Context: an optimization exercise on an open-source flow, tuned for small area and a short achievable clock period. The choices shown serve that exercise and are no tape-out recipe.
Where RTL was checked, it was by simulation tests only, not by an equivalence proof against the original.
Some runs may be left out. An edit can pass the tests and still lose a function that they never use.
The RTL of runs 2 and 5 was laid out without a check of its function.
Power and IR drop assume default switching activity.

==> config.mk <==
export PLATFORM = sky130hd
export DESIGN_NAME = Multiplier
export DESIGN_NICKNAME = Multiplier
export VERILOG_FILES = /design/flow/design.v
export SDC_FILE = /design/flow/constraint.sdc
export NUM_CORES = 4
export LEC_CHECK = 0
export CAP_MARGIN = 20
export CORE_MARGIN = 2
export CORE_UTILIZATION = 40
export SLEW_MARGIN = 20
==> constraint.sdc <==
create_clock -name core_clock -period 6.0 [get_ports {clk}]
set_input_delay 1.2000 -clock core_clock [delete_from_list [all_inputs] [get_ports {clk}]]
set_output_delay 1.2000 -clock core_clock [all_outputs]
set_load 0.01 [all_outputs]
==> design.v <==
`timescale 1ns / 1ps
module Multiplier #(parameter	Waiting=3'h0,
					Multiplying=3'h1,
					Accumulating=3'h2,
					Activating=3'h3,
					MultWithoutAcc=3'h4)
	(
	input clk,
	input resetn,
	input [2:0] step,
	input [7:0] shift,
	input signed [7:0] A,
	input signed [7:0] B0,
	input signed [7:0] B1,
	input signed [7:0] B2,
	input signed [7:0] B3,
	input signed [7:0] B4,
	input signed [7:0] B5,
	input signed [7:0] B6,
	input signed [7:0] B7,
	output [7:0] Y0,
	output [7:0] Y1,
	output [7:0] Y2,
	output [7:0] Y3,
	output [7:0] Y4,
	output [7:0] Y5,
	output [7:0] Y6,
	output [7:0] Y7,
	output reg overflow
	);
	reg [2:0] state;
	wire signed [17:0] extA;
	wire signed [17:0] extB[7:0];
	wire signed [35:0] AB[7:0];
	reg signed [27:0] AB_Dly[7:0];
	reg signed [27:0] AB_acc[7:0];
	reg signed [27:0] extY[7:0];
	assign extA={ A[7:0], 10'b0 };
	assign extB[0]={ B0, 10'b0 };
	assign extB[1]={ B1, 10'b0 };
	assign extB[2]={ B2, 10'b0 };
	assign extB[3]={ B3, 10'b0 };
	assign extB[4]={ B4, 10'b0 };
	assign extB[5]={ B5, 10'b0 };
	assign extB[6]={ B6, 10'b0 };
	assign extB[7]={ B7, 10'b0 };
	assign AB[0] = extA  * extB[0];
	assign AB[1] = extA  * extB[1];
	assign AB[2] = extA  * extB[2];
	assign AB[3] = extA  * extB[3];
	assign AB[4] = extA  * extB[4];
	assign AB[5] = extA  * extB[5];
	assign AB[6] = extA  * extB[6];
	assign AB[7] = extA  * extB[7];
	reg now_ov[7:0];
	always @(posedge clk) begin
		if(~resetn) begin	overflow <= 0; end
		else begin overflow <= overflow
			| (now_ov[0] | now_ov[1] | now_ov[2] | now_ov[3] | now_ov[4] | now_ov[5] | now_ov[6] | now_ov[7]); end
	end
	always @(posedge clk) begin
		state <= step;
	end
	integer i;
	always @(posedge clk) begin
	for(i=0; i<8; i=i+1) begin  
		if(~resetn) begin
			AB_Dly[i] <= 0;
			AB_acc[i] <= 0;
			extY[i] <= 0;
			now_ov[i] <= 0;
		end
		else begin
			if(state==Waiting) begin
				AB_Dly[i] <= AB_Dly[i];
				AB_acc[i] <= AB_acc[i];
			end
			else if(state==Multiplying) begin  
				AB_Dly[i] <= { {12{AB[i][35]}}, AB[i][35:20]};
			end
			else if(state==MultWithoutAcc) begin  
				AB_acc[i] <= 0;
				AB_Dly[i] <= { {12{AB[i][35]}}, AB[i][35:20]};
			end
			else if(state==Accumulating) begin  
				AB_acc[i] <= AB_acc[i] + AB_Dly[i];
				now_ov[i] <= (AB_acc[i][26] ^ AB_acc[i][27]);
			end
			else if(state==Activating) begin  
				extY[i] <= (AB_acc[i][27]) ? (0): ( AB_acc[i]>>shift );
			end
			else begin
				AB_Dly[i] <= 0;
				AB_acc[i] <= 0;
			end
		end
	end
	end
	assign Y0 = (extY[0] > 28'sd127)?(8'sd127):(extY[0][7:0]);  
	assign Y1 = (extY[1] > 28'sd127)?(8'sd127):(extY[1][7:0]);
	assign Y2 = (extY[2] > 28'sd127)?(8'sd127):(extY[2][7:0]);
	assign Y3 = (extY[3] > 28'sd127)?(8'sd127):(extY[3][7:0]);
	assign Y4 = (extY[4] > 28'sd127)?(8'sd127):(extY[4][7:0]);
	assign Y5 = (extY[5] > 28'sd127)?(8'sd127):(extY[5][7:0]);
	assign Y6 = (extY[6] > 28'sd127)?(8'sd127):(extY[6][7:0]);
	assign Y7 = (extY[7] > 28'sd127)?(8'sd127):(extY[7][7:0]);
endmodule
==> run.sh <==
#!/bin/bash
# synth_recipe.tcl (not shown) runs the flow's synth.tcl, then flattens the netlist and writes it again
# the make line also repeats each setting of config.mk as NAME=value (left out here)
make -C /OpenROAD-flow-scripts/flow DESIGN_CONFIG=/design/flow/config.mk WORK_HOME=/design/flow/orfs CLKGATE_MAP_FILE= SYNTH_SCRIPT=/design/flow/synth_recipe.tcl finish
### Routing congestion map, run 1

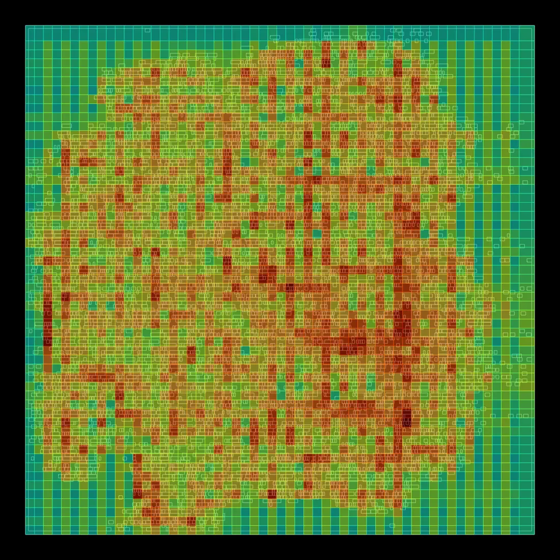
GRT busiest layer: met1
Post-Route Utilization: 44.29%
drt wl/cell: 18.75 um

### M3 wires, run 1

Scale: 1.5 px per um. Cells faint in the background.
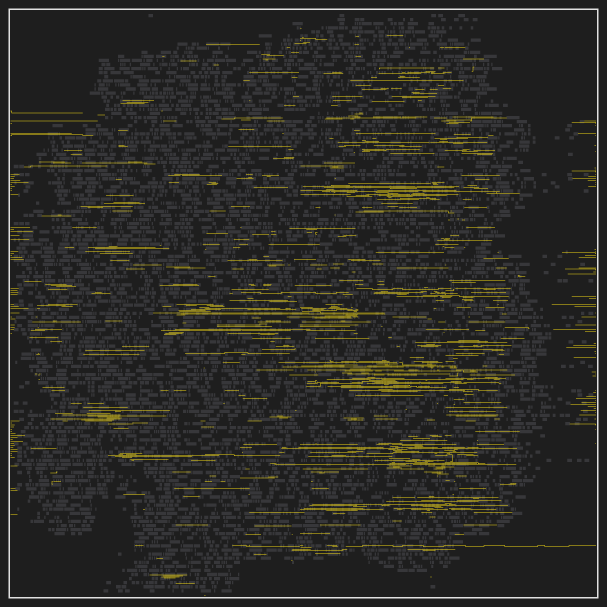
The layer holds 7.1% of the routed length. The longest straight run is 104 um. The wires run mostly horizontal.
WL final: 181900 um
met3 Resource Use GR: 4.225%

==> summary.md, run 1 <==
| Metric | Value |
|---|---|
| Nets | roughly 8600 |
| RSZ-0062 raised after global routing | false |
| Data required time at the worst endpoint | around 6.5 ns |
| P_int | between 0.01 and 0.015 W |
| Share of layout cells above drive strength 1 | 5.618% |
| H-tree levels | 3 |
| Synth-to-layout area growth | 10.30% |
| Initial antenna violation count | 6 |
| PwrDens | roughly 290 nW/um^2 |
| Comb power frac | a little over half |
| First-pass GRT wire length | between 200000 and 300000 um |
| Clk_skew | 0.03687 ns |
| CTS tree | yes |
| Synthesized instance count | roughly 7700 |
| Post-route non-filler standard cell count | 9706 |
| Peak supply drop | 194.8 uV |
| # resized after CTS | 0 |
| Setup Fix Bufs, Post-CTS | 0 |
| Die Height | 391.3 um |
| Global Route Usage Sum | a little under a quarter |
| Worst-path clk slew | 0.06 ns |
| Max Buffers Root-to-Sink | 3 |
| DPL Wire Length | 137800 um |
| Max-cap violations | 0 |
| Synth top area share | around a fifth |
| Core ar. | between 100000 and 150000 um^2 |
| CP endpoint kind | register |
| Total die area | 153100 um^2 |
| Pin count of the biggest net entering global routing | 226 |
| Status | complete, no violations |
| Starting Density | approximately two fifths |
| # rows | between 100 and 150 |
| Drt pass-1 iters | 6 |
| Register bit total from synthesis | 588 |
| Vias/cell | roughly 5.5 |
| Crit path max fanout | 5 |
| Vias in the first global route | slightly above 50000 |
| Commonest cells post-synth | 939 x nand2_1, 755 x inv_1, 609 x nor2_1, 588 x dfxtp_1, 549 x a21oi_1 |
| Most used flip-flop cell after synthesis | dfxtp_1 |
| Syn_area_per_cell | ~7.8 um^2 |
| Slew HR | roughly 16% |
| Mapped Area | around 60000 um^2 |
| Placer Congestion | roughly 0.94 |
| Final period util | roughly nine tenths |
| Worst min-delay path category | register to register |
| Tot Pwr | ~0.019 W |
| CTS buffer count | 72 |
| Clock Latency Late Sink | 0.67 ns |
| Startpoint Class | primary input |
| Remaining antenna violation count | 0 |
| Ports | 150 |
| R2r setup slk | between 2 and 2.5 ns |
| Most frequent cell after synthesis | nand2_1 |
| Clk root buf | clkbuf_16 |
| Setup_tns | 0 ns |
| Yosys warns | 5 |
| GRT overflow | 0 |
| Port Buf Inserts | approximately 150 |
| Hold_buf cts | 0 |
| Clock sink total | slightly below 600 |
| Critical Path AT | approximately 6 ns |
| Die W | about 390 um |
| Sequential area share after synthesis | approximately a fifth |
| Final hold violation count | 0 |
| Async SR Flop Fraction | 0% |
| Max-slew violations | 0 |
| Leakage Power | ~29 nW |
| Number of remaining DRC errors | 0 |
| Sequential Power Share | between 20 and 25% |
| Sw frac | between 40% and 50% |
| Netlist cell types | 80 |
| FMAX | 0.1836 GHz |
| Fin crit period | 5.447 ns |
| Iter 0 DRT Violations | 4787 |
| Number of synthesized flops with an enable pin | 0 |
| Cell taking the most area after synthesis | dfxtp_1 |
| Worst-Margin Slew | 1.257 ns |
| Placed cell count | approximately 9600 |
| Setup violations, final | 0 |
| Clock share of power | between 20% and 30% |
| Top area cells in the synthesized netlist | dfxtp_1 20%, fa_1 15%, ha_1 9.3% |
| Switching power total | about 0.008 W |
| CP Class | primary input to register |
| # fillers | between 15000 and 20000 |
### The metal 2 layer, run 1

Scale: 1 px per um. Cells faint in the background.
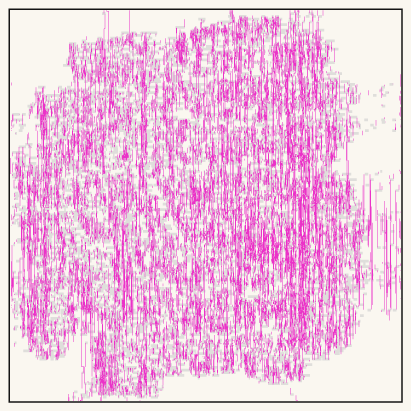
6841 nets have wire on it. The wires run mostly vertical. The layer carries 74.0 mm of wire. The longest straight run is 108 um. The layer holds 41% of the routed length.
met2 usage: 33.95%
via count: 53100

-- run 1: kinds of logic (layout without fill, tap and decap cells) --
kind of cell | Yosys count | count (layout) | share of synthesized area, %
flops | 588 | 588 | 19.62
fa+ha+maj | 896 | 896 | 24.29
buf+inv | 1207 | 1188 | 7.603
xor+xnor | 305 | 305 | 4.452
compound gates | 1864 | 1864 | 19.47
simple gates | 2594 | 2594 | 20.16
mux | 254 | 254 | 4.404
other cells | 0 | 1 | 0
-- run 1: sequential cells by signal, summed over array words and instances, names as in the netlist --
signal,cells
extY,224
AB_Dly,128
overflow,1
now_ov,8
AB_acc,224
state,3
-- run 1: cell type report --
cell class                 instances  area (um^2)  share of cell area [%]
inverter                         757         2856                   4.316
multi-input combinational       5913        43720                   66.07
tap                             2016         2522                   3.811
timing repair buffer             304         2909                   4.396
clock buffer                     100         2088                   3.155
antenna                            1        2.502                0.003781
sequential                       588        11770                   17.79
clock inverter                    27        305.3                  0.4613
-- run 1: cells in the final DEF, fill, tap and decap left out, types with 75 or more instances in the layout --
| cell | n |
|---|---|
| nor4_1 | 96 |
| and2_1 | 359 |
| a211oi_1 | 75 |
| mux2_2 | 80 |
| nand2_1 | 938 |
| dfxtp_1 | 588 |
| inv_1 | 753 |
| clkdlybuf4s50_1 | 136 |
| mux2i_1 | 174 |
| ha_1 | 448 |
| a22oi_1 | 172 |
| a21oi_1 | 548 |
| o211ai_1 | 104 |
| nand3_1 | 161 |
| xor2_1 | 108 |
| fa_1 | 448 |
| o21ai_0 | 458 |
| nor3_1 | 98 |
| xnor2_1 | 197 |
| buf_4 | 132 |
| a21o_1 | 127 |
| nand2b_1 | 108 |
| nor2_1 | 604 |
-- run 1: metal layers --
| metal | share of wire [%] | global-route usage (%) | vias up |
|---|---|---|---|
| li1 | - | - | 26030 |
| met1 | 51 | 35.84 | 25280 |
| met2 | 41 | 33.95 | 1617 |
| met3 | 7.1 | 4.225 | 168 |
| met4 | 1.7 | 4.851 | 10 |
| met5 | 0.031 | 0 | - |
-- run 1: stage by stage --
| stage | worst slack (ns) | utilization, % | hold WS, ns | instance area [um^2] |
|---|---|---|---|---|
| 3_3_place_gp | 0.02180 | 42.69 | 0.4363 | 63780 |
| 3_5_place_dp | -0.06341 | 42.69 | 0.4409 | 63780 |
| 6_report | 0.5528 | 44.29 | 0.4464 | 66180 |
| 4_1_cts | 0.6290 | 44.29 | 0.4493 | 66170 |
| 5_1_grt | 0.2287 | 44.29 | 0.4589 | 66180 |
| 2_1_floorplan | 0.4648 | - | 0.4268 | 60000 |
-- run 1: worst max-delay path: stages --
cell             delay [ns]
clkdlybuf4s50_1        0.57
and2_1                 0.28
fa_1                   0.49
inv_1                  0.06
fa_1                   0.51
inv_1                  0.06
fa_1                   0.52
inv_1                  0.05
fa_1                   0.49
inv_1                  0.05
ha_1                   0.32
a21oi_1                0.26
o21bai_1               0.10
a21oi_1                0.23
o21bai_1               0.09
a21oi_1                0.22
o21bai_1               0.08
a21oi_1                0.17
xor2_1                 0.15
o21ai_0                0.08
-- run 1: final timing paths --
check / start / endpoint / depth (start not counted)
worst max-delay path: B5[0] / AB_Dly[5][14] / 20
worst min-delay path: extY[6][0] / extY[6][0] / 2
worst max register to register: state[2] / extY[1][7] / 7
worst min register to register: extY[6][0] / extY[6][0] / 2
-- run 1: power groups by stage --
stage          Clock [W]  Combinational (W)  Sequential [W]
2_1_floorplan          0            0.00745         0.00451
3_3_place_gp           0            0.00973         0.00476
3_5_place_dp           0            0.00992         0.00477
4_1_cts          0.00461            0.00996         0.00469
5_1_grt          0.00476             0.0113         0.00473
6_report         0.00452            0.00998         0.00470
==> run 2: a larger rewrite; changed files in full <==
==> design.v <==
module Multiplier (
	input clk,
	input resetn,
	input [2:0] step,
	input [7:0] shift,
	input signed [7:0] A,
	input signed [7:0] B0,
	input signed [7:0] B1,
	input signed [7:0] B2,
	input signed [7:0] B3,
	input signed [7:0] B4,
	input signed [7:0] B5,
	input signed [7:0] B6,
	input signed [7:0] B7,
	output [7:0] Y0,
	output [7:0] Y1,
	output [7:0] Y2,
	output [7:0] Y3,
	output [7:0] Y4,
	output [7:0] Y5,
	output [7:0] Y6,
	output [7:0] Y7,
	output reg overflow
	);
	reg s_mul;    
	reg s_zp;     
	reg s_acc;    
	reg s_act;    
	reg s_clr;    
	always @(posedge clk) begin
		s_mul <= (step == 3'd1) | (step == 3'd4);
		s_zp  <= step[2] & (step[1] | step[0]);
		s_acc <= (step == 3'd2);
		s_act <= (step == 3'd3);
		s_clr <= step[2];
	end
	wire rst = ~resetn;
	reg [7:0] a_r;
	wire [7:0] a_nx = (rst | s_zp) ? 8'd0 : s_mul ? A : a_r;
	always @(posedge clk) a_r <= a_nx;
	reg [3:0] d_one, d_two, d_neg;
	wire [8:0] ae = {a_nx, 1'b0};
	wire nx_acc = (step == 3'd2);
	integer j;
	always @(posedge clk) begin
		for (j = 0; j < 4; j = j + 1) begin
			d_one[j] <= nx_acc & (ae[2*j+1] ^ ae[2*j]);
			d_two[j] <= nx_acc & ((ae[2*j+2] & ~ae[2*j+1] & ~ae[2*j]) | (~ae[2*j+2] & ae[2*j+1] & ae[2*j]));
			d_neg[j] <= nx_acc & ae[2*j+2] & ~(ae[2*j+1] & ae[2*j]);
		end
	end
	wire [7:0] b_in [0:7];
	assign b_in[0] = B0; assign b_in[1] = B1; assign b_in[2] = B2; assign b_in[3] = B3;
	assign b_in[4] = B4; assign b_in[5] = B5; assign b_in[6] = B6; assign b_in[7] = B7;
	wire sh_big = |shift[7:5];
	wire [4:0] sh = shift[4:0];
	wire [26:7] m;
	genvar g, k;
	generate for (k = 7; k < 27; k = k + 1) begin : mk
		assign m[k] = ({1'b0, sh} <= k - 7);
	end endgenerate
	reg [6:0] y_r [0:7];
	reg f_r;
	wire [7:0] fl;
	generate for (g = 0; g < 8; g = g + 1) begin : lane
		reg [7:0] b_r;
		reg [27:0] acc;
		always @(posedge clk) if (s_mul) b_r <= b_in[g];
		wire [17:0] u;
		mac_lo mac (.acc(acc[15:0]), .b(b_r), .one(d_one), .two(d_two), .neg(d_neg), .u(u));
		wire [11:0] hi_p = acc[27:16] + 12'd1;
		wire [11:0] hi_m = acc[27:16] - 12'd1;
		wire [11:0] hi = u[17] ? hi_p : u[16] ? acc[27:16] : hi_m;
		always @(posedge clk) begin
			if (rst | s_clr) acc <= 28'd0;
			else acc <= {hi, u[15:0]};
		end
		wire [26:0] x0 = acc[26:0];
		wire [22:0] x1 = sh[4] ? {4'd0, x0[26:16]} : x0[22:0];
		wire [14:0] x2 = sh[3] ? x1[22:8] : x1[14:0];
		wire [10:0] x3 = sh[2] ? x2[14:4] : x2[10:0];
		wire [8:0] x4 = sh[1] ? x3[10:2] : x3[8:0];
		wire [6:0] x5 = sh[0] ? x4[7:1] : x4[6:0];
		wire sat = |(acc[26:7] & m);
		wire [6:0] ynew = (acc[27] | sh_big) ? 7'd0 : sat ? 7'h7f : x5;
		always @(posedge clk) begin
			if (rst) y_r[g] <= 7'd0;
			else if (s_act) y_r[g] <= ynew;
		end
		assign fl[g] = acc[26] ^ acc[27];
	end endgenerate
	always @(posedge clk) begin
		if (rst) begin
			f_r <= 1'b0;
			overflow <= 1'b0;
		end else begin
			if (s_acc) f_r <= |fl;
			overflow <= overflow | f_r;
		end
	end
	assign Y0 = {1'b0, y_r[0]};
	assign Y1 = {1'b0, y_r[1]};
	assign Y2 = {1'b0, y_r[2]};
	assign Y3 = {1'b0, y_r[3]};
	assign Y4 = {1'b0, y_r[4]};
	assign Y5 = {1'b0, y_r[5]};
	assign Y6 = {1'b0, y_r[6]};
	assign Y7 = {1'b0, y_r[7]};
endmodule
module mac_lo (
	input [15:0] acc,
	input [7:0] b,
	input [3:0] one,
	input [3:0] two,
	input [3:0] neg,
	output [17:0] u
);
	wire [8:0] bx = {b[7], b};
	wire [9:0] bs = {bx, 1'b0};
	wire [8:0] pp0 = (({9{one[0]}} & bx) | ({9{two[0]}} & bs[8:0])) ^ {9{neg[0]}};
	wire [8:0] pp1 = (({9{one[1]}} & bx) | ({9{two[1]}} & bs[8:0])) ^ {9{neg[1]}};
	wire [8:0] pp2 = (({9{one[2]}} & bx) | ({9{two[2]}} & bs[8:0])) ^ {9{neg[2]}};
	wire [8:0] pp3 = (({9{one[3]}} & bx) | ({9{two[3]}} & bs[8:0])) ^ {9{neg[3]}};
	wire t_1;
	wire t_2;
	wire t_3;
	wire t_4;
	wire t_5;
	wire t_6;
	wire t_7;
	wire t_8;
	wire t_9;
	wire t_10;
	wire t_11;
	wire t_12;
	wire t_13;
	wire t_14;
	wire t_15;
	wire t_16;
	wire t_17;
	wire t_18;
	wire t_19;
	wire t_20;
	wire t_21;
	wire t_22;
	wire t_23;
	wire t_24;
	wire t_25;
	wire t_26;
	wire t_27;
	wire t_28;
	wire t_29;
	wire t_30;
	wire t_31;
	wire t_32;
	wire t_33;
	wire t_34;
	wire t_35;
	wire t_36;
	wire t_37;
	wire t_38;
	wire t_39;
	wire t_40;
	wire t_41;
	wire t_42;
	wire t_43;
	wire t_44;
	wire t_45;
	wire t_46;
	wire t_47;
	wire t_48;
	wire t_49;
	wire t_50;
	wire t_51;
	wire t_52;
	wire t_53;
	wire t_54;
	wire t_55;
	wire t_56;
	wire t_57;
	wire t_58;
	wire t_59;
	wire t_60;
	wire t_61;
	wire t_62;
	wire t_63;
	wire t_64;
	wire t_65;
	wire t_66;
	wire t_67;
	wire t_68;
	wire t_69;
	wire t_70;
	wire t_71;
	wire t_72;
	wire t_73;
	wire t_74;
	wire t_75;
	wire t_76;
	wire t_77;
	wire t_78;
	wire t_79;
	wire t_80;
	assign t_1 = acc[4] ^ pp0[4];
	assign t_2 = acc[4] & pp0[4];
	assign t_3 = acc[5] ^ pp0[5];
	assign t_4 = acc[5] & pp0[5];
	assign t_5 = acc[6] ^ pp0[6] ^ pp1[4];
	assign t_6 = (acc[6] & pp0[6]) | (acc[6] & pp1[4]) | (pp0[6] & pp1[4]);
	assign t_7 = pp2[2] ^ pp3[0];
	assign t_8 = pp2[2] & pp3[0];
	assign t_9 = acc[7] ^ pp0[7] ^ pp1[5];
	assign t_10 = (acc[7] & pp0[7]) | (acc[7] & pp1[5]) | (pp0[7] & pp1[5]);
	assign t_11 = pp2[3] ^ pp3[1];
	assign t_12 = pp2[3] & pp3[1];
	assign t_13 = acc[8] ^ ~pp0[8] ^ pp1[6];
	assign t_14 = (acc[8] & ~pp0[8]) | (acc[8] & pp1[6]) | (~pp0[8] & pp1[6]);
	assign t_15 = ~(pp2[4] ^ pp3[2]);
	assign t_16 = pp2[4] | pp3[2];
	assign t_17 = acc[9] ^ pp1[7] ^ pp2[5];
	assign t_18 = (acc[9] & pp1[7]) | (acc[9] & pp2[5]) | (pp1[7] & pp2[5]);
	assign t_19 = ~pp3[3];
	assign t_20 = pp3[3];
	assign t_21 = acc[10] ^ ~pp1[8] ^ pp2[6];
	assign t_22 = (acc[10] & ~pp1[8]) | (acc[10] & pp2[6]) | (~pp1[8] & pp2[6]);
	assign t_23 = acc[11] ^ pp2[7];
	assign t_24 = acc[11] & pp2[7];
	assign t_25 = acc[2] ^ pp0[2];
	assign t_26 = acc[2] & pp0[2];
	assign t_27 = acc[3] ^ pp0[3];
	assign t_28 = acc[3] & pp0[3];
	assign t_29 = pp1[2] ^ pp2[0] ^ neg[2];
	assign t_30 = (pp1[2] & pp2[0]) | (pp1[2] & neg[2]) | (pp2[0] & neg[2]);
	assign t_31 = pp1[3] ^ pp2[1] ^ t_3;
	assign t_32 = (pp1[3] & pp2[1]) | (pp1[3] & t_3) | (pp2[1] & t_3);
	assign t_33 = neg[3] ^ t_5 ^ t_7;
	assign t_34 = (neg[3] & t_5) | (neg[3] & t_7) | (t_5 & t_7);
	assign t_35 = t_9 ^ t_11 ^ t_6;
	assign t_36 = (t_9 & t_11) | (t_9 & t_6) | (t_11 & t_6);
	assign t_37 = t_13 ^ t_15 ^ t_10;
	assign t_38 = (t_13 & t_15) | (t_13 & t_10) | (t_15 & t_10);
	assign t_39 = t_17 ^ t_19 ^ t_14;
	assign t_40 = (t_17 & t_19) | (t_17 & t_14) | (t_19 & t_14);
	assign t_41 = pp3[4] ^ t_21 ^ t_18;
	assign t_42 = (pp3[4] & t_21) | (pp3[4] & t_18) | (t_21 & t_18);
	assign t_43 = ~(pp3[5] ^ t_23);
	assign t_44 = pp3[5] | t_23;
	assign t_45 = acc[12] ^ ~pp2[8] ^ pp3[6];
	assign t_46 = (acc[12] & ~pp2[8]) | (acc[12] & pp3[6]) | (~pp2[8] & pp3[6]);
	assign t_47 = acc[13] ^ pp3[7];
	assign t_48 = acc[13] & pp3[7];
	assign t_49 = acc[0] ^ pp0[0];
	assign t_50 = acc[0] & pp0[0];
	assign t_51 = acc[1] ^ pp0[1];
	assign t_52 = acc[1] & pp0[1];
	assign t_53 = pp1[0] ^ neg[1] ^ t_25;
	assign t_54 = (pp1[0] & neg[1]) | (pp1[0] & t_25) | (neg[1] & t_25);
	assign t_55 = pp1[1] ^ t_27 ^ t_26;
	assign t_56 = (pp1[1] & t_27) | (pp1[1] & t_26) | (t_27 & t_26);
	assign t_57 = t_1 ^ t_29 ^ t_28;
	assign t_58 = (t_1 & t_29) | (t_1 & t_28) | (t_29 & t_28);
	assign t_59 = t_2 ^ t_31 ^ t_30;
	assign t_60 = (t_2 & t_31) | (t_2 & t_30) | (t_31 & t_30);
	assign t_61 = t_4 ^ t_33 ^ t_32;
	assign t_62 = (t_4 & t_33) | (t_4 & t_32) | (t_33 & t_32);
	assign t_63 = t_8 ^ t_35 ^ t_34;
	assign t_64 = (t_8 & t_35) | (t_8 & t_34) | (t_35 & t_34);
	assign t_65 = t_12 ^ t_37 ^ t_36;
	assign t_66 = (t_12 & t_37) | (t_12 & t_36) | (t_37 & t_36);
	assign t_67 = t_16 ^ t_39 ^ t_38;
	assign t_68 = (t_16 & t_39) | (t_16 & t_38) | (t_39 & t_38);
	assign t_69 = t_20 ^ t_41 ^ t_40;
	assign t_70 = (t_20 & t_41) | (t_20 & t_40) | (t_41 & t_40);
	assign t_71 = t_22 ^ t_43 ^ t_42;
	assign t_72 = (t_22 & t_43) | (t_22 & t_42) | (t_43 & t_42);
	assign t_73 = t_24 ^ t_45 ^ t_44;
	assign t_74 = (t_24 & t_45) | (t_24 & t_44) | (t_45 & t_44);
	assign t_75 = ~(t_47 ^ t_46);
	assign t_76 = t_47 | t_46;
	assign t_77 = acc[14] ^ ~pp3[8] ^ t_48;
	assign t_78 = (acc[14] & ~pp3[8]) | (acc[14] & t_48) | (~pp3[8] & t_48);
	assign t_79 = ~acc[15];
	assign t_80 = acc[15];
	wire [17:0] ra = {1'b0, t_80, t_79, t_77, t_75, t_73, t_71, t_69, t_67, t_65, t_63, t_61, t_59, t_57, t_55, t_53, t_51, neg[0]};
	wire [17:0] rb = {1'b0, 1'b0, t_78, t_76, t_74, t_72, t_70, t_68, t_66, t_64, t_62, t_60, t_58, t_56, t_54, t_52, t_50, t_49};
	assign u = ra + rb;
endmodule
### Routing congestion map, run 2

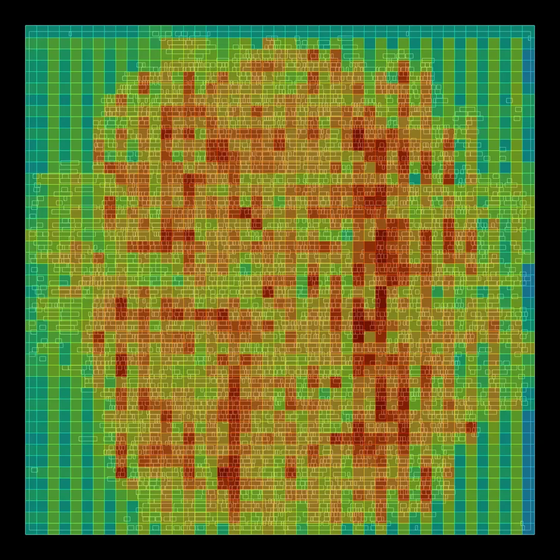
met2 usage: 35.00%
met3 Resource Use GR: 4.992%

### Wiring heat map, run 2

Scale: 1 px per um. The die is cut into 31 by 31 equal tiles; dark blue is low, red is high, scaled to the fullest tile. Values are wire area over tile area, all layers added.
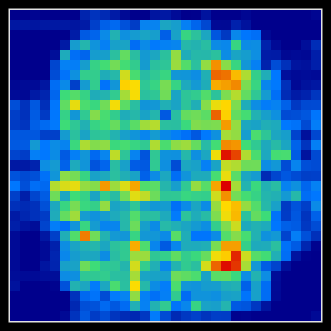
18% of the tiles are over half the peak. The mean over all tiles is 0.21. The fullest tile reaches 0.68.

==> summary.md, run 2 <==
| Metric | Value |
|---|---|
| Starting Density | about two fifths |
| Top Registers | lane.acc: 224 flops, lane.b_r: 64 flops, y_r: 56 flops |
| Sequential area share after synthesis | between 20% and 30% |
| Number of synthesized flops with an enable pin | 64 |
| # rows | between 100 and 150 |
| Cell taking the most area after synthesis | dfxtp_1 |
| Drt pass-1 iters | 6 |
| Final period util | between 90% and 100% |
| Reg area | 8102 um^2 |
| Iter 0 DRT Violations | 2858 |
| Sw frac | 43.99% |
| Pin count of the biggest net entering global routing | between 90 and 100 |
| Simple-gate share of the synthesized area | between 10% and 20% |
| Placer Congestion | 0.9878 |
| Nets | between 5000 and 6000 |
| Max-slew violations | 0 |
| P_int | approximately 0.0095 W |
| Share of layout cells above drive strength 1 | between 10 and 15% |
| H-tree levels | 2 |
| Synth-to-layout area growth | 16.50% |
| CTS tree | yes |
| Critical Path AT | ~6.4 ns |
| Clock sink total | between 300 and 400 |
| Die W | a little over 300 um |
| XOR/XNOR Fraction of Synth Area | between 10% and 20% |
| Data required time at the worst endpoint | around 6.5 ns |
| Drt wl/cell | about 21 um |
| Switching power total | between 0.007 and 0.008 W |
| Hold Path End | y_r[7][5] |
| Worst-path clk slew | roughly 0.060 ns |
| CP endpoint kind | register |
| Worst-Margin Slew | between 1 and 1.5 ns |
| Ports | 150 |
| Clock share of power | a little under a fifth |
| Max-cap violations | 0 |
| Synthesized instance count | about 4400 |
| Mux cell area share after synthesis | about 6.7% |
| Fin crit period | a little under 6 ns |
| Syn_area_per_cell | roughly 8.6 um^2 |
| Max reg flops | roughly 220 |
| Via count | about 32000 |
| Most common cell after layout, fill and taps aside | inv_1 |
| Tot Pwr | approximately 0.017 W |
| Clk_skew | around 0.027 ns |
| Status | complete, no violations |
| Core ar. | 93330 um^2 |
| Post-Synth Adder-Cell Area | 21.33% |
| Top area cells in the synthesized netlist | dfxtp_1 16%, ha_1 11%, fa_1 11% |
| FMAX | 0.1702 GHz |
| Async SR Flop Fraction | 0% |
## run 2: changes by cell type after synthesis, moves of 109 or more
cell      change
nor2_1      -299
dfxtp_1     -281
xnor2_1     +122
ha_1        -125
a21oi_1     -308
clkbuf_1    -219
and2_1      -329
nand3_1     -109
nand2_1     -690
fa_1        -248
o21ai_0     -255
inv_1       -358
## run 2: logic make-up (layout without fill, tap and decap cells)
| group | count (synthesis) | in the layout |
|---|---|---|
| AOI/OAI and AO/OA | 1220 | 1220 |
| and+or+nand+nor | 862 | 862 |
| buffers and inverters | 692 | 878 |
| adders and majority gates | 523 | 523 |
| xor gates and xnor gates | 463 | 463 |
| DFF | 371 | 371 |
| muxes | 250 | 250 |
| other | 1 | 9 |
## run 2: area by class of cell
class,count,share of cell area [%]
tap,1254,3.570
timing repair buffer,391,8.206
clock buffer,54,2.827
sequential,371,18.44
clock inverter,34,0.9367
multi-input combinational,3326,62.61
antenna,1,0.005694
inverter,399,3.411
## run 2: stage by stage
| stage | std cells | utilization [%] | setup WS, ns | hold WS [ns] | cell area, um^2 |
|---|---|---|---|---|---|
| detailed placement | 5713 | 44.54 | -0.03640 | 0.4431 | 41570 |
| floorplan | 4389 | - | -0.2213 | 0.4413 | 38040 |
| finish | 5830 | 47.09 | 0.1241 | 0.4513 | 43940 |
| global placement | 5713 | 44.54 | -0.01502 | 0.4355 | 41570 |
| global route | 5829 | 47.08 | -0.1445 | 0.4730 | 43940 |
| CTS | 5802 | 46.34 | -0.007490 | 0.4560 | 43250 |
## run 2: worst max-delay path by stage
stage,from,end,slack [ns]
6_report,lane[5].b_r[3],lane[5].acc[27],0.12
2_1_floorplan,d_neg[1],lane[1].acc[27],-0.22
3_5_place_dp,d_two[1],lane[1].acc[27],-0.04
4_1_cts,d_one[0],lane[1].acc[27],-0.007
3_3_place_gp,d_two[1],lane[0].acc[27],-0.02
5_1_grt,lane[5].b_r[4],lane[5].acc[27],-0.14
## run 2: power by group through the flow
stage                     sequential [W]  clock, W  combinational (W)
after floorplan                  0.00333         0            0.00764
after global placement           0.00372         0            0.00945
after detailed placement         0.00372         0            0.00955
after CTS                        0.00366   0.00316            0.00963
after global routing             0.00374   0.00325             0.0113
final                            0.00371   0.00309             0.0102
## run 2: layer usage
| layer | up-vias | wire length [um] | global-route usage (%) | part of all wire [%] |
|---|---|---|---|---|
| li1 | 15670 | - | - | - |
| met1 | 15410 | 59800 | 37.52 | 49 |
| met2 | 1247 | 49250 | 35.00 | 40 |
| met3 | 169 | 10450 | 4.992 | 8.5 |
| met4 | 0 | 2795 | 5.632 | 2.3 |
| met5 | - | 0 | 0 | 0 |
## run 2: worst max-delay path, stage by stage, from the launching register on
cell and delay, ns:
edfxtp_1 0.48, a22oi_1 0.29, xor2_1 0.24, fa_1 0.47, fa_1 0.47, fa_1 0.51
inv_1 0.04, ha_1 0.19, or4_1 0.56, o221ai_2 0.19, a31oi_2 0.16, a31o_2 0.29
inv_2 0.08, buf_4 0.12, ha_1 0.27, o21a_1 0.25, a2111oi_4 0.42, nor3_1 0.10
o22a_1 0.22, nor4b_1 0.16, a31oi_1 0.16, nand3_1 0.08
## run 2: repair_timing
item	in CTS	in global routing
hold buffers	0	0
pin swaps	0	67
resized for setup	4	89
setup buffers	1	27
cloned	0	0
hold endpoints to repair	0	0
endpoints found under the setup margin	3	33
## Run 3: files that changed since run 2, shown whole
==> design.v <==
module Multiplier (
	input clk,
	input resetn,
	input [2:0] step,
	input [7:0] shift,
	input signed [7:0] A,
	input signed [7:0] B0,
	input signed [7:0] B1,
	input signed [7:0] B2,
	input signed [7:0] B3,
	input signed [7:0] B4,
	input signed [7:0] B5,
	input signed [7:0] B6,
	input signed [7:0] B7,
	output [7:0] Y0,
	output [7:0] Y1,
	output [7:0] Y2,
	output [7:0] Y3,
	output [7:0] Y4,
	output [7:0] Y5,
	output [7:0] Y6,
	output [7:0] Y7,
	output reg overflow
	);
	reg s_mul;    
	reg s_zp;     
	reg s_acc;    
	reg s_act;    
	reg s_clr;    
	always @(posedge clk) begin
		s_mul <= (step == 3'd1) | (step == 3'd4);
		s_zp  <= step[2] & (step[1] | step[0]);
		s_acc <= (step == 3'd2);
		s_act <= (step == 3'd3);
		s_clr <= step[2];
	end
	wire rst = ~resetn;
	reg [7:0] a_r;
	wire [7:0] a_nx = (rst | s_zp) ? 8'd0 : s_mul ? A : a_r;
	always @(posedge clk) a_r <= a_nx;
	reg [3:0] d_one, d_two, d_neg;
	wire [8:0] ae = {a_nx, 1'b0};
	wire nx_acc = (step == 3'd2);
	integer j;
	always @(posedge clk) begin
		for (j = 0; j < 4; j = j + 1) begin
			d_one[j] <= nx_acc & (ae[2*j+1] ^ ae[2*j]);
			d_two[j] <= nx_acc & ((ae[2*j+2] & ~ae[2*j+1] & ~ae[2*j]) | (~ae[2*j+2] & ae[2*j+1] & ae[2*j]));
			d_neg[j] <= nx_acc & ae[2*j+2] & ~(ae[2*j+1] & ae[2*j]);
		end
	end
	wire [7:0] b_in [0:7];
	assign b_in[0] = B0; assign b_in[1] = B1; assign b_in[2] = B2; assign b_in[3] = B3;
	assign b_in[4] = B4; assign b_in[5] = B5; assign b_in[6] = B6; assign b_in[7] = B7;
	wire sh_big = |shift[7:5];
	wire [4:0] sh = shift[4:0];
	wire [26:7] m;
	genvar g, k;
	generate for (k = 7; k < 27; k = k + 1) begin : mk
		assign m[k] = ({1'b0, sh} <= k - 7);
	end endgenerate
	reg [6:0] y_r [0:7];
	reg f_r;
	wire [7:0] fl;
	generate for (g = 0; g < 8; g = g + 1) begin : lane
		reg [7:0] b_r;
		reg [27:0] v;        
		reg [1:0] q;         
		always @(posedge clk) if (s_mul) b_r <= b_in[g];
		wire [15:0] vn;
		wire [1:0] qn;
		mac_lo mac (.v(v[15:0]), .b(b_r), .one(d_one), .two(d_two), .neg(d_neg),
			.vn(vn), .qn(qn));
		wire [11:0] ah = v[27:16];
		wire [11:0] hi_p, hi_m;
		for (k = 0; k < 12; k = k + 1) begin : incdec
			if (k == 0) begin : b0
				assign hi_p[k] = ~ah[k];
				assign hi_m[k] = ~ah[k];
			end else begin : bk
				assign hi_p[k] = ah[k] ^ (&ah[k-1:0]);
				assign hi_m[k] = ah[k] ^ ~(|ah[k-1:0]);
			end
		end
		wire [11:0] hin = ({12{q[1]}} & hi_m) | ({12{~q[1] & q[0]}} & hi_p) | ({12{~q[0]}} & ah);
		always @(posedge clk) begin
			if (rst | s_clr) begin
				v <= 28'd0;
				q <= 2'd0;
			end else begin
				v <= {hin, vn};
				q <= qn;
			end
		end
		wire [27:0] acc = {hin, v[15:0]};
		wire [26:0] x0 = acc[26:0];
		wire [22:0] x1 = sh[4] ? {4'd0, x0[26:16]} : x0[22:0];
		wire [14:0] x2 = sh[3] ? x1[22:8] : x1[14:0];
		wire [10:0] x3 = sh[2] ? x2[14:4] : x2[10:0];
		wire [8:0] x4 = sh[1] ? x3[10:2] : x3[8:0];
		wire [6:0] x5 = sh[0] ? x4[7:1] : x4[6:0];
		wire sat = |(acc[26:7] & m);
		wire [6:0] ynew = (acc[27] | sh_big) ? 7'd0 : sat ? 7'h7f : x5;
		always @(posedge clk) begin
			if (rst) y_r[g] <= 7'd0;
			else if (s_act) y_r[g] <= ynew;
		end
		assign fl[g] = acc[26] ^ acc[27];
	end endgenerate
	always @(posedge clk) begin
		if (rst) begin
			f_r <= 1'b0;
			overflow <= 1'b0;
		end else begin
			if (s_acc) f_r <= |fl;
			overflow <= overflow | f_r;
		end
	end
	assign Y0 = {1'b0, y_r[0]};
	assign Y1 = {1'b0, y_r[1]};
	assign Y2 = {1'b0, y_r[2]};
	assign Y3 = {1'b0, y_r[3]};
	assign Y4 = {1'b0, y_r[4]};
	assign Y5 = {1'b0, y_r[5]};
	assign Y6 = {1'b0, y_r[6]};
	assign Y7 = {1'b0, y_r[7]};
endmodule
module mac_lo (
	input [15:0] v,
	input [7:0] b,
	input [3:0] one,
	input [3:0] two,
	input [3:0] neg,
	output [15:0] vn,
	output [1:0] qn
);
	wire [8:0] bx = {b[7], b};
	wire [9:0] bs = {bx, 1'b0};
	wire [8:0] pp0 = (({9{one[0]}} & bx) | ({9{two[0]}} & bs[8:0])) ^ {9{neg[0]}};
	wire [8:0] pp1 = (({9{one[1]}} & bx) | ({9{two[1]}} & bs[8:0])) ^ {9{neg[1]}};
	wire [8:0] pp2 = (({9{one[2]}} & bx) | ({9{two[2]}} & bs[8:0])) ^ {9{neg[2]}};
	wire [8:0] pp3 = (({9{one[3]}} & bx) | ({9{two[3]}} & bs[8:0])) ^ {9{neg[3]}};
	wire t_1;
	wire t_2;
	wire t_3;
	wire t_4;
	wire t_5;
	wire t_6;
	wire t_7;
	wire t_8;
	wire t_9;
	wire t_10;
	wire t_11;
	wire t_12;
	wire t_13;
	wire t_14;
	wire t_15;
	wire t_16;
	wire t_17;
	wire t_18;
	wire t_19;
	wire t_20;
	wire t_21;
	wire t_22;
	wire t_23;
	wire t_24;
	wire t_25;
	wire t_26;
	wire t_27;
	wire t_28;
	wire t_29;
	wire t_30;
	wire t_31;
	wire t_32;
	wire t_33;
	wire t_34;
	wire t_35;
	wire t_36;
	wire t_37;
	wire t_38;
	wire t_39;
	wire t_40;
	wire t_41;
	wire t_42;
	wire t_43;
	wire t_44;
	wire t_45;
	wire t_46;
	wire t_47;
	wire t_48;
	wire t_49;
	wire t_50;
	wire t_51;
	wire t_52;
	wire t_53;
	wire t_54;
	wire t_55;
	wire t_56;
	wire t_57;
	wire t_58;
	wire t_59;
	wire t_60;
	wire t_61;
	wire t_62;
	wire t_63;
	wire t_64;
	wire t_65;
	wire t_66;
	wire t_67;
	wire t_68;
	wire t_69;
	wire t_70;
	wire t_71;
	wire t_72;
	wire t_73;
	wire t_74;
	wire t_75;
	wire t_76;
	wire t_77;
	wire t_78;
	wire t_79;
	wire t_80;
	assign t_1 = v[4] ^ pp0[4];
	assign t_2 = v[4] & pp0[4];
	assign t_3 = v[5] ^ pp0[5];
	assign t_4 = v[5] & pp0[5];
	assign t_5 = v[6] ^ pp0[6] ^ pp1[4];
	assign t_6 = (v[6] & pp0[6]) | (v[6] & pp1[4]) | (pp0[6] & pp1[4]);
	assign t_7 = pp2[2] ^ pp3[0];
	assign t_8 = pp2[2] & pp3[0];
	assign t_9 = v[7] ^ pp0[7] ^ pp1[5];
	assign t_10 = (v[7] & pp0[7]) | (v[7] & pp1[5]) | (pp0[7] & pp1[5]);
	assign t_11 = pp2[3] ^ pp3[1];
	assign t_12 = pp2[3] & pp3[1];
	assign t_13 = v[8] ^ ~pp0[8] ^ pp1[6];
	assign t_14 = (v[8] & ~pp0[8]) | (v[8] & pp1[6]) | (~pp0[8] & pp1[6]);
	assign t_15 = ~(pp2[4] ^ pp3[2]);
	assign t_16 = pp2[4] | pp3[2];
	assign t_17 = v[9] ^ pp1[7] ^ pp2[5];
	assign t_18 = (v[9] & pp1[7]) | (v[9] & pp2[5]) | (pp1[7] & pp2[5]);
	assign t_19 = ~pp3[3];
	assign t_20 = pp3[3];
	assign t_21 = v[10] ^ ~pp1[8] ^ pp2[6];
	assign t_22 = (v[10] & ~pp1[8]) | (v[10] & pp2[6]) | (~pp1[8] & pp2[6]);
	assign t_23 = v[11] ^ pp2[7];
	assign t_24 = v[11] & pp2[7];
	assign t_25 = v[2] ^ pp0[2];
	assign t_26 = v[2] & pp0[2];
	assign t_27 = v[3] ^ pp0[3];
	assign t_28 = v[3] & pp0[3];
	assign t_29 = pp1[2] ^ pp2[0] ^ neg[2];
	assign t_30 = (pp1[2] & pp2[0]) | (pp1[2] & neg[2]) | (pp2[0] & neg[2]);
	assign t_31 = pp1[3] ^ pp2[1] ^ t_3;
	assign t_32 = (pp1[3] & pp2[1]) | (pp1[3] & t_3) | (pp2[1] & t_3);
	assign t_33 = neg[3] ^ t_5 ^ t_7;
	assign t_34 = (neg[3] & t_5) | (neg[3] & t_7) | (t_5 & t_7);
	assign t_35 = t_9 ^ t_11 ^ t_6;
	assign t_36 = (t_9 & t_11) | (t_9 & t_6) | (t_11 & t_6);
	assign t_37 = t_13 ^ t_15 ^ t_10;
	assign t_38 = (t_13 & t_15) | (t_13 & t_10) | (t_15 & t_10);
	assign t_39 = t_17 ^ t_19 ^ t_14;
	assign t_40 = (t_17 & t_19) | (t_17 & t_14) | (t_19 & t_14);
	assign t_41 = pp3[4] ^ t_21 ^ t_18;
	assign t_42 = (pp3[4] & t_21) | (pp3[4] & t_18) | (t_21 & t_18);
	assign t_43 = ~(pp3[5] ^ t_23);
	assign t_44 = pp3[5] | t_23;
	assign t_45 = v[12] ^ ~pp2[8] ^ pp3[6];
	assign t_46 = (v[12] & ~pp2[8]) | (v[12] & pp3[6]) | (~pp2[8] & pp3[6]);
	assign t_47 = v[13] ^ pp3[7];
	assign t_48 = v[13] & pp3[7];
	assign t_49 = v[0] ^ pp0[0];
	assign t_50 = v[0] & pp0[0];
	assign t_51 = v[1] ^ pp0[1];
	assign t_52 = v[1] & pp0[1];
	assign t_53 = pp1[0] ^ neg[1] ^ t_25;
	assign t_54 = (pp1[0] & neg[1]) | (pp1[0] & t_25) | (neg[1] & t_25);
	assign t_55 = pp1[1] ^ t_27 ^ t_26;
	assign t_56 = (pp1[1] & t_27) | (pp1[1] & t_26) | (t_27 & t_26);
	assign t_57 = t_1 ^ t_29 ^ t_28;
	assign t_58 = (t_1 & t_29) | (t_1 & t_28) | (t_29 & t_28);
	assign t_59 = t_2 ^ t_31 ^ t_30;
	assign t_60 = (t_2 & t_31) | (t_2 & t_30) | (t_31 & t_30);
	assign t_61 = t_4 ^ t_33 ^ t_32;
	assign t_62 = (t_4 & t_33) | (t_4 & t_32) | (t_33 & t_32);
	assign t_63 = t_8 ^ t_35 ^ t_34;
	assign t_64 = (t_8 & t_35) | (t_8 & t_34) | (t_35 & t_34);
	assign t_65 = t_12 ^ t_37 ^ t_36;
	assign t_66 = (t_12 & t_37) | (t_12 & t_36) | (t_37 & t_36);
	assign t_67 = t_16 ^ t_39 ^ t_38;
	assign t_68 = (t_16 & t_39) | (t_16 & t_38) | (t_39 & t_38);
	assign t_69 = t_20 ^ t_41 ^ t_40;
	assign t_70 = (t_20 & t_41) | (t_20 & t_40) | (t_41 & t_40);
	assign t_71 = t_22 ^ t_43 ^ t_42;
	assign t_72 = (t_22 & t_43) | (t_22 & t_42) | (t_43 & t_42);
	assign t_73 = t_24 ^ t_45 ^ t_44;
	assign t_74 = (t_24 & t_45) | (t_24 & t_44) | (t_45 & t_44);
	assign t_75 = ~(t_47 ^ t_46);
	assign t_76 = t_47 | t_46;
	assign t_77 = v[14] ^ ~pp3[8] ^ t_48;
	assign t_78 = (v[14] & ~pp3[8]) | (v[14] & t_48) | (~pp3[8] & t_48);
	assign t_79 = ~v[15];
	assign t_80 = v[15];
	wire [17:0] ra = {1'b1, 1'b1, t_79, t_77, t_75, t_73, t_71, t_69, t_67, t_65, t_63, t_61, t_59, t_57, t_55, t_53, t_51, neg[0]};
	wire [17:0] rb = {1'b0, t_80, t_78, t_76, t_74, t_72, t_70, t_68, t_66, t_64, t_62, t_60, t_58, t_56, t_54, t_52, t_50, t_49};
	wire [17:0] u = ra + rb;
	assign vn = u[15:0];
	assign qn = u[17:16];
endmodule
==> config.mk <==
export PLATFORM = sky130hd
export DESIGN_NAME = Multiplier
export DESIGN_NICKNAME = Multiplier
export VERILOG_FILES = /design/flow/design.v
export SDC_FILE = /design/flow/constraint.sdc
export NUM_CORES = 4
export LEC_CHECK = 0
export ABC_AREA = 1
export CAP_MARGIN = 20
export CORE_MARGIN = 2
export CORE_UTILIZATION = 40
export SLEW_MARGIN = 20
### The metal 2 layer, run 3

Scale: 1.5 px per um. Cells faint in the background.
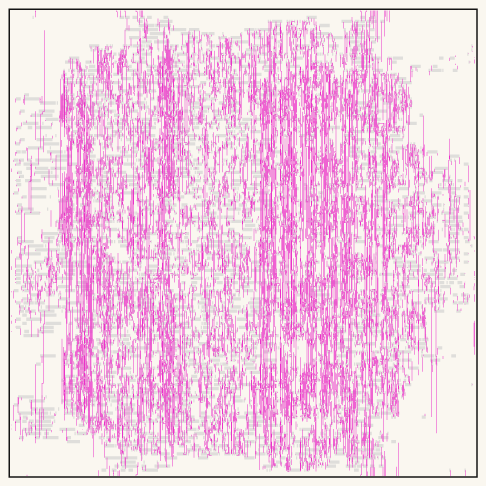
The layer holds 40% of the routed length. The longest straight run is 114 um.

### Wiring heat map, run 3

Scale: 1 px per um. The die is cut into 31 by 31 equal tiles; dark blue is low, red is high, scaled to the fullest tile. Values are wire area over tile area, all layers added.
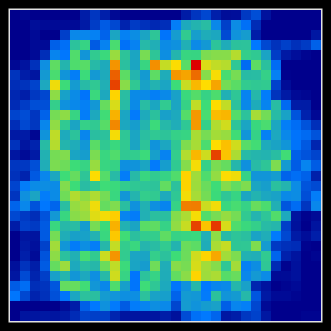
The fullest tile reaches 0.68. 10% of the tiles are nearly empty. The mean over all tiles is 0.23. 23% of the tiles are over half the peak. The densest ninth of the die: centre.

==> summary.md, run 3 <==
| Metric | Value |
|---|---|
| Critical Path End | lane[2].v[14] |
| Status | complete, no violations |
| Post-Route Utilization | 45.27% |
| Hold_buf cts | 0 |
| Final hold violation count | 0 |
| Yosys warns | 2 |
| R2r endpoint | lane[2].v[14] |
| Startpoint Class | register |
| Most common cell after layout, fill and taps aside | nand2_1 |
| Synth top area share | about 17% |
| Cell mode on critical path | inv_1 |
| Max Buffers Root-to-Sink | 3 |
| Remaining antenna violation count | 0 |
| Vias in the first global route | ~34000 |
| Clock sink total | approximately 390 |
| Worst setup startpoint | d_two[0] |
| Core ar. | just over 90000 um^2 |
| Cell taking the most area after synthesis | dfxtp_1 |
| Delay-heaviest family, CP | adder cells |
| Multi-input combinational cell area | about 25000 um^2 |
| Drt pass-1 iters | 6 |
| Vias/cell | roughly 5.4 |
| First-pass GRT wire length | a little over 200000 um |
| Reg with most FFs | lane.v |
| CP Depth | 19 |
| Worst-Margin Slew | around 1.1 ns |
| Initial antenna violation count | 3 |
| # rows | around 110 |
| Clk root buf | clkbuf_16 |
| Setup_tns | 0 ns |
| Reg2reg start | d_two[0] |
| Die W | between 300 and 400 um |
| Setup Fix Bufs, Post-CTS | 0 |
| FMAX | 0.2097 GHz |
| Commonest cells post-synth | 1061 x nand2_1, 803 x inv_1, 429 x nor2_1, 405 x a21oi_1, 382 x nand3_1 |
| Slew HR | ~28% |
| Syn_area_per_cell | 7.013 um^2 |
| CP endpoint kind | register |
| Placer Congestion | 0.9686 |
| Sequential area share after synthesis | roughly 22% |
| Clock Latency Late Sink | between 0.6 and 0.7 ns |
| CTS tree | yes |
| Placed cell count | ~6600 |
| Most used flip-flop cell after synthesis | dfxtp_1 |
| Max-cap violations | 0 |
| Critical Path AT | between 5 and 6 ns |
| Reg area | between 8000 and 9000 um^2 |
| Max reg flops | ~220 |
| Starting Density | around 40% |
| # resized after CTS | 0 |
| Register bit total from synthesis | about 390 |
| Top area cells in the synthesized netlist | dfxtp_1 17%, nand2_1 11%, ha_1 10% |
| Mapped Area | ~38000 um^2 |
| Synthesized instance count | between 5000 and 6000 |
| Post-route non-filler standard cell count | about 6700 |
| Buf/Inv on CP | 5 |
| Nets | ~6000 |
| Die Height | between 300 and 400 um |
| Share of layout cells above drive strength 1 | about 4.7% |
| # fillers | 9759 |
| R2r setup slk | 1.23 ns |
| CP Class | register to register |
| GRT overflow | 0 |
| Synth-to-layout area growth | 12.15% |
| Most frequent cells in the layout | 1061 x nand2_1, 791 x inv_1, 428 x nor2_1, 405 x a21oi_1, 382 x nand3_1 |
| Total die area | 96650 um^2 |
| H-tree levels | 2 |
| Setup violations, final | 0 |
| Number of synthesized flops with an enable pin | 64 |
## run 3: kinds of logic after synthesis
family | share of synthesized area (%)
buf+inv | 10.65
flops | 22.27
xor+xnor | 6.882
fa+ha+maj | 20.47
mux | 0.05314
compound gates | 16.71
other cells | 0.009954
simple gates | 22.96
## run 3: worst reg2reg max path, stage by stage (launching register included)
cell and delay, ns:
dfxtp_1 0.33, clkinv_1 0.30, buf_4 0.35, o22ai_1 0.23, xor2_1 0.10, ha_1 0.30
inv_1 0.05, fa_1 0.49, fa_1 0.51, inv_1 0.04, ha_1 0.37, inv_1 0.06
nor3_1 0.18, nand2_1 0.07, nand2_1 0.10, a31oi_1 0.13, o21ai_0 0.61, a31oi_1 0.19
o21ai_0 0.19, a21oi_1 0.06
## run 3: worst min path at each step
stage                  start            to  cells past startpoint
2_1_floorplan  lane[2].v[15]  lane[2].q[0]                      1
3_3_place_gp       y_r[1][6]     y_r[1][6]                      2
3_5_place_dp       y_r[0][0]     y_r[0][0]                      2
4_1_cts            y_r[0][0]     y_r[0][0]                      2
5_1_grt            y_r[1][0]     y_r[1][0]                      2
6_report           y_r[1][2]     y_r[1][2]                      2
## run 3: stage by stage
step	power [W]	hold WS [ns]	setup slack, ns	area [um^2]
floorplan	0.008556	0.4225	1.339	37700
global placement	0.01057	0.4528	1.363	40380
detailed placement	0.01061	0.4543	1.307	40380
CTS	0.01416	0.4636	1.293	42250
global route	0.01540	0.4820	0.8453	42250
finish	0.01422	0.4626	1.232	42250
## run 3: layout make-up
cell class	count	share of cell area, %
inverters	825	7.347
diodes	1	0.005923
multi-input cells	3950	59.91
clock inverters	31	1.105
flip-flops and latches	387	19.88
clock buffers	65	3.314
repair buffers	211	4.726
well taps	1254	3.714
## run 3: layer usage
layer / track usage [%] / vias to the layer above / routed length, um
met3: 4.292 / 230 / 10820
met1: 40.46 / 17030 / 64050
li1: - / 17800 / -
met4: 8.366 / 4 / 4438
met5: 0 / - / 26
met2: 38.97 / 1547 / 53870
## run 3: report_power, final
part	total [W]	internal [W]	leakage, nW	switching, W
combinational	0.00726	0.00244	15.8	0.00482
sequential	0.00348	0.00297	3.24	0.000506
clock	0.00347	0.00210	0.898	0.00138
total	0.0142	0.00751	19.9	0.00670
## Run 4: what changed since run 3
--- a/config.mk
+++ b/config.mk
@@ -9,4 +9,5 @@
 export CAP_MARGIN = 20
 export CORE_MARGIN = 2
 export CORE_UTILIZATION = 40
+export SETUP_SLACK_MARGIN = 1.8
 export SLEW_MARGIN = 20
### Gate-type map, run 4

Scale: 1.5 px per um.
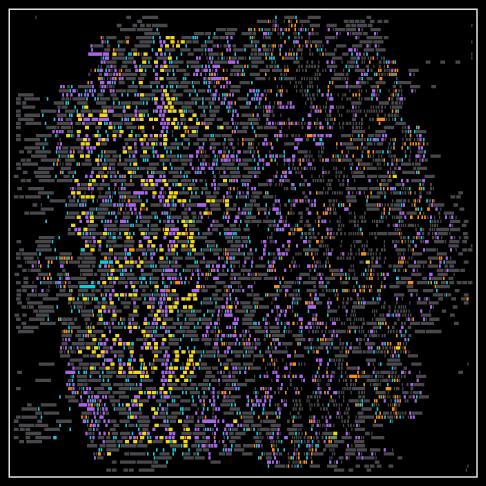
aoi and oai cells: drawn in purple, cells 1039. nor cells: drawn in orange, cells 481, where spread over the die. xor and xnor cells: drawn in yellow, cells 296. inv cells: drawn in cyan, cells 827, where spread over the die.

### Routing congestion map, run 4

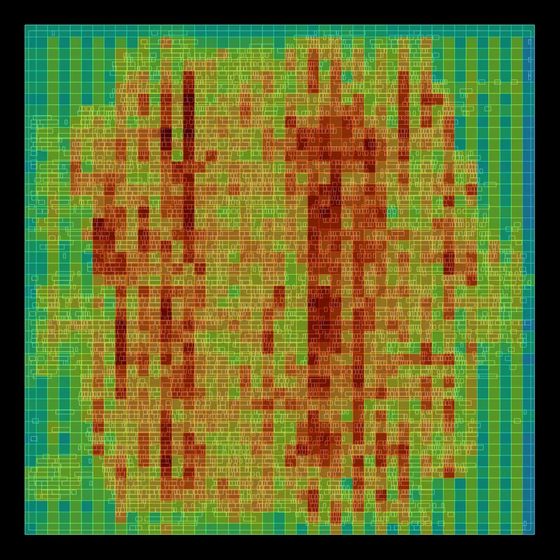
M1 GR Usage: 41.20%
met2 usage: 38.57%
drt wl/cell: 20.32 um

==> summary.md, run 4 <==
| Metric | Value |
|---|---|
| Status | complete, no violations |
| H-tree levels | 2 |
| Async SR Flop Fraction | 0% |
| Max Buffers Root-to-Sink | 3 |
| Pre-CTS WS | 0.9317 ns |
| Crit path max fanout | 30 |
| Placer Congestion | about 1 |
| First-pass GRT wire length | between 200000 and 250000 um |
| CTS tree | yes |
| DPL Wire Length | 103300 um |
| Core ar. | between 90000 and 100000 um^2 |
| RSZ-0062 raised after global routing | true |
| R2r endpoint | lane[2].v[15] |
| Hold Path End | y_r[6][4] |
| Port Buf Inserts | approximately 140 |
| Drt pass-1 iters | 7 |
| Final period util | 68.71% |
| Vias in the first global route | between 30000 and 40000 |
| Nets | slightly above 6000 |
| Most common cell after layout, fill and taps aside | nand2_1 |
| WHS Path Cells | 2 |
| Worst min-delay path category | register to register |
| Starting Density | 40.36% |
| Die W | 310.9 um |
| Syn_area_per_cell | ~7 um^2 |
| Max-cap violations | 0 |
| Most frequent cells in the layout | 1056 x nand2_1, 787 x inv_1, 421 x nor2_1, 389 x a21oi_1, 381 x nand3_1 |
| Total die area | between 90000 and 100000 um^2 |
| Share of layout cells above drive strength 1 | under 10% |
| Mapped Area | 37670 um^2 |
| Most frequent cell after synthesis | nand2_1 |
| Register bit total from synthesis | 387 |
| Remaining antenna violation count | 0 |
| Most used flip-flop cell after synthesis | dfxtp_1 |
| PwrDens | ~340 nW/um^2 |
| Synthesized instance count | 5372 |
| Reg2reg path depth | 19 |
| FMAX | between 0.2 and 0.25 GHz |
| Multi-input combinational cell area | 25930 um^2 |
| Max-slew violations | 0 |
| Reg area | ~8400 um^2 |
| Die Height | ~310 um |
| Slew HR | between 10% and 20% |
| # rows | 112 |
| Initial antenna violation count | 5 |
| Worst-path clk slew | roughly 0.060 ns |
| Critical path's slowest cell | fa_1 |
==> run 4: cell type report <==
cell class                 instances  share of cell area, %
clock buffer                      65                  3.160
clock inverter                    29                 0.9685
inverter                         825                  7.352
multi-input combinational       3950                  59.90
sequential                       387                  19.45
tap                             1254                  3.625
timing repair buffer             242                  5.510
timing repair inverter             2                0.03180
==> run 4: cell families after synthesis <==
family	Yosys count	share of synthesized area, %
AO/OA/AOI/OAI	1094	16.71
XOR/XNOR	296	6.882
adder cells (fa/ha/maj)	501	20.47
buffers and inverters	1042	10.65
flip-flops	387	22.27
multiplexers	2	0.05314
other	1	0.009954
AND/OR/NAND/NOR	2049	22.96
==> run 4: worst max-delay path, delay by kind of cell (launching register included) <==
kind                       cells  cell delay [ns]
DFF                            1             0.37
adders and majority gates      4             1.87
xor gates and xnor gates       2             0.25
AOI/OAI and AO/OA              3             0.48
buffers and inverters          5             0.48
and+or+nand+nor                5             0.53
==> run 4: power breakdown <==
group	switching, W	internal, W
logic	0.00506	0.00270
clock network	0.00134	0.00200
registers	0.000500	0.00297
==> run 4: what timing repair did <==
item | in CTS | in global routing
endpoints found under the setup margin | 116 | 95
pin swaps | 3 | 32
setup buffers | 9 | 28
resized for setup | 47 | 149
cloned | 0 | 5
==> run 4: how the worst max path moves through the flow <==
| stage | to | startpoint | slack, ns |
|---|---|---|---|
| after floorplan | lane[1].v[14] | d_one[0] | 1.79 |
| after global placement | y_r[3][5] | shift[2] | 0.93 |
| after detailed placement | y_r[3][5] | shift[2] | 0.93 |
| after CTS | lane[2].v[14] | d_one[1] | 1.73 |
| after global routing | lane[2].v[14] | d_one[1] | 1.67 |
| final | lane[2].v[15] | d_one[1] | 1.88 |
==> run 4: through the flow <==
stage          total power, W  hold slack [ns]  util, %  std cells  area (um^2)
3_3_place_gp          0.01059           0.4487    43.17       6618        40290
6_report              0.01457           0.4638    46.37       6754        43280
2_1_floorplan        0.008558           0.4225        -       5379        37730
5_1_grt               0.01577           0.4853    46.37       6754        43280
3_5_place_dp          0.01062           0.4523    43.17       6618        40290
4_1_cts               0.01405           0.4650    45.29       6721        42270
==> run 4: metal layers <==
layer,vias up,part of all wire (%),track usage [%]
li1,17860,-,-
met1,17260,46,41.20
met2,1840,40,38.57
met3,313,9.7,5.119
met4,4,3.9,9.321
met5,-,0.020,0
==> run 5: a larger rewrite; changed files in full <==
==> design.v <==
module Multiplier (
	input clk,
	input resetn,
	input [2:0] step,
	input [7:0] shift,
	input signed [7:0] A,
	input signed [7:0] B0,
	input signed [7:0] B1,
	input signed [7:0] B2,
	input signed [7:0] B3,
	input signed [7:0] B4,
	input signed [7:0] B5,
	input signed [7:0] B6,
	input signed [7:0] B7,
	output [7:0] Y0,
	output [7:0] Y1,
	output [7:0] Y2,
	output [7:0] Y3,
	output [7:0] Y4,
	output [7:0] Y5,
	output [7:0] Y6,
	output [7:0] Y7,
	output reg overflow
	);
	reg s_mul;    
	reg s_zp;     
	reg s_acc;    
	reg s_act;    
	reg s_clr;    
	always @(posedge clk) begin
		s_mul <= (step == 3'd1) | (step == 3'd4);
		s_zp  <= step[2] & (step[1] | step[0]);
		s_acc <= (step == 3'd2);
		s_act <= (step == 3'd3);
		s_clr <= step[2];
	end
	wire rst = ~resetn;
	wire clr = rst | s_clr;
	wire [8:0] ae = {A, 1'b0};
	wire [3:0] one, two, neg;
	genvar j;
	generate for (j = 0; j < 4; j = j + 1) begin : enc
		assign one[j] = ae[2*j+1] ^ ae[2*j];
		assign two[j] = (ae[2*j+2] & ~ae[2*j+1] & ~ae[2*j]) | (~ae[2*j+2] & ae[2*j+1] & ae[2*j]);
		assign neg[j] = ae[2*j+2] & ~(ae[2*j+1] & ae[2*j]);
	end endgenerate
	reg [3:0] p_neg;
	reg p_zero;
	always @(posedge clk) begin
		if (s_mul) p_neg <= neg;
		if (rst | s_zp) p_zero <= 1'b1;
		else if (s_mul) p_zero <= 1'b0;
	end
	wire add_en = s_acc & ~p_zero;
	wire [7:0] b_in [0:7];
	assign b_in[0] = B0; assign b_in[1] = B1; assign b_in[2] = B2; assign b_in[3] = B3;
	assign b_in[4] = B4; assign b_in[5] = B5; assign b_in[6] = B6; assign b_in[7] = B7;
	wire sh_big = |shift[7:5];
	wire [4:0] sh = shift[4:0];
	wire [26:7] m;
	genvar g, k;
	generate for (k = 7; k < 27; k = k + 1) begin : mk
		assign m[k] = ({1'b0, sh} <= k - 7);
	end endgenerate
	reg [6:0] y_r [0:7];
	reg f_r;
	wire [7:0] fl;
	generate for (g = 0; g < 8; g = g + 1) begin : lane
		wire [26:0] hn;
		reg [26:0] h;
		mul_rows mr (.b(b_in[g]), .one(one), .two(two), .neg(neg), .h(hn));
		always @(posedge clk) if (s_mul) h <= hn;
		reg [27:0] v;        
		reg [1:0] q;         
		wire [15:0] vn;
		wire [1:0] qn;
		acc_lo al (.v(v[15:0]), .h(h), .neg(p_neg), .vn(vn), .qn(qn));
		wire [11:0] ah = v[27:16];
		wire [11:0] hi_p, hi_m;
		for (k = 0; k < 12; k = k + 1) begin : incdec
			if (k == 0) begin : b0
				assign hi_p[k] = ~ah[k];
				assign hi_m[k] = ~ah[k];
			end else begin : bk
				assign hi_p[k] = ah[k] ^ (&ah[k-1:0]);
				assign hi_m[k] = ah[k] ^ ~(|ah[k-1:0]);
			end
		end
		wire [11:0] hin = ({12{q[1]}} & hi_m) | ({12{~q[1] & q[0]}} & hi_p) | ({12{~q[0]}} & ah);
		always @(posedge clk) begin
			if (clr) begin
				v <= 28'd0;
				q <= 2'd0;
			end else if (add_en) begin
				v <= {hin, vn};
				q <= qn;
			end
		end
		wire [27:0] acc = {hin, v[15:0]};
		wire [26:0] x0 = acc[26:0];
		wire [22:0] x1 = sh[4] ? {4'd0, x0[26:16]} : x0[22:0];
		wire [14:0] x2 = sh[3] ? x1[22:8] : x1[14:0];
		wire [10:0] x3 = sh[2] ? x2[14:4] : x2[10:0];
		wire [8:0] x4 = sh[1] ? x3[10:2] : x3[8:0];
		wire [6:0] x5 = sh[0] ? x4[7:1] : x4[6:0];
		wire sat = |(acc[26:7] & m);
		wire [6:0] ynew = (acc[27] | sh_big) ? 7'd0 : sat ? 7'h7f : x5;
		always @(posedge clk) begin
			if (rst) y_r[g] <= 7'd0;
			else if (s_act) y_r[g] <= ynew;
		end
		assign fl[g] = acc[26] ^ acc[27];
	end endgenerate
	always @(posedge clk) begin
		if (rst) begin
			f_r <= 1'b0;
			overflow <= 1'b0;
		end else begin
			if (s_acc) f_r <= |fl;
			overflow <= overflow | f_r;
		end
	end
	assign Y0 = {1'b0, y_r[0]};
	assign Y1 = {1'b0, y_r[1]};
	assign Y2 = {1'b0, y_r[2]};
	assign Y3 = {1'b0, y_r[3]};
	assign Y4 = {1'b0, y_r[4]};
	assign Y5 = {1'b0, y_r[5]};
	assign Y6 = {1'b0, y_r[6]};
	assign Y7 = {1'b0, y_r[7]};
endmodule
module mul_rows (
	input [7:0] b,
	input [3:0] one,
	input [3:0] two,
	input [3:0] neg,
	output [26:0] h
);
	wire [8:0] bx = {b[7], b};
	wire [8:0] bs = {b, 1'b0};
	wire [8:0] pp0 = (({9{one[0]}} & bx) | ({9{two[0]}} & bs)) ^ {9{neg[0]}};
	wire [8:0] pp1 = (({9{one[1]}} & bx) | ({9{two[1]}} & bs)) ^ {9{neg[1]}};
	wire [8:0] pp2 = (({9{one[2]}} & bx) | ({9{two[2]}} & bs)) ^ {9{neg[2]}};
	wire [8:0] pp3 = (({9{one[3]}} & bx) | ({9{two[3]}} & bs)) ^ {9{neg[3]}};
	wire m_1;
	wire m_2;
	wire m_3;
	wire m_4;
	wire m_5;
	wire m_6;
	wire m_7;
	wire m_8;
	wire m_9;
	wire m_10;
	wire m_11;
	wire m_12;
	wire m_13;
	wire m_14;
	wire m_15;
	wire m_16;
	wire m_17;
	wire m_18;
	wire m_19;
	wire m_20;
	wire m_21;
	wire m_22;
	wire m_23;
	wire m_24;
	wire m_25;
	wire m_26;
	wire m_27;
	wire m_28;
	assign m_1 = pp0[6] ^ pp1[4];
	assign m_2 = pp0[6] & pp1[4];
	assign m_3 = pp0[7] ^ pp1[5] ^ pp2[3];
	assign m_4 = (pp0[7] & pp1[5]) | (pp0[7] & pp2[3]) | (pp1[5] & pp2[3]);
	assign m_5 = ~pp0[8] ^ pp1[6] ^ pp2[4];
	assign m_6 = (~pp0[8] & pp1[6]) | (~pp0[8] & pp2[4]) | (pp1[6] & pp2[4]);
	assign m_7 = pp1[7] ^ pp2[5];
	assign m_8 = pp1[7] & pp2[5];
	assign m_9 = ~pp1[8] ^ pp2[6];
	assign m_10 = ~pp1[8] & pp2[6];
	assign m_11 = pp0[4] ^ pp1[2];
	assign m_12 = pp0[4] & pp1[2];
	assign m_13 = pp0[5] ^ pp1[3] ^ pp2[1];
	assign m_14 = (pp0[5] & pp1[3]) | (pp0[5] & pp2[1]) | (pp1[3] & pp2[1]);
	assign m_15 = pp2[2] ^ pp3[0] ^ m_1;
	assign m_16 = (pp2[2] & pp3[0]) | (pp2[2] & m_1) | (pp3[0] & m_1);
	assign m_17 = pp3[1] ^ m_3 ^ m_2;
	assign m_18 = (pp3[1] & m_3) | (pp3[1] & m_2) | (m_3 & m_2);
	assign m_19 = pp3[2] ^ m_5 ^ m_4;
	assign m_20 = (pp3[2] & m_5) | (pp3[2] & m_4) | (m_5 & m_4);
	assign m_21 = pp3[3] ^ m_7 ^ m_6;
	assign m_22 = (pp3[3] & m_7) | (pp3[3] & m_6) | (m_7 & m_6);
	assign m_23 = pp3[4] ^ m_9 ^ m_8;
	assign m_24 = (pp3[4] & m_9) | (pp3[4] & m_8) | (m_9 & m_8);
	assign m_25 = pp2[7] ^ pp3[5] ^ m_10;
	assign m_26 = (pp2[7] & pp3[5]) | (pp2[7] & m_10) | (pp3[5] & m_10);
	assign m_27 = ~pp2[8] ^ pp3[6];
	assign m_28 = ~pp2[8] & pp3[6];
	assign h[0] = pp0[0];    
	assign h[1] = pp0[1];    
	assign h[2] = pp0[2];    
	assign h[3] = pp1[0];    
	assign h[4] = pp0[3];    
	assign h[5] = pp1[1];    
	assign h[6] = pp2[0];    
	assign h[7] = m_11;    
	assign h[8] = m_13;    
	assign h[9] = m_12;    
	assign h[10] = m_15;    
	assign h[11] = m_14;    
	assign h[12] = m_17;    
	assign h[13] = m_16;    
	assign h[14] = m_19;    
	assign h[15] = m_18;    
	assign h[16] = m_21;    
	assign h[17] = m_20;    
	assign h[18] = m_23;    
	assign h[19] = m_22;    
	assign h[20] = m_25;    
	assign h[21] = m_24;    
	assign h[22] = m_27;    
	assign h[23] = m_26;    
	assign h[24] = pp3[7];    
	assign h[25] = m_28;    
	assign h[26] = ~pp3[8];    
endmodule
module acc_lo (
	input [15:0] v,
	input [26:0] h,
	input [3:0] neg,
	output [15:0] vn,
	output [1:0] qn
);
	wire t_1;
	wire t_2;
	wire t_3;
	wire t_4;
	wire t_5;
	wire t_6;
	wire t_7;
	wire t_8;
	wire t_9;
	wire t_10;
	wire t_11;
	wire t_12;
	wire t_13;
	wire t_14;
	wire t_15;
	wire t_16;
	wire t_17;
	wire t_18;
	wire t_19;
	wire t_20;
	wire t_21;
	wire t_22;
	wire t_23;
	wire t_24;
	wire t_25;
	wire t_26;
	wire t_27;
	wire t_28;
	wire t_29;
	wire t_30;
	wire t_31;
	wire t_32;
	wire t_33;
	wire t_34;
	wire t_35;
	wire t_36;
	wire t_37;
	wire t_38;
	wire t_39;
	wire t_40;
	wire t_41;
	wire t_42;
	wire t_43;
	wire t_44;
	wire t_45;
	wire t_46;
	wire t_47;
	wire t_48;
	wire t_49;
	wire t_50;
	wire t_51;
	wire t_52;
	wire t_53;
	wire t_54;
	wire t_55;
	wire t_56;
	assign t_1 = v[2] ^ h[2];
	assign t_2 = v[2] & h[2];
	assign t_3 = v[3] ^ h[4];
	assign t_4 = v[3] & h[4];
	assign t_5 = v[4] ^ h[6] ^ h[7];
	assign t_6 = (v[4] & h[6]) | (v[4] & h[7]) | (h[6] & h[7]);
	assign t_7 = v[5] ^ h[8];
	assign t_8 = v[5] & h[8];
	assign t_9 = v[6] ^ h[10] ^ h[11];
	assign t_10 = (v[6] & h[10]) | (v[6] & h[11]) | (h[10] & h[11]);
	assign t_11 = v[7] ^ h[12];
	assign t_12 = v[7] & h[12];
	assign t_13 = v[8] ^ h[14] ^ h[15];
	assign t_14 = (v[8] & h[14]) | (v[8] & h[15]) | (h[14] & h[15]);
	assign t_15 = v[9] ^ h[16] ^ h[17];
	assign t_16 = (v[9] & h[16]) | (v[9] & h[17]) | (h[16] & h[17]);
	assign t_17 = v[10] ^ h[18];
	assign t_18 = v[10] & h[18];
	assign t_19 = v[11] ^ h[20] ^ h[21];
	assign t_20 = (v[11] & h[20]) | (v[11] & h[21]) | (h[20] & h[21]);
	assign t_21 = v[12] ^ h[22];
	assign t_22 = v[12] & h[22];
	assign t_23 = v[13] ^ h[24] ^ h[25];
	assign t_24 = (v[13] & h[24]) | (v[13] & h[25]) | (h[24] & h[25]);
	assign t_25 = v[0] ^ h[0];
	assign t_26 = v[0] & h[0];
	assign t_27 = v[1] ^ h[1];
	assign t_28 = v[1] & h[1];
	assign t_29 = h[3] ^ neg[1] ^ t_1;
	assign t_30 = (h[3] & neg[1]) | (h[3] & t_1) | (neg[1] & t_1);
	assign t_31 = h[5] ^ t_3 ^ t_2;
	assign t_32 = (h[5] & t_3) | (h[5] & t_2) | (t_3 & t_2);
	assign t_33 = neg[2] ^ t_5 ^ t_4;
	assign t_34 = (neg[2] & t_5) | (neg[2] & t_4) | (t_5 & t_4);
	assign t_35 = h[9] ^ t_7 ^ t_6;
	assign t_36 = (h[9] & t_7) | (h[9] & t_6) | (t_7 & t_6);
	assign t_37 = neg[3] ^ t_9 ^ t_8;
	assign t_38 = (neg[3] & t_9) | (neg[3] & t_8) | (t_9 & t_8);
	assign t_39 = h[13] ^ t_11 ^ t_10;
	assign t_40 = (h[13] & t_11) | (h[13] & t_10) | (t_11 & t_10);
	assign t_41 = ~(t_13 ^ t_12);
	assign t_42 = t_13 | t_12;
	assign t_43 = ~(t_15 ^ t_14);
	assign t_44 = t_15 | t_14;
	assign t_45 = h[19] ^ t_17 ^ t_16;
	assign t_46 = (h[19] & t_17) | (h[19] & t_16) | (t_17 & t_16);
	assign t_47 = ~(t_19 ^ t_18);
	assign t_48 = t_19 | t_18;
	assign t_49 = h[23] ^ t_21 ^ t_20;
	assign t_50 = (h[23] & t_21) | (h[23] & t_20) | (t_21 & t_20);
	assign t_51 = ~(t_23 ^ t_22);
	assign t_52 = t_23 | t_22;
	assign t_53 = v[14] ^ h[26] ^ t_24;
	assign t_54 = (v[14] & h[26]) | (v[14] & t_24) | (h[26] & t_24);
	assign t_55 = ~v[15];
	assign t_56 = v[15];
	wire [17:0] ra = {1'b1, 1'b1, t_55, t_53, t_51, t_49, t_47, t_45, t_43, t_41, t_39, t_37, t_35, t_33, t_31, t_29, t_27, neg[0]};
	wire [17:0] rb = {1'b0, t_56, t_54, t_52, t_50, t_48, t_46, t_44, t_42, t_40, t_38, t_36, t_34, t_32, t_30, t_28, t_26, t_25};
	wire [17:0] u = ra + rb;
	assign vn = u[15:0];
	assign qn = u[17:16];
endmodule
==> config.mk <==
export PLATFORM = sky130hd
export DESIGN_NAME = Multiplier
export DESIGN_NICKNAME = Multiplier
export VERILOG_FILES = /design/flow/design.v
export SDC_FILE = /design/flow/constraint.sdc
export NUM_CORES = 4
export LEC_CHECK = 0
export ABC_AREA = 1
export CAP_MARGIN = 20
export CORE_MARGIN = 2
export CORE_UTILIZATION = 40
export SETUP_SLACK_MARGIN = 2.8
export SLEW_MARGIN = 20
### Routing congestion map, run 5

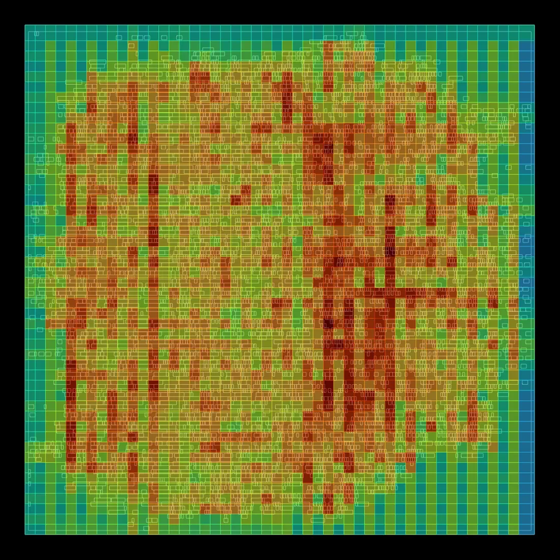
drt wl/cell: 20.29 um
met3 Resource Use GR: 4.222%
Post-Route Utilization: 46.77%
M1 GR Usage: 41.64%
Global Route Usage Sum: 26.53%

### Gate-type map, run 5

Scale: 1.5 px per um.
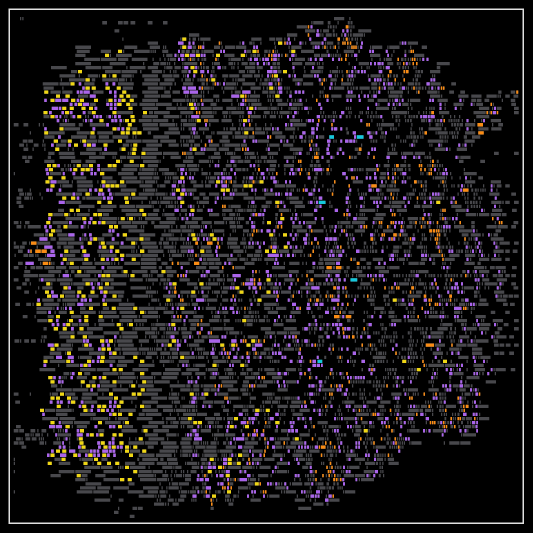
nor cells: drawn in orange, cells 422. mux cells: drawn in cyan, cells 5. xor and xnor cells: drawn in yellow, cells 371. aoi and oai cells: drawn in purple, cells 1276, where spread over the die.

==> summary.md, run 5 <==
| Metric | Value |
|---|---|
| Yosys warns | 3 |
| Setup violations, final | 0 |
| Die Height | approximately 340 um |
| Number of synthesized flops with an enable pin | 220 |
| CTS buffer count | between 60 and 70 |
| Clock sink total | around 520 |
| P_int | 0.009384 W |
| Peak supply drop | approximately 200 uV |
| Cell taking the most area after synthesis | edfxtp_1 |
| Sequential area share after synthesis | 27.82% |
| Reg with most FFs | lane.v |
| GRT overflow | 0 |
| WHS Path Cells | 2 |
| RSZ-0062 raised after global routing | true |
| Setup_tns | 0 ns |
| Clock share of power | between 20% and 30% |
| Pre-CTS WS | roughly 1.4 ns |
| R2r setup slk | roughly 3 ns |
| Max Buffers Root-to-Sink | 3 |
| First-pass GRT wire length | about 240000 um |
| Final hold violation count | 0 |
| Commonest cells post-synth | 1214 x nand2_1, 1117 x inv_1, 474 x a21oi_1, 398 x nand3_1, 393 x nor2_1 |
| Via count | about 43000 |
| Clock Latency Late Sink | approximately 0.65 ns |
| Fin crit period | slightly above 3 ns |
| CP endpoint kind | register |
| Share of layout cells above drive strength 1 | 8.004% |
| Starting Density | 40.44% |
| Max-cap violations | 0 |
| Reg2reg start | p_neg[1] |
| H-tree levels | 3 |
| CTS tree | yes |
| # rows | around 120 |
| Number of remaining DRC errors | 0 |
| Synthesized instance count | 6255 |
| Iter 0 DRT Violations | 4580 |
| Worst-path clk slew | 0.06 ns |
| Placer Congestion | roughly 1 |
| R2r endpoint | lane[2].q[0] |
| CP Class | primary input to register |
| Initial antenna violation count | 3 |
| Port Buf Inserts | 141 |
| Reg2reg path depth | 18 |
| Status | complete, no violations |
| Sw frac | 39.04% |
| Beginning of the worst hold path | s_zp |
| DPL Wire Length | 117200 um |
| Register bit total from synthesis | ~520 |
| Pin count of the biggest net entering global routing | 167 |
| WL final | about 160000 um |
| Vias/cell | around 5.4 |
| Startpoint Class | primary input |
| Nets | slightly below 7000 |
| Most frequent cells in the layout | 1204 x nand2_1, 1106 x inv_1, 438 x a21oi_1, 395 x nand3_1, 370 x nor2_1 |
| Comb power frac | 42.1% |
| Async SR Flop Fraction | 0% |
| Data required time at the worst endpoint | 6.38 ns |
| Sequential Power Share | 28.4% |
| Vias in the first global route | just under 40000 |
| Switching power total | 0.006009 W |
| Worst-Margin Slew | ~1.0 ns |
| Top area cells in the synthesized netlist | edfxtp_1 14%, dfxtp_1 13%, nand2_1 10% |
| Mapped Area | between 40000 and 50000 um^2 |
| Synth top area share | 14.48% |
| Final setup margin | around 2.9 ns |
| Critical Path AT | 3.49 ns |
| Max reg flops | between 200 and 250 |
| Synth-to-layout area growth | 15.64% |
| Ports | 150 |
| Crit path max fanout | 57 |
| Most used flip-flop cell after synthesis | dfxtp_1 |
| Worst setup startpoint | A[4] |
| Die W | around 340 um |
| Slew HR | about a third |
| Most common cell after layout, fill and taps aside | nand2_1 |
| Drt pass-1 iters | 7 |
| Hold Path End | p_zero |
| Core ar. | between 100000 and 150000 um^2 |
| Max-slew violations | 0 |
| FMAX | 0.3206 GHz |
| Most frequent cell after synthesis | nand2_1 |
| Syn_area_per_cell | between 7 and 8 um^2 |
| Top Registers | lane.v: 224 flops, lane.h: 216 flops, y_r: 56 flops |
| Worst min-delay path category | register to register |
| Leakage Power | between 20 and 30 nW |
| Total die area | roughly 120000 um^2 |
| Remaining antenna violation count | 0 |
| Netlist cell types | 52 |
| Clk root buf | clkbuf_16 |
| PwrDens | between 200 and 300 nW/um^2 |
| Clk_skew | around 0.025 ns |
| Final period util | roughly 52% |
run 5: what timing repair did:
item | 4_1_cts | 5_1_grt
setup buffers | 29 | 33
endpoints found under the setup margin | 247 | 215
hold buffers | 0 | 0
resized for setup | 127 | 170
cloned | 3 | 4
pin swaps | 21 | 49
run 5: power groups by stage:
stage               clock network (W)  registers, W  logic (W)
floorplan                           0       0.00432    0.00421
global placement                    0       0.00443    0.00552
detailed placement                  0       0.00444    0.00561
CTS                           0.00462       0.00436    0.00587
global route                  0.00475       0.00439    0.00724
finish                        0.00455       0.00437    0.00647
run 5: worst max path at each step:
| stage | endpoint |
|---|---|
| after floorplan | lane[2].h[14] |
| after global placement | lane[1].h[18] |
| after detailed placement | lane[6].h[18] |
| after CTS | lane[2].h[20] |
| after global routing | lane[0].q[0] |
| final | lane[7].h[12] |
run 5: logic make-up (layout without fill, tap and decap cells):
logic type	Yosys count	count (layout)	synth area share (%)
compound gates	1293	1294	15.86
xor+xnor	371	371	7.123
fa+ha+maj	539	539	18.07
simple gates	2117	2118	19.19
mux	5	5	0.1097
buf+inv	1405	1525	11.82
flops	524	524	27.82
other cells	1	9	0.008220
run 5: layout make-up:
cell class | instances | area [um^2]
well taps | 1500 | 1877
diodes | 1 | 2.502
flip-flops and latches | 524 | 12710
repair buffers | 263 | 2693
clock inverters | 39 | 528.0
multi-input cells | 4335 | 28680
clock buffers | 87 | 1908
fillers | 11240 | 60050
inverters | 1136 | 4358
run 5: routing by layer:
metal	global-route usage, %	routed length [um]	vias to the layer above
li1	-	-	20490
met1	41.64	77510	19880
met2	36.89	63920	1940
met3	4.222	14480	245
met4	7.223	4041	2
met5	0	12	-
run 5: critical path, stage by stage:
cell and delay [ns]:
clkdlybuf4s15_2 0.34, ha_4 0.29, inv_12 0.26, o22ai_2 0.12
xor2_1 0.17, fa_1 0.56, inv_1 0.06, fa_1 0.44
run 5: metrics by stage:
stage	total power [W]	area [um^2]	utilization, %	hold WS, ns	cells
after floorplan	0.008527	46100	-	0.3988	6262
after global placement	0.009957	48630	43.11	0.4181	7689
after detailed placement	0.01005	48630	43.11	0.4252	7689
after CTS	0.01485	51710	45.84	0.4418	7847
after global routing	0.01638	52750	46.76	0.4649	7884
final	0.01539	52760	46.77	0.4327	7885
## Run 6: what changed since run 5
--- a/design.v
+++ b/design.v
@@ -76,17 +76,14 @@
 		wire [1:0] qn;
 		acc_lo al (.v(v[15:0]), .h(h), .neg(p_neg), .vn(vn), .qn(qn));
 		wire [11:0] ah = v[27:16];
-		wire [11:0] hi_p, hi_m;
-		for (k = 0; k < 12; k = k + 1) begin : incdec
+		wire [11:0] hin;
+		for (k = 0; k < 12; k = k + 1) begin : hadj
 			if (k == 0) begin : b0
-				assign hi_p[k] = ~ah[k];
-				assign hi_m[k] = ~ah[k];
+				assign hin[k] = ah[k] ^ q[0];
 			end else begin : bk
-				assign hi_p[k] = ah[k] ^ (&ah[k-1:0]);
-				assign hi_m[k] = ah[k] ^ ~(|ah[k-1:0]);
+				assign hin[k] = ah[k] ^ (q[0] & (q[1] ? ~(|ah[k-1:0]) : (&ah[k-1:0])));
 			end
 		end
-		wire [11:0] hin = ({12{q[1]}} & hi_m) | ({12{~q[1] & q[0]}} & hi_p) | ({12{~q[0]}} & ah);
 		always @(posedge clk) begin
 			if (clr) begin
 				v <= 28'd0;
@@ -347,7 +344,195 @@
 	assign t_56 = v[15];
 	wire [17:0] ra = {1'b1, 1'b1, t_55, t_53, t_51, t_49, t_47, t_45, t_43, t_41, t_39, t_37, t_35, t_33, t_31, t_29, t_27, neg[0]};
 	wire [17:0] rb = {1'b0, t_56, t_54, t_52, t_50, t_48, t_46, t_44, t_42, t_40, t_38, t_36, t_34, t_32, t_30, t_28, t_26, t_25};
-	wire [17:0] u = ra + rb;
+	wire [17:0] u_p0 = ra ^ rb;
+	wire [17:0] u_g0 = ra & rb;
+	wire [17:0] u_pp0 = u_p0;
+	wire [17:0] u_g1, u_pp1;
+	assign u_g1[0] = u_g0[0];
+	assign u_pp1[0] = u_pp0[0];
+	assign u_g1[1] = u_g0[1] | (u_pp0[1] & u_g0[0]);
+	assign u_pp1[1] = u_pp0[1] & u_pp0[0];
+	assign u_g1[2] = u_g0[2];
+	assign u_pp1[2] = u_pp0[2];
+	assign u_g1[3] = u_g0[3] | (u_pp0[3] & u_g0[2]);
+	assign u_pp1[3] = u_pp0[3] & u_pp0[2];
+	assign u_g1[4] = u_g0[4];
+	assign u_pp1[4] = u_pp0[4];
+	assign u_g1[5] = u_g0[5] | (u_pp0[5] & u_g0[4]);
+	assign u_pp1[5] = u_pp0[5] & u_pp0[4];
+	assign u_g1[6] = u_g0[6];
+	assign u_pp1[6] = u_pp0[6];
+	assign u_g1[7] = u_g0[7] | (u_pp0[7] & u_g0[6]);
+	assign u_pp1[7] = u_pp0[7] & u_pp0[6];
+	assign u_g1[8] = u_g0[8];
+	assign u_pp1[8] = u_pp0[8];
+	assign u_g1[9] = u_g0[9] | (u_pp0[9] & u_g0[8]);
+	assign u_pp1[9] = u_pp0[9] & u_pp0[8];
+	assign u_g1[10] = u_g0[10];
+	assign u_pp1[10] = u_pp0[10];
+	assign u_g1[11] = u_g0[11] | (u_pp0[11] & u_g0[10]);
+	assign u_pp1[11] = u_pp0[11] & u_pp0[10];
+	assign u_g1[12] = u_g0[12];
+	assign u_pp1[12] = u_pp0[12];
+	assign u_g1[13] = u_g0[13] | (u_pp0[13] & u_g0[12]);
+	assign u_pp1[13] = u_pp0[13] & u_pp0[12];
+	assign u_g1[14] = u_g0[14];
+	assign u_pp1[14] = u_pp0[14];
+	assign u_g1[15] = u_g0[15] | (u_pp0[15] & u_g0[14]);
+	assign u_pp1[15] = u_pp0[15] & u_pp0[14];
+	assign u_g1[16] = u_g0[16];
+	assign u_pp1[16] = u_pp0[16];
+	assign u_g1[17] = u_g0[17] | (u_pp0[17] & u_g0[16]);
+	assign u_pp1[17] = u_pp0[17] & u_pp0[16];
+	wire [17:0] u_g2, u_pp2;
+	assign u_g2[0] = u_g1[0];
+	assign u_pp2[0] = u_pp1[0];
+	assign u_g2[1] = u_g1[1];
+	assign u_pp2[1] = u_pp1[1];
+	assign u_g2[2] = u_g1[2] | (u_pp1[2] & u_g1[1]);
+	assign u_pp2[2] = u_pp1[2] & u_pp1[1];
+	assign u_g2[3] = u_g1[3] | (u_pp1[3] & u_g1[1]);
+	assign u_pp2[3] = u_pp1[3] & u_pp1[1];
+	assign u_g2[4] = u_g1[4];
+	assign u_pp2[4] = u_pp1[4];
+	assign u_g2[5] = u_g1[5];
+	assign u_pp2[5] = u_pp1[5];
+	assign u_g2[6] = u_g1[6] | (u_pp1[6] & u_g1[5]);
+	assign u_pp2[6] = u_pp1[6] & u_pp1[5];
+	assign u_g2[7] = u_g1[7] | (u_pp1[7] & u_g1[5]);
+	assign u_pp2[7] = u_pp1[7] & u_pp1[5];
+	assign u_g2[8] = u_g1[8];
+	assign u_pp2[8] = u_pp1[8];
+	assign u_g2[9] = u_g1[9];
+	assign u_pp2[9] = u_pp1[9];
+	assign u_g2[10] = u_g1[10] | (u_pp1[10] & u_g1[9]);
+	assign u_pp2[10] = u_pp1[10] & u_pp1[9];
+	assign u_g2[11] = u_g1[11] | (u_pp1[11] & u_g1[9]);
+	assign u_pp2[11] = u_pp1[11] & u_pp1[9];
+	assign u_g2[12] = u_g1[12];
+	assign u_pp2[12] = u_pp1[12];
+	assign u_g2[13] = u_g1[13];
+	assign u_pp2[13] = u_pp1[13];
+	assign u_g2[14] = u_g1[14] | (u_pp1[14] & u_g1[13]);
+	assign u_pp2[14] = u_pp1[14] & u_pp1[13];
+	assign u_g2[15] = u_g1[15] | (u_pp1[15] & u_g1[13]);
+	assign u_pp2[15] = u_pp1[15] & u_pp1[13];
+	assign u_g2[16] = u_g1[16];
+	assign u_pp2[16] = u_pp1[16];
+	assign u_g2[17] = u_g1[17];
+	assign u_pp2[17] = u_pp1[17];
+	wire [17:0] u_g3, u_pp3;
+	assign u_g3[0] = u_g2[0];
+	assign u_pp3[0] = u_pp2[0];
+	assign u_g3[1] = u_g2[1];
+	assign u_pp3[1] = u_pp2[1];
+	assign u_g3[2] = u_g2[2];
+	assign u_pp3[2] = u_pp2[2];
+	assign u_g3[3] = u_g2[3];
+	assign u_pp3[3] = u_pp2[3];
+	assign u_g3[4] = u_g2[4] | (u_pp2[4] & u_g2[3]);
+	assign u_pp3[4] = u_pp2[4] & u_pp2[3];
+	assign u_g3[5] = u_g2[5] | (u_pp2[5] & u_g2[3]);
+	assign u_pp3[5] = u_pp2[5] & u_pp2[3];
+	assign u_g3[6] = u_g2[6] | (u_pp2[6] & u_g2[3]);
+	assign u_pp3[6] = u_pp2[6] & u_pp2[3];
+	assign u_g3[7] = u_g2[7] | (u_pp2[7] & u_g2[3]);
+	assign u_pp3[7] = u_pp2[7] & u_pp2[3];
+	assign u_g3[8] = u_g2[8];
+	assign u_pp3[8] = u_pp2[8];
+	assign u_g3[9] = u_g2[9];
+	assign u_pp3[9] = u_pp2[9];
+	assign u_g3[10] = u_g2[10];
+	assign u_pp3[10] = u_pp2[10];
+	assign u_g3[11] = u_g2[11];
+	assign u_pp3[11] = u_pp2[11];
+	assign u_g3[12] = u_g2[12] | (u_pp2[12] & u_g2[11]);
+	assign u_pp3[12] = u_pp2[12] & u_pp2[11];
+	assign u_g3[13] = u_g2[13] | (u_pp2[13] & u_g2[11]);
+	assign u_pp3[13] = u_pp2[13] & u_pp2[11];
+	assign u_g3[14] = u_g2[14] | (u_pp2[14] & u_g2[11]);
+	assign u_pp3[14] = u_pp2[14] & u_pp2[11];
+	assign u_g3[15] = u_g2[15] | (u_pp2[15] & u_g2[11]);
+	assign u_pp3[15] = u_pp2[15] & u_pp2[11];
+	assign u_g3[16] = u_g2[16];
+	assign u_pp3[16] = u_pp2[16];
+	assign u_g3[17] = u_g2[17];
+	assign u_pp3[17] = u_pp2[17];
+	wire [17:0] u_g4, u_pp4;
+	assign u_g4[0] = u_g3[0];
+	assign u_pp4[0] = u_pp3[0];
+	assign u_g4[1] = u_g3[1];
+	assign u_pp4[1] = u_pp3[1];
+	assign u_g4[2] = u_g3[2];
+	assign u_pp4[2] = u_pp3[2];
+	assign u_g4[3] = u_g3[3];
+	assign u_pp4[3] = u_pp3[3];
+	assign u_g4[4] = u_g3[4];
+	assign u_pp4[4] = u_pp3[4];
+	assign u_g4[5] = u_g3[5];
+	assign u_pp4[5] = u_pp3[5];
+	assign u_g4[6] = u_g3[6];
+	assign u_pp4[6] = u_pp3[6];
+	assign u_g4[7] = u_g3[7];
+	assign u_pp4[7] = u_pp3[7];
+	assign u_g4[8] = u_g3[8] | (u_pp3[8] & u_g3[7]);
+	assign u_pp4[8] = u_pp3[8] & u_pp3[7];
+	assign u_g4[9] = u_g3[9] | (u_pp3[9] & u_g3[7]);
+	assign u_pp4[9] = u_pp3[9] & u_pp3[7];
+	assign u_g4[10] = u_g3[10] | (u_pp3[10] & u_g3[7]);
+	assign u_pp4[10] = u_pp3[10] & u_pp3[7];
+	assign u_g4[11] = u_g3[11] | (u_pp3[11] & u_g3[7]);
+	assign u_pp4[11] = u_pp3[11] & u_pp3[7];
+	assign u_g4[12] = u_g3[12] | (u_pp3[12] & u_g3[7]);
+	assign u_pp4[12] = u_pp3[12] & u_pp3[7];
+	assign u_g4[13] = u_g3[13] | (u_pp3[13] & u_g3[7]);
+	assign u_pp4[13] = u_pp3[13] & u_pp3[7];
+	assign u_g4[14] = u_g3[14] | (u_pp3[14] & u_g3[7]);
+	assign u_pp4[14] = u_pp3[14] & u_pp3[7];
+	assign u_g4[15] = u_g3[15] | (u_pp3[15] & u_g3[7]);
+	assign u_pp4[15] = u_pp3[15] & u_pp3[7];
+	assign u_g4[16] = u_g3[16];
+	assign u_pp4[16] = u_pp3[16];
+	assign u_g4[17] = u_g3[17];
+	assign u_pp4[17] = u_pp3[17];
+	wire [17:0] u_g5, u_pp5;
+	assign u_g5[0] = u_g4[0];
+	assign u_pp5[0] = u_pp4[0];
+	assign u_g5[1] = u_g4[1];
+	assign u_pp5[1] = u_pp4[1];
+	assign u_g5[2] = u_g4[2];
+	assign u_pp5[2] = u_pp4[2];
+	assign u_g5[3] = u_g4[3];
+	assign u_pp5[3] = u_pp4[3];
+	assign u_g5[4] = u_g4[4];
+	assign u_pp5[4] = u_pp4[4];
+	assign u_g5[5] = u_g4[5];
+	assign u_pp5[5] = u_pp4[5];
+	assign u_g5[6] = u_g4[6];
+	assign u_pp5[6] = u_pp4[6];
+	assign u_g5[7] = u_g4[7];
+	assign u_pp5[7] = u_pp4[7];
+	assign u_g5[8] = u_g4[8];
+	assign u_pp5[8] = u_pp4[8];
+	assign u_g5[9] = u_g4[9];
+	assign u_pp5[9] = u_pp4[9];
+	assign u_g5[10] = u_g4[10];
+	assign u_pp5[10] = u_pp4[10];
+	assign u_g5[11] = u_g4[11];
+	assign u_pp5[11] = u_pp4[11];
+	assign u_g5[12] = u_g4[12];
+	assign u_pp5[12] = u_pp4[12];
+	assign u_g5[13] = u_g4[13];
+	assign u_pp5[13] = u_pp4[13];
+	assign u_g5[14] = u_g4[14];
+	assign u_pp5[14] = u_pp4[14];
+	assign u_g5[15] = u_g4[15];
+	assign u_pp5[15] = u_pp4[15];
+	assign u_g5[16] = u_g4[16] | (u_pp4[16] & u_g4[15]);
+	assign u_pp5[16] = u_pp4[16] & u_pp4[15];
+	assign u_g5[17] = u_g4[17] | (u_pp4[17] & u_g4[15]);
+	assign u_pp5[17] = u_pp4[17] & u_pp4[15];
+	wire [17:0] u = u_p0 ^ {u_g5[16:0], 1'b0};
 	assign vn = u[15:0];
 	assign qn = u[17:16];
 endmodule
### The metal 2 layer, run 6

Scale: 1.5 px per um. Cells faint in the background.
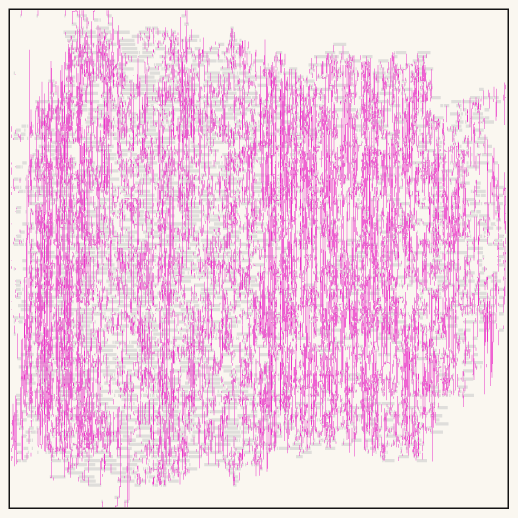
The wires run mostly vertical. 4883 nets have wire on it. The layer holds 41% of the routed length.
WL final: 154900 um
via count: 39500
met2 usage: 38.98%

### Routing congestion map, run 6

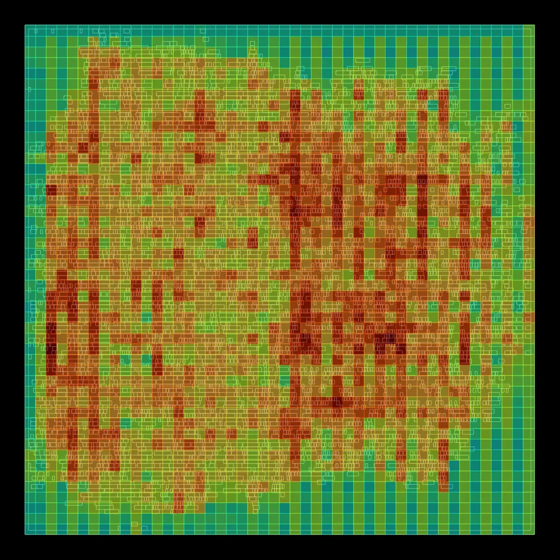
met3 Resource Use GR: 4.618%
Global Route Usage Sum: 27.41%
drt wl/cell: 21.35 um

==> summary.md, run 6 <==
| Metric | Value |
|---|---|
| Synth-to-layout area growth | 18.28% |
| Top Registers | lane.v: 224 flops, lane.h: 216 flops, y_r: 56 flops |
| Port Buf Inserts | roughly 140 |
| Leakage Power | about 23 nW |
| Sw frac | around 36% |
| Placer Congestion | ~1 |
| Hold Path End | p_zero |
| Most used flip-flop cell after synthesis | dfxtp_1 |
| PwrDens | roughly 290 nW/um^2 |
| Status | complete, no violations |
| Core ar. | 106800 um^2 |
| GRT overflow | 0 |
| Worst-path clk slew | ~0.060 ns |
| FMAX | between 0.2 and 0.3 GHz |
| Iter 0 DRT Violations | 4677 |
| DPL Wire Length | approximately 110000 um |
| Critical Path AT | 3.99 ns |
| Most frequent cell after synthesis | nand2_1 |
| Crit path max fanout | 4 |
| Data required time at the worst endpoint | between 6 and 7 ns |
| Clock Latency Late Sink | approximately 0.64 ns |
| # rows | 120 |
| CP Class | register to register |
| Synthesized instance count | between 5000 and 6000 |
| Netlist cell types | 52 |
| Most frequent cells in the layout | 1146 x nand2_1, 836 x inv_1, 418 x nand3_1, 326 x xor2_1, 310 x o21ai_0 |
| Peak supply drop | 219.4 uV |
| Max reg flops | 224 |
| Setup violations, final | 0 |
| WHS Path Cells | 2 |
| Antenna Cells | 0 |
| CTS tree | yes |
| Beginning of the worst hold path | s_zp |
| Max Buffers Root-to-Sink | 3 |
| Fin crit period | roughly 3.5 ns |
| Mapped Area | ~43000 um^2 |
| Drt pass-1 iters | 6 |
| Most common cell after layout, fill and taps aside | nand2_1 |
| Max-slew violations | 0 |
| Reg with most FFs | lane.v |
| Final hold violation count | 0 |
| Starting Density | 40.24% |
| Placed cell count | around 7000 |
| CTS buffer count | 67 |
-- run 6: power by group through the flow --
| stage | logic, W | clock network (W) | registers (W) |
|---|---|---|---|
| global route | 0.00685 | 0.00447 | 0.00435 |
| floorplan | 0.00352 | 0 | 0.00433 |
| detailed placement | 0.00476 | 0 | 0.00440 |
| global placement | 0.00463 | 0 | 0.00440 |
| CTS | 0.00546 | 0.00434 | 0.00432 |
| finish | 0.00615 | 0.00428 | 0.00432 |
-- run 6: layout make-up --
class	instances	area [um^2]	share of cell area, %
timing repair inverter	1	7.507	0.01478
clock inverter	26	351.6	0.6920
inverter	895	3451	6.792
tap	1403	1755	3.455
multi-input combinational	3970	27040	53.22
sequential	524	12720	25.03
timing repair buffer	342	3565	7.016
clock buffer	94	1921	3.780
-- run 6: logic make-up (layout without fill, tap and decap cells) --
logic type	after synthesis	after routing	share of synthesized area, %
buffers and inverters	1172	1358	10.48
XOR/XNOR	383	383	7.809
adder cells (fa/ha/maj)	491	491	18.22
flip-flops	524	524	29.55
AND/OR/NAND/NOR	2029	2030	20.06
other	1	8	0.008730
AO/OA/AOI/OAI	1057	1058	13.88
-- run 6: repair_timing --
item                                   in CTS  in global routing
cloned                                     11                  3
pin swaps                                 116                139
buffers inserted                           93                 42
endpoints found under the hold margin       0                  0
setup endpoints to repair                 283                174
resized for setup                         185                191
-- run 6: per-stage QoR --
stage          area (um^2)  setup WS, ns  power [W]
3_5_place_dp         45810         1.337   0.009155
3_3_place_gp         45810         1.438   0.009028
5_1_grt              50810         2.419    0.01566
2_1_floorplan        43430         2.578   0.007858
4_1_cts              49750         2.450    0.01412
6_report             50810         2.539    0.01475
-- run 6: worst max path at each step --
stage / startpoint / end / depth (start not counted)
3_3_place_gp: A[5] / lane[6].h[26] / 7
5_1_grt: lane[1].h[6] / lane[1].v[15] / 21
4_1_cts: lane[1].h[7] / lane[1].v[15] / 21
3_5_place_dp: A[6] / lane[2].h[16] / 7
6_report: lane[1].h[6] / lane[1].v[15] / 21
2_1_floorplan: A[2] / lane[0].h[12] / 10
-- run 6: critical path: stages (launching register included) --
cell and delay (ns):
edfxtp_1 0.41, fa_1 0.55, fa_1 0.45, ha_1 0.29
nand2_1 0.06, inv_1 0.03, nand2_1 0.08, nand2_2 0.07
a21o_1 0.19, a21oi_4 0.18, nor2_4 0.05, nor2_4 0.19
nor3_2 0.07, nor2_2 0.11, inv_2 0.07, buf_6 0.11
buf_6 0.10, buf_6 0.10, nand2_2 0.05, nand3_2 0.06
nand2_1 0.09, inv_1 0.04
-- run 6: metal layers --
layer	up-vias	share of wire (%)	global-route usage (%)
met2	1906	41	38.98
li1	18750	-	-
met4	2	3.2	8.190
met5	-	0.0045	0
met3	307	9.1	4.618
met1	18530	47	41.96
## Run 7: what changed since run 6
--- a/design.v
+++ b/design.v
@@ -352,36 +352,36 @@
 	assign u_pp1[0] = u_pp0[0];
 	assign u_g1[1] = u_g0[1] | (u_pp0[1] & u_g0[0]);
 	assign u_pp1[1] = u_pp0[1] & u_pp0[0];
-	assign u_g1[2] = u_g0[2];
-	assign u_pp1[2] = u_pp0[2];
+	assign u_g1[2] = u_g0[2] | (u_pp0[2] & u_g0[1]);
+	assign u_pp1[2] = u_pp0[2] & u_pp0[1];
 	assign u_g1[3] = u_g0[3] | (u_pp0[3] & u_g0[2]);
 	assign u_pp1[3] = u_pp0[3] & u_pp0[2];
-	assign u_g1[4] = u_g0[4];
-	assign u_pp1[4] = u_pp0[4];
+	assign u_g1[4] = u_g0[4] | (u_pp0[4] & u_g0[3]);
+	assign u_pp1[4] = u_pp0[4] & u_pp0[3];
 	assign u_g1[5] = u_g0[5] | (u_pp0[5] & u_g0[4]);
 	assign u_pp1[5] = u_pp0[5] & u_pp0[4];
-	assign u_g1[6] = u_g0[6];
-	assign u_pp1[6] = u_pp0[6];
+	assign u_g1[6] = u_g0[6] | (u_pp0[6] & u_g0[5]);
+	assign u_pp1[6] = u_pp0[6] & u_pp0[5];
 	assign u_g1[7] = u_g0[7] | (u_pp0[7] & u_g0[6]);
 	assign u_pp1[7] = u_pp0[7] & u_pp0[6];
-	assign u_g1[8] = u_g0[8];
-	assign u_pp1[8] = u_pp0[8];
+	assign u_g1[8] = u_g0[8] | (u_pp0[8] & u_g0[7]);
+	assign u_pp1[8] = u_pp0[8] & u_pp0[7];
 	assign u_g1[9] = u_g0[9] | (u_pp0[9] & u_g0[8]);
 	assign u_pp1[9] = u_pp0[9] & u_pp0[8];
-	assign u_g1[10] = u_g0[10];
-	assign u_pp1[10] = u_pp0[10];
+	assign u_g1[10] = u_g0[10] | (u_pp0[10] & u_g0[9]);
+	assign u_pp1[10] = u_pp0[10] & u_pp0[9];
 	assign u_g1[11] = u_g0[11] | (u_pp0[11] & u_g0[10]);
 	assign u_pp1[11] = u_pp0[11] & u_pp0[10];
-	assign u_g1[12] = u_g0[12];
-	assign u_pp1[12] = u_pp0[12];
+	assign u_g1[12] = u_g0[12] | (u_pp0[12] & u_g0[11]);
+	assign u_pp1[12] = u_pp0[12] & u_pp0[11];
 	assign u_g1[13] = u_g0[13] | (u_pp0[13] & u_g0[12]);
 	assign u_pp1[13] = u_pp0[13] & u_pp0[12];
-	assign u_g1[14] = u_g0[14];
-	assign u_pp1[14] = u_pp0[14];
+	assign u_g1[14] = u_g0[14] | (u_pp0[14] & u_g0[13]);
+	assign u_pp1[14] = u_pp0[14] & u_pp0[13];
 	assign u_g1[15] = u_g0[15] | (u_pp0[15] & u_g0[14]);
 	assign u_pp1[15] = u_pp0[15] & u_pp0[14];
-	assign u_g1[16] = u_g0[16];
-	assign u_pp1[16] = u_pp0[16];
+	assign u_g1[16] = u_g0[16] | (u_pp0[16] & u_g0[15]);
+	assign u_pp1[16] = u_pp0[16] & u_pp0[15];
 	assign u_g1[17] = u_g0[17] | (u_pp0[17] & u_g0[16]);
 	assign u_pp1[17] = u_pp0[17] & u_pp0[16];
 	wire [17:0] u_g2, u_pp2;
@@ -389,38 +389,38 @@
 	assign u_pp2[0] = u_pp1[0];
 	assign u_g2[1] = u_g1[1];
 	assign u_pp2[1] = u_pp1[1];
-	assign u_g2[2] = u_g1[2] | (u_pp1[2] & u_g1[1]);
-	assign u_pp2[2] = u_pp1[2] & u_pp1[1];
+	assign u_g2[2] = u_g1[2] | (u_pp1[2] & u_g1[0]);
+	assign u_pp2[2] = u_pp1[2] & u_pp1[0];
 	assign u_g2[3] = u_g1[3] | (u_pp1[3] & u_g1[1]);
 	assign u_pp2[3] = u_pp1[3] & u_pp1[1];
-	assign u_g2[4] = u_g1[4];
-	assign u_pp2[4] = u_pp1[4];
-	assign u_g2[5] = u_g1[5];
-	assign u_pp2[5] = u_pp1[5];
-	assign u_g2[6] = u_g1[6] | (u_pp1[6] & u_g1[5]);
-	assign u_pp2[6] = u_pp1[6] & u_pp1[5];
+	assign u_g2[4] = u_g1[4] | (u_pp1[4] & u_g1[2]);
+	assign u_pp2[4] = u_pp1[4] & u_pp1[2];
+	assign u_g2[5] = u_g1[5] | (u_pp1[5] & u_g1[3]);
+	assign u_pp2[5] = u_pp1[5] & u_pp1[3];
+	assign u_g2[6] = u_g1[6] | (u_pp1[6] & u_g1[4]);
+	assign u_pp2[6] = u_pp1[6] & u_pp1[4];
 	assign u_g2[7] = u_g1[7] | (u_pp1[7] & u_g1[5]);
 	assign u_pp2[7] = u_pp1[7] & u_pp1[5];
-	assign u_g2[8] = u_g1[8];
-	assign u_pp2[8] = u_pp1[8];
-	assign u_g2[9] = u_g1[9];
-	assign u_pp2[9] = u_pp1[9];
-	assign u_g2[10] = u_g1[10] | (u_pp1[10] & u_g1[9]);
-	assign u_pp2[10] = u_pp1[10] & u_pp1[9];
+	assign u_g2[8] = u_g1[8] | (u_pp1[8] & u_g1[6]);
+	assign u_pp2[8] = u_pp1[8] & u_pp1[6];
+	assign u_g2[9] = u_g1[9] | (u_pp1[9] & u_g1[7]);
+	assign u_pp2[9] = u_pp1[9] & u_pp1[7];
+	assign u_g2[10] = u_g1[10] | (u_pp1[10] & u_g1[8]);
+	assign u_pp2[10] = u_pp1[10] & u_pp1[8];
 	assign u_g2[11] = u_g1[11] | (u_pp1[11] & u_g1[9]);
 	assign u_pp2[11] = u_pp1[11] & u_pp1[9];
-	assign u_g2[12] = u_g1[12];
-	assign u_pp2[12] = u_pp1[12];
-	assign u_g2[13] = u_g1[13];
-	assign u_pp2[13] = u_pp1[13];
-	assign u_g2[14] = u_g1[14] | (u_pp1[14] & u_g1[13]);
-	assign u_pp2[14] = u_pp1[14] & u_pp1[13];
+	assign u_g2[12] = u_g1[12] | (u_pp1[12] & u_g1[10]);
+	assign u_pp2[12] = u_pp1[12] & u_pp1[10];
+	assign u_g2[13] = u_g1[13] | (u_pp1[13] & u_g1[11]);
+	assign u_pp2[13] = u_pp1[13] & u_pp1[11];
+	assign u_g2[14] = u_g1[14] | (u_pp1[14] & u_g1[12]);
+	assign u_pp2[14] = u_pp1[14] & u_pp1[12];
 	assign u_g2[15] = u_g1[15] | (u_pp1[15] & u_g1[13]);
 	assign u_pp2[15] = u_pp1[15] & u_pp1[13];
-	assign u_g2[16] = u_g1[16];
-	assign u_pp2[16] = u_pp1[16];
-	assign u_g2[17] = u_g1[17];
-	assign u_pp2[17] = u_pp1[17];
+	assign u_g2[16] = u_g1[16] | (u_pp1[16] & u_g1[14]);
+	assign u_pp2[16] = u_pp1[16] & u_pp1[14];
+	assign u_g2[17] = u_g1[17] | (u_pp1[17] & u_g1[15]);
+	assign u_pp2[17] = u_pp1[17] & u_pp1[15];
 	wire [17:0] u_g3, u_pp3;
 	assign u_g3[0] = u_g2[0];
 	assign u_pp3[0] = u_pp2[0];
@@ -430,34 +430,34 @@
 	assign u_pp3[2] = u_pp2[2];
 	assign u_g3[3] = u_g2[3];
 	assign u_pp3[3] = u_pp2[3];
-	assign u_g3[4] = u_g2[4] | (u_pp2[4] & u_g2[3]);
-	assign u_pp3[4] = u_pp2[4] & u_pp2[3];
-	assign u_g3[5] = u_g2[5] | (u_pp2[5] & u_g2[3]);
-	assign u_pp3[5] = u_pp2[5] & u_pp2[3];
-	assign u_g3[6] = u_g2[6] | (u_pp2[6] & u_g2[3]);
-	assign u_pp3[6] = u_pp2[6] & u_pp2[3];
+	assign u_g3[4] = u_g2[4] | (u_pp2[4] & u_g2[0]);
+	assign u_pp3[4] = u_pp2[4] & u_pp2[0];
+	assign u_g3[5] = u_g2[5] | (u_pp2[5] & u_g2[1]);
+	assign u_pp3[5] = u_pp2[5] & u_pp2[1];
+	assign u_g3[6] = u_g2[6] | (u_pp2[6] & u_g2[2]);
+	assign u_pp3[6] = u_pp2[6] & u_pp2[2];
 	assign u_g3[7] = u_g2[7] | (u_pp2[7] & u_g2[3]);
 	assign u_pp3[7] = u_pp2[7] & u_pp2[3];
-	assign u_g3[8] = u_g2[8];
-	assign u_pp3[8] = u_pp2[8];
-	assign u_g3[9] = u_g2[9];
-	assign u_pp3[9] = u_pp2[9];
-	assign u_g3[10] = u_g2[10];
-	assign u_pp3[10] = u_pp2[10];
-	assign u_g3[11] = u_g2[11];
-	assign u_pp3[11] = u_pp2[11];
-	assign u_g3[12] = u_g2[12] | (u_pp2[12] & u_g2[11]);
-	assign u_pp3[12] = u_pp2[12] & u_pp2[11];
-	assign u_g3[13] = u_g2[13] | (u_pp2[13] & u_g2[11]);
-	assign u_pp3[13] = u_pp2[13] & u_pp2[11];
-	assign u_g3[14] = u_g2[14] | (u_pp2[14] & u_g2[11]);
-	assign u_pp3[14] = u_pp2[14] & u_pp2[11];
+	assign u_g3[8] = u_g2[8] | (u_pp2[8] & u_g2[4]);
+	assign u_pp3[8] = u_pp2[8] & u_pp2[4];
+	assign u_g3[9] = u_g2[9] | (u_pp2[9] & u_g2[5]);
+	assign u_pp3[9] = u_pp2[9] & u_pp2[5];
+	assign u_g3[10] = u_g2[10] | (u_pp2[10] & u_g2[6]);
+	assign u_pp3[10] = u_pp2[10] & u_pp2[6];
+	assign u_g3[11] = u_g2[11] | (u_pp2[11] & u_g2[7]);
+	assign u_pp3[11] = u_pp2[11] & u_pp2[7];
+	assign u_g3[12] = u_g2[12] | (u_pp2[12] & u_g2[8]);
+	assign u_pp3[12] = u_pp2[12] & u_pp2[8];
+	assign u_g3[13] = u_g2[13] | (u_pp2[13] & u_g2[9]);
+	assign u_pp3[13] = u_pp2[13] & u_pp2[9];
+	assign u_g3[14] = u_g2[14] | (u_pp2[14] & u_g2[10]);
+	assign u_pp3[14] = u_pp2[14] & u_pp2[10];
 	assign u_g3[15] = u_g2[15] | (u_pp2[15] & u_g2[11]);
 	assign u_pp3[15] = u_pp2[15] & u_pp2[11];
-	assign u_g3[16] = u_g2[16];
-	assign u_pp3[16] = u_pp2[16];
-	assign u_g3[17] = u_g2[17];
-	assign u_pp3[17] = u_pp2[17];
+	assign u_g3[16] = u_g2[16] | (u_pp2[16] & u_g2[12]);
+	assign u_pp3[16] = u_pp2[16] & u_pp2[12];
+	assign u_g3[17] = u_g2[17] | (u_pp2[17] & u_g2[13]);
+	assign u_pp3[17] = u_pp2[17] & u_pp2[13];
 	wire [17:0] u_g4, u_pp4;
 	assign u_g4[0] = u_g3[0];
 	assign u_pp4[0] = u_pp3[0];
@@ -475,26 +475,26 @@
 	assign u_pp4[6] = u_pp3[6];
 	assign u_g4[7] = u_g3[7];
 	assign u_pp4[7] = u_pp3[7];
-	assign u_g4[8] = u_g3[8] | (u_pp3[8] & u_g3[7]);
-	assign u_pp4[8] = u_pp3[8] & u_pp3[7];
-	assign u_g4[9] = u_g3[9] | (u_pp3[9] & u_g3[7]);
-	assign u_pp4[9] = u_pp3[9] & u_pp3[7];
-	assign u_g4[10] = u_g3[10] | (u_pp3[10] & u_g3[7]);
-	assign u_pp4[10] = u_pp3[10] & u_pp3[7];
-	assign u_g4[11] = u_g3[11] | (u_pp3[11] & u_g3[7]);
-	assign u_pp4[11] = u_pp3[11] & u_pp3[7];
-	assign u_g4[12] = u_g3[12] | (u_pp3[12] & u_g3[7]);
-	assign u_pp4[12] = u_pp3[12] & u_pp3[7];
-	assign u_g4[13] = u_g3[13] | (u_pp3[13] & u_g3[7]);
-	assign u_pp4[13] = u_pp3[13] & u_pp3[7];
-	assign u_g4[14] = u_g3[14] | (u_pp3[14] & u_g3[7]);
-	assign u_pp4[14] = u_pp3[14] & u_pp3[7];
+	assign u_g4[8] = u_g3[8] | (u_pp3[8] & u_g3[0]);
+	assign u_pp4[8] = u_pp3[8] & u_pp3[0];
+	assign u_g4[9] = u_g3[9] | (u_pp3[9] & u_g3[1]);
+	assign u_pp4[9] = u_pp3[9] & u_pp3[1];
+	assign u_g4[10] = u_g3[10] | (u_pp3[10] & u_g3[2]);
+	assign u_pp4[10] = u_pp3[10] & u_pp3[2];
+	assign u_g4[11] = u_g3[11] | (u_pp3[11] & u_g3[3]);
+	assign u_pp4[11] = u_pp3[11] & u_pp3[3];
+	assign u_g4[12] = u_g3[12] | (u_pp3[12] & u_g3[4]);
+	assign u_pp4[12] = u_pp3[12] & u_pp3[4];
+	assign u_g4[13] = u_g3[13] | (u_pp3[13] & u_g3[5]);
+	assign u_pp4[13] = u_pp3[13] & u_pp3[5];
+	assign u_g4[14] = u_g3[14] | (u_pp3[14] & u_g3[6]);
+	assign u_pp4[14] = u_pp3[14] & u_pp3[6];
 	assign u_g4[15] = u_g3[15] | (u_pp3[15] & u_g3[7]);
 	assign u_pp4[15] = u_pp3[15] & u_pp3[7];
-	assign u_g4[16] = u_g3[16];
-	assign u_pp4[16] = u_pp3[16];
-	assign u_g4[17] = u_g3[17];
-	assign u_pp4[17] = u_pp3[17];
+	assign u_g4[16] = u_g3[16] | (u_pp3[16] & u_g3[8]);
+	assign u_pp4[16] = u_pp3[16] & u_pp3[8];
+	assign u_g4[17] = u_g3[17] | (u_pp3[17] & u_g3[9]);
+	assign u_pp4[17] = u_pp3[17] & u_pp3[9];
 	wire [17:0] u_g5, u_pp5;
 	assign u_g5[0] = u_g4[0];
 	assign u_pp5[0] = u_pp4[0];
@@ -528,10 +528,10 @@
 	assign u_pp5[14] = u_pp4[14];
 	assign u_g5[15] = u_g4[15];
 	assign u_pp5[15] = u_pp4[15];
-	assign u_g5[16] = u_g4[16] | (u_pp4[16] & u_g4[15]);
-	assign u_pp5[16] = u_pp4[16] & u_pp4[15];
-	assign u_g5[17] = u_g4[17] | (u_pp4[17] & u_g4[15]);
-	assign u_pp5[17] = u_pp4[17] & u_pp4[15];
+	assign u_g5[16] = u_g4[16] | (u_pp4[16] & u_g4[0]);
+	assign u_pp5[16] = u_pp4[16] & u_pp4[0];
+	assign u_g5[17] = u_g4[17] | (u_pp4[17] & u_g4[1]);
+	assign u_pp5[17] = u_pp4[17] & u_pp4[1];
 	wire [17:0] u = u_p0 ^ {u_g5[16:0], 1'b0};
 	assign vn = u[15:0];
 	assign qn = u[17:16];
--- a/config.mk
+++ b/config.mk
@@ -9,5 +9,5 @@
 export CAP_MARGIN = 20
 export CORE_MARGIN = 2
 export CORE_UTILIZATION = 40
-export SETUP_SLACK_MARGIN = 2.8
+export SETUP_SLACK_MARGIN = 3.1
 export SLEW_MARGIN = 20
### Wiring heat map, run 7

Scale: 1 px per um. The die is cut into 33 by 33 equal tiles; dark blue is low, red is high, scaled to the fullest tile. Values are wire area over tile area, all layers added.
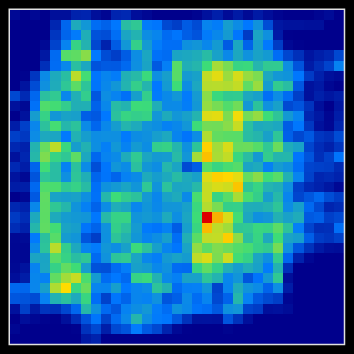
12% of the tiles are over half the peak. The emptiest ninth of the die: south-east. 15% of the tiles are nearly empty. The fullest tile reaches 0.89. The densest ninth of the die: centre.

### Gate-type map, run 7

Scale: 1.5 px per um.
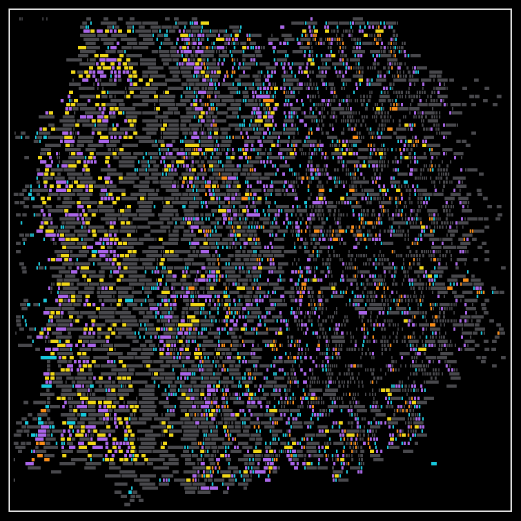
inv cells: drawn in cyan, cells 866. aoi and oai cells: drawn in purple, cells 1141, where spread over the die. xor and xnor cells: drawn in yellow, cells 422. nor cells: drawn in orange, cells 329.
multi-input combinational area share: 54.22%
post-route non-filler standard cell count: 7501
most common cell after layout, fill and taps aside: nand2_1

==> summary.md, run 7 <==
| Metric | Value |
|---|---|
| Nets | roughly 6600 |
| GRT busiest layer | met1 |
| Synth-to-layout area growth | 23.38% |
| Drt pass-1 iters | 7 |
| Register bit total from synthesis | roughly 520 |
| Max Buffers Root-to-Sink | 3 |
| Via count | roughly 41000 |
| Yosys warns | 3 |
| Syn_area_per_cell | between 7 and 8 um^2 |
| RSZ-0062 raised after global routing | true |
| Reg area | ~13000 um^2 |
| Top Registers | lane.v: 224 flops, lane.h: 216 flops, y_r: 56 flops |
| Crit path max fanout | 8 |
| Post-Route Utilization | between 40% and 50% |
| Mux cell area share after synthesis | 0% |
| Cell taking the most area after synthesis | edfxtp_1 |
| Max-cap violations | 0 |
| CP endpoint kind | register |
| Critical Path AT | 3.56 ns |
| WL final | ~160000 um |
| Clock Latency Late Sink | roughly 0.63 ns |
| CP Class | register to register |
| Worst-path clk slew | roughly 0.06 ns |
| Share of layout cells above drive strength 1 | between 10% and 20% |
| Most used flip-flop cell after synthesis | dfxtp_1 |
| Post-route cell area | about 54000 um^2 |
| Worst-Margin Slew | about 0.96 ns |
| Commonest cells post-synth | 1243 x nand2_1, 840 x inv_1, 428 x nand3_1, 417 x a21oi_1, 379 x o21ai_0 |
| Mapped Area | about 43000 um^2 |
| Clock sink total | 524 |
| Final setup margin | about 3 ns |
| Ports | 150 |
| Total die area | roughly 110000 um^2 |
| Data required time at the worst endpoint | 6.51 ns |
| Final period util | 50.84% |
| CTS tree | yes |
| Clk root buf | clkbuf_16 |
| Top area cells in the synthesized netlist | edfxtp_1 15%, dfxtp_1 14%, nand2_1 11% |
| Netlist cell types | between 50 and 60 |
| # fillers | slightly above 10000 |
| Combinational family with the most area after synthesis | simple AND/OR/NAND/NOR gates |
| Most frequent cells in the layout | 1196 x nand2_1, 782 x inv_1, 414 x nand3_1, 356 x a21oi_1, 324 x xor2_1 |
| DPL Wire Length | between 100000 and 150000 um |
| Vias/cell | approximately 5.5 |
| Met3 Resource Use GR | 4.442% |
| Initial antenna violation count | 0 |
| Synth Area in Compound Gates | between 10% and 20% |
| CTS buffer count | a little under 70 |
| Simple-gate share of the synthesized area | around a fifth |
| # rows | 120 |
| Drt wl/cell | ~21 um |
| Reg with most FFs | lane.v |
| FMAX | ~0.33 GHz |
| Number of remaining DRC errors | 0 |
| Met2 usage | between 40% and 50% |
| Remaining antenna violation count | 0 |
| Starting Density | 40.46% |
| Worst min-delay path category | register to register |
| H-tree levels | 3 |
| Post-Synth Adder-Cell Area | 17.35% |
| Final hold violation count | 0 |
| Max reg flops | between 200 and 250 |
| Async SR Flop Fraction | 0% |
| Slew HR | between 30% and 40% |
| Synthesized instance count | a little under 6000 |
| Vias in the first global route | between 30000 and 40000 |
| Area after DPL | 46470 um^2 |
| Pre-CTS WS | 1.175 ns |
| Die Height | between 300 and 400 um |
| Most frequent cell after synthesis | nand2_1 |
| Pin count of the biggest net entering global routing | 150 |
| Core ar. | about 110000 um^2 |
| Peak supply drop | 288.1 uV |
| Setup violations, final | 0 |
| PwrDens | a little over 300 nW/um^2 |
| Leakage Power | roughly 24 nW |
| XOR/XNOR Fraction of Synth Area | between 8 and 9% |
| Fin crit period | between 3 and 4 ns |
| M1 GR Usage | 41.44% |
| Clk_skew | roughly 0.022 ns |
| Number of synthesized flops with an enable pin | 220 |
| Synth top area share | approximately 15% |
| Status | complete, no violations |
| Antenna Cells | 0 |
| Max-slew violations | 0 |
| Placer Congestion | around 0.99 |
| Multi-input combinational cell area | 29090 um^2 |
| Global Route Usage Sum | between 20% and 30% |
| Startpoint Class | register |
| Hold_buf cts | 0 |
| Port Buf Inserts | roughly 140 |
| Die W | 333.7 um |
| GRT overflow | 0 |
| Setup_tns | 0 ns |
==> run 7: path summary, 6_finish.rpt <==
kind | startpoint | to | slack [ns] | cells after the start
setup / recovery | p_neg[1] | lane[7].q[0] | 2.95 | 16
hold / removal | s_zp | p_zero | 0.44 | 2
setup reg to reg | p_neg[1] | lane[7].q[0] | 2.95 | 16
hold reg to reg | s_zp | p_zero | 0.44 | 2
==> run 7: logic make-up after synthesis <==
kind of cell / count (synthesis)
AND/OR/NAND/NOR: 2107
adder cells (fa/ha/maj): 483
AO/OA/AOI/OAI: 1156
XOR/XNOR: 422
flip-flops: 524
other: 1
buffers and inverters: 1139
==> run 7: what timing repair did <==
item	CTS	global route
setup buffers	114	86
gates cloned	12	3
gates resized for setup	323	461
pin swaps	104	171
endpoints found under the setup margin	316	237
==> run 7: worst max-delay path, cell delays in order, from the launching register on <==
cell and delay (ns):
edfxtp_1 0.37, clkinvlp_4 0.11, buf_12 0.16, buf_6 0.12, fa_1 0.54, inv_2 0.05, ha_4 0.28, nand3b_1 0.11
nand3_2 0.09, inv_1 0.07, o21ai_4 0.20, a31oi_4 0.13, o21ai_4 0.22, a21oi_2 0.11, xor2_2 0.18, o21ai_1 0.13
inv_1 0.05
==> run 7: area by class of cell <==
type	instances	area share [%]
clock inverters	24	0.5130
multi-input cells	4178	54.22
well taps	1403	3.271
clock buffers	96	3.677
repair inverters	3	0.06762
repair buffers	410	8.217
flip-flops and latches	524	23.73
inverters	863	6.312
==> run 7: metal layers <==
metal / vias to the layer above / share of wire [%]
met4: 0 / 4.0
met3: 376 / 9.8
met5: - / 0
met1: 19260 / 45
met2: 2145 / 41
li1: 19580 / -
==> run 7: report_power, final <==
group | total (W) | leakage (nW) | internal [W] | switching [W]
combinational | 0.00759 | 18.8 | 0.00331 | 0.00428
sequential | 0.00442 | 4.60 | 0.00414 | 0.000272
clock | 0.00425 | 1.09 | 0.00254 | 0.00170
==> run 7: metrics by stage <==
| stage | std cells | hold WS, ns | power, W |
|---|---|---|---|
| global route | 7501 | 0.4832 | 0.01715 |
| finish | 7501 | 0.4414 | 0.01625 |
| floorplan | 5839 | 0.3988 | 0.008314 |
| CTS | 7412 | 0.4468 | 0.01504 |
| detailed placement | 7166 | 0.4106 | 0.009780 |
| global placement | 7166 | 0.4233 | 0.009647 |
## Run 8: what changed since run 7
--- a/config.mk
+++ b/config.mk
@@ -9,5 +9,5 @@
 export CAP_MARGIN = 20
 export CORE_MARGIN = 2
 export CORE_UTILIZATION = 40
-export SETUP_SLACK_MARGIN = 3.1
+export SETUP_SLACK_MARGIN = 3.0
 export SLEW_MARGIN = 20
### The metal 2 layer, run 8

Scale: 1.5 px per um. Cells faint in the background.
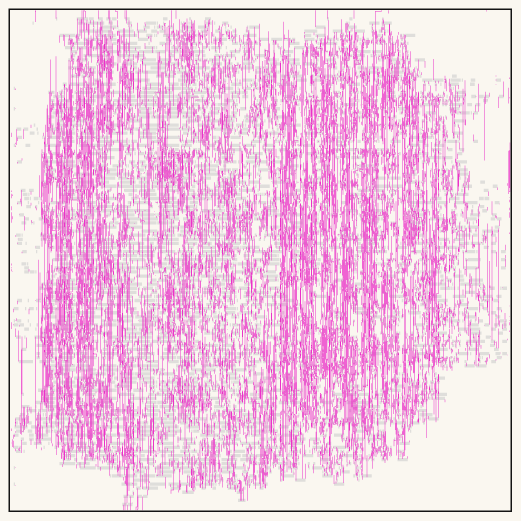
The wires run mostly vertical. 4980 nets have wire on it. The longest straight run is 135 um. The layer carries 66.0 mm of wire.
met2 usage: 38.83%
WL final: 159600 um
via count: 40930

### Gate-type map, run 8

Scale: 1.5 px per um.
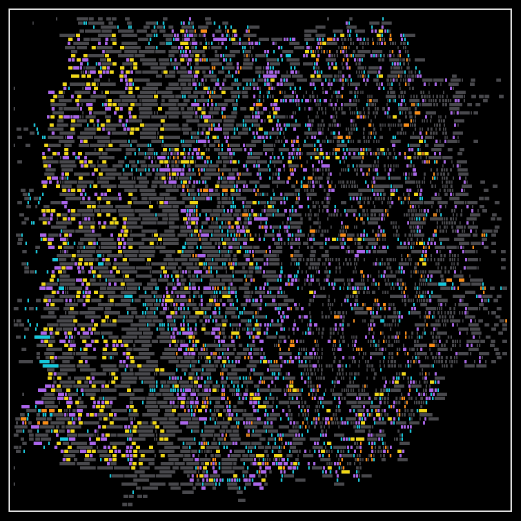
nor cells: drawn in orange, cells 329. inv cells: drawn in cyan, cells 868. aoi and oai cells: drawn in purple, cells 1140, where spread over the die. xor and xnor cells: drawn in yellow, cells 422.
post-route non-filler standard cell count: 7436
multi-input combinational area share: 54.33%

==> summary.md, run 8 <==
| Metric | Value |
|---|---|
| Status | complete, no violations |
| # fillers | around 11000 |
| Final hold violation count | 0 |
| Placer Congestion | 0.9811 |
| Pin count of the biggest net entering global routing | 164 |
| Drt pass-1 iters | 9 |
| RSZ-0062 raised after global routing | true |
| Synth-to-layout area growth | 20.41% |
| Commonest cells post-synth | 1243 x nand2_1, 840 x inv_1, 428 x nand3_1, 417 x a21oi_1, 379 x o21ai_0 |
| Most used flip-flop cell after synthesis | dfxtp_1 |
| Data required time at the worst endpoint | 6.54 ns |
| Worst min-delay path category | register to register |
| Number of synthesized flops with an enable pin | between 200 and 250 |
| Vias in the first global route | about 37000 |
| # rows | between 100 and 150 |
| Clk root buf | clkbuf_16 |
| Crit path max fanout | 4 |
| Pre-CTS WS | 0.8406 ns |
| FMAX | about 0.32 GHz |
| Startpoint Class | register |
| Clk_skew | 0.02661 ns |
| Async SR Flop Fraction | 0% |
| Synth top area share | 15.19% |
| Initial antenna violation count | 0 |
| Vias/cell | around 5.5 |
| Setup violations, final | 0 |
| Max reg flops | 224 |
| Reg with most FFs | lane.v |
| Max Buffers Root-to-Sink | 3 |
| DPL Wire Length | between 100000 and 150000 um |
| CP endpoint kind | register |
| Switching power total | roughly 0.0061 W |
| Leakage Power | ~24 nW |
| Max-cap violations | 0 |
| Ports | 150 |
| Clock Latency Late Sink | 0.64 ns |
| Worst-path clk slew | ~0.060 ns |
| GRT overflow | 0 |
| Worst hold slack | approximately 0.44 ns |
| Most common cell after layout, fill and taps aside | nand2_1 |
| Final setup margin | 2.921 ns |
| Hold_buf cts | 0 |
| Iter 0 DRT Violations | roughly 4200 |
| CTS tree | yes |
| Top area cells in the synthesized netlist | edfxtp_1 15%, dfxtp_1 14%, nand2_1 11% |
| Peak supply drop | 217.6 uV |
| Top Registers | lane.v: 224 flops, lane.h: 216 flops, y_r: 56 flops |
| Netlist cell types | between 50 and 60 |
| Most frequent cells in the layout | 1202 x nand2_1, 816 x inv_1, 422 x nand3_1, 364 x a21oi_1, 347 x xor2_1 |
| Core ar. | approximately 110000 um^2 |
| Comb power frac | roughly 44% |
| First-pass GRT wire length | around 230000 um |
| Nets | ~6500 |
| Die W | between 300 and 400 um |
| Sequential Power Share | ~28% |
| Most frequent cell after synthesis | nand2_1 |
| Max-slew violations | 0 |
| H-tree levels | 3 |
| Worst-Margin Slew | 1.031 ns |
| Die Height | 333.7 um |
| Share of layout cells above drive strength 1 | ~12% |
| CP Class | register to register |
| Remaining antenna violation count | 0 |
| Setup_tns | 0 ns |
| Starting Density | around two fifths |
| Fin crit period | 3.079 ns |
| R2r setup slk | about 2.9 ns |
| Antenna Cells | 0 |
| Critical Path AT | around 3.6 ns |
| Cell taking the most area after synthesis | edfxtp_1 |
| Clock sink total | approximately 520 |
| Placed cell count | roughly 7000 |
| Register bit total from synthesis | 524 |
| PwrDens | 303.8 nW/um^2 |
| Port Buf Inserts | between 100 and 150 |
[run 8: kinds of logic (layout without fill, tap and decap cells)]
logic type / Yosys count / count (layout) / share of synthesized area (%)
DFF: 524 / 524 / 29.18
adders and majority gates: 483 / 483 / 17.35
other: 1 / 8 / 0.008622
and+or+nand+nor: 2107 / 2108 / 20.30
AOI/OAI and AO/OA: 1156 / 1156 / 14.66
xor gates and xnor gates: 422 / 422 / 8.498
buffers and inverters: 1139 / 1332 / 10.00
[run 8: through the flow]
stage / instance area [um^2] / utilization [%] / power [W]
6_report: 52370 / 48.72 / 0.01591
5_1_grt: 52370 / 48.72 / 0.01680
4_1_cts: 50450 / 46.93 / 0.01482
3_5_place_dp: 46430 / 43.19 / 0.009735
3_3_place_gp: 46430 / 43.19 / 0.009625
2_1_floorplan: 44090 / - / 0.008296
[run 8: metal layers]
| metal | vias up | GRT usage (%) | wire, um |
|---|---|---|---|
| met1 | 19170 | 41.46 | 73310 |
| met5 | - | 0 | 0 |
| met2 | 2007 | 38.83 | 66040 |
| li1 | 19480 | - | - |
| met3 | 276 | 4.407 | 14880 |
| met4 | 0 | 8.185 | 5323 |
[run 8: power groups by stage]
| stage | Combinational (W) | Sequential (W) | Clock [W] |
|---|---|---|---|
| floorplan | 0.00395 | 0.00434 | 0 |
| global placement | 0.00514 | 0.00448 | 0 |
| detailed placement | 0.00525 | 0.00448 | 0 |
| CTS | 0.00587 | 0.00440 | 0.00455 |
| global route | 0.00769 | 0.00442 | 0.00468 |
| finish | 0.00701 | 0.00441 | 0.00448 |
[run 8: area by class of cell]
type                            instances  area [um^2]  area share (%)
Clock buffer                           90         1971           3.763
Multi-Input combinational cell       4177        28450           54.33
Sequential cell                       524        12730           24.30
Tap cell                             1403         1755           3.352
Clock inverter                         37        447.9          0.8553
Timing Repair inverter                  5        58.81          0.1123
Timing Repair Buffer                  337         3588           6.852
Inverter                              863         3368           6.432
[run 8: final timing paths]
kind                      from             to  cells after the start
hold / removal            s_zp         p_zero                      2
hold reg to reg           s_zp         p_zero                      2
setup reg to reg  lane[4].h[2]  lane[4].v[15]                     17
setup / recovery  lane[4].h[2]  lane[4].v[15]                     17
[run 8: critical path, cell delays in order (launching register included)]
cell and delay, ns:
edfxtp_1 0.41, ha_1 0.31, inv_2 0.04, fa_1 0.50
inv_2 0.05, ha_4 0.24, a21oi_4 0.12, nand2_2 0.08
a21oi_2 0.17, o21bai_2 0.10, nand3_2 0.13, nand2_2 0.09
nand3_1 0.10, nand4_1 0.21, a21oi_2 0.18, o21ai_0 0.10
o211ai_1 0.09, inv_1 0.05
[run 8: what timing repair did]
action | CTS | global route
gates cloned | 11 | 7
endpoints found under the setup margin | 365 | 246
setup buffers | 60 | 70
gates resized for setup | 220 | 317
pin swaps | 47 | 139

## port drivers added, routing unchanged
Ports are ideal in the flow. The routed layouts listed here were re-timed in OpenROAD. Step 1, drivers: a clkbuf_16 drives clk and a buf_2 each remaining input, both assumed. Step 2 moves the port delays by t, midway between the first and last clock arrival at a register: inputs arrive t later, outputs are due t later. That takes back most of the time a late clock gives input paths. a / b / c = no drivers / after step 1 / after step 2; a / b = the first two.
| run | t, ns | setup slack, ns | worst data-port slew with drivers (ns) |
|---|---|---|---|
| run 1 | 0.733 | 0.553 / 0.610 / -0.123 | 0.15 |
| run 2 | 0.692 | 0.124 / 0.124 / 0.124 | 0.08 |
| run 3 | 0.703 | 1.232 / 1.232 / 1.232 | 0.09 |
| run 4 | 0.708 | 1.878 / 1.878 / 1.397 | 0.08 |
| run 5 | 0.707 | 2.881 / 2.872 / 2.165 | 0.11 |
| run 6 | 0.710 | 2.539 / 2.539 / 2.171 | 0.07 |
| run 7 | 0.695 | 2.949 / 2.949 / 2.391 | 0.08 |
| run 8 | 0.701 | 2.921 / 2.921 / 2.334 | 0.09 |
Met with ideal ports but missed after step 2: setup timing in run 1. For run 5, which loses most, drivers alone change the setup slack by -0.009 ns; drivers and shift together by -0.716 ns.
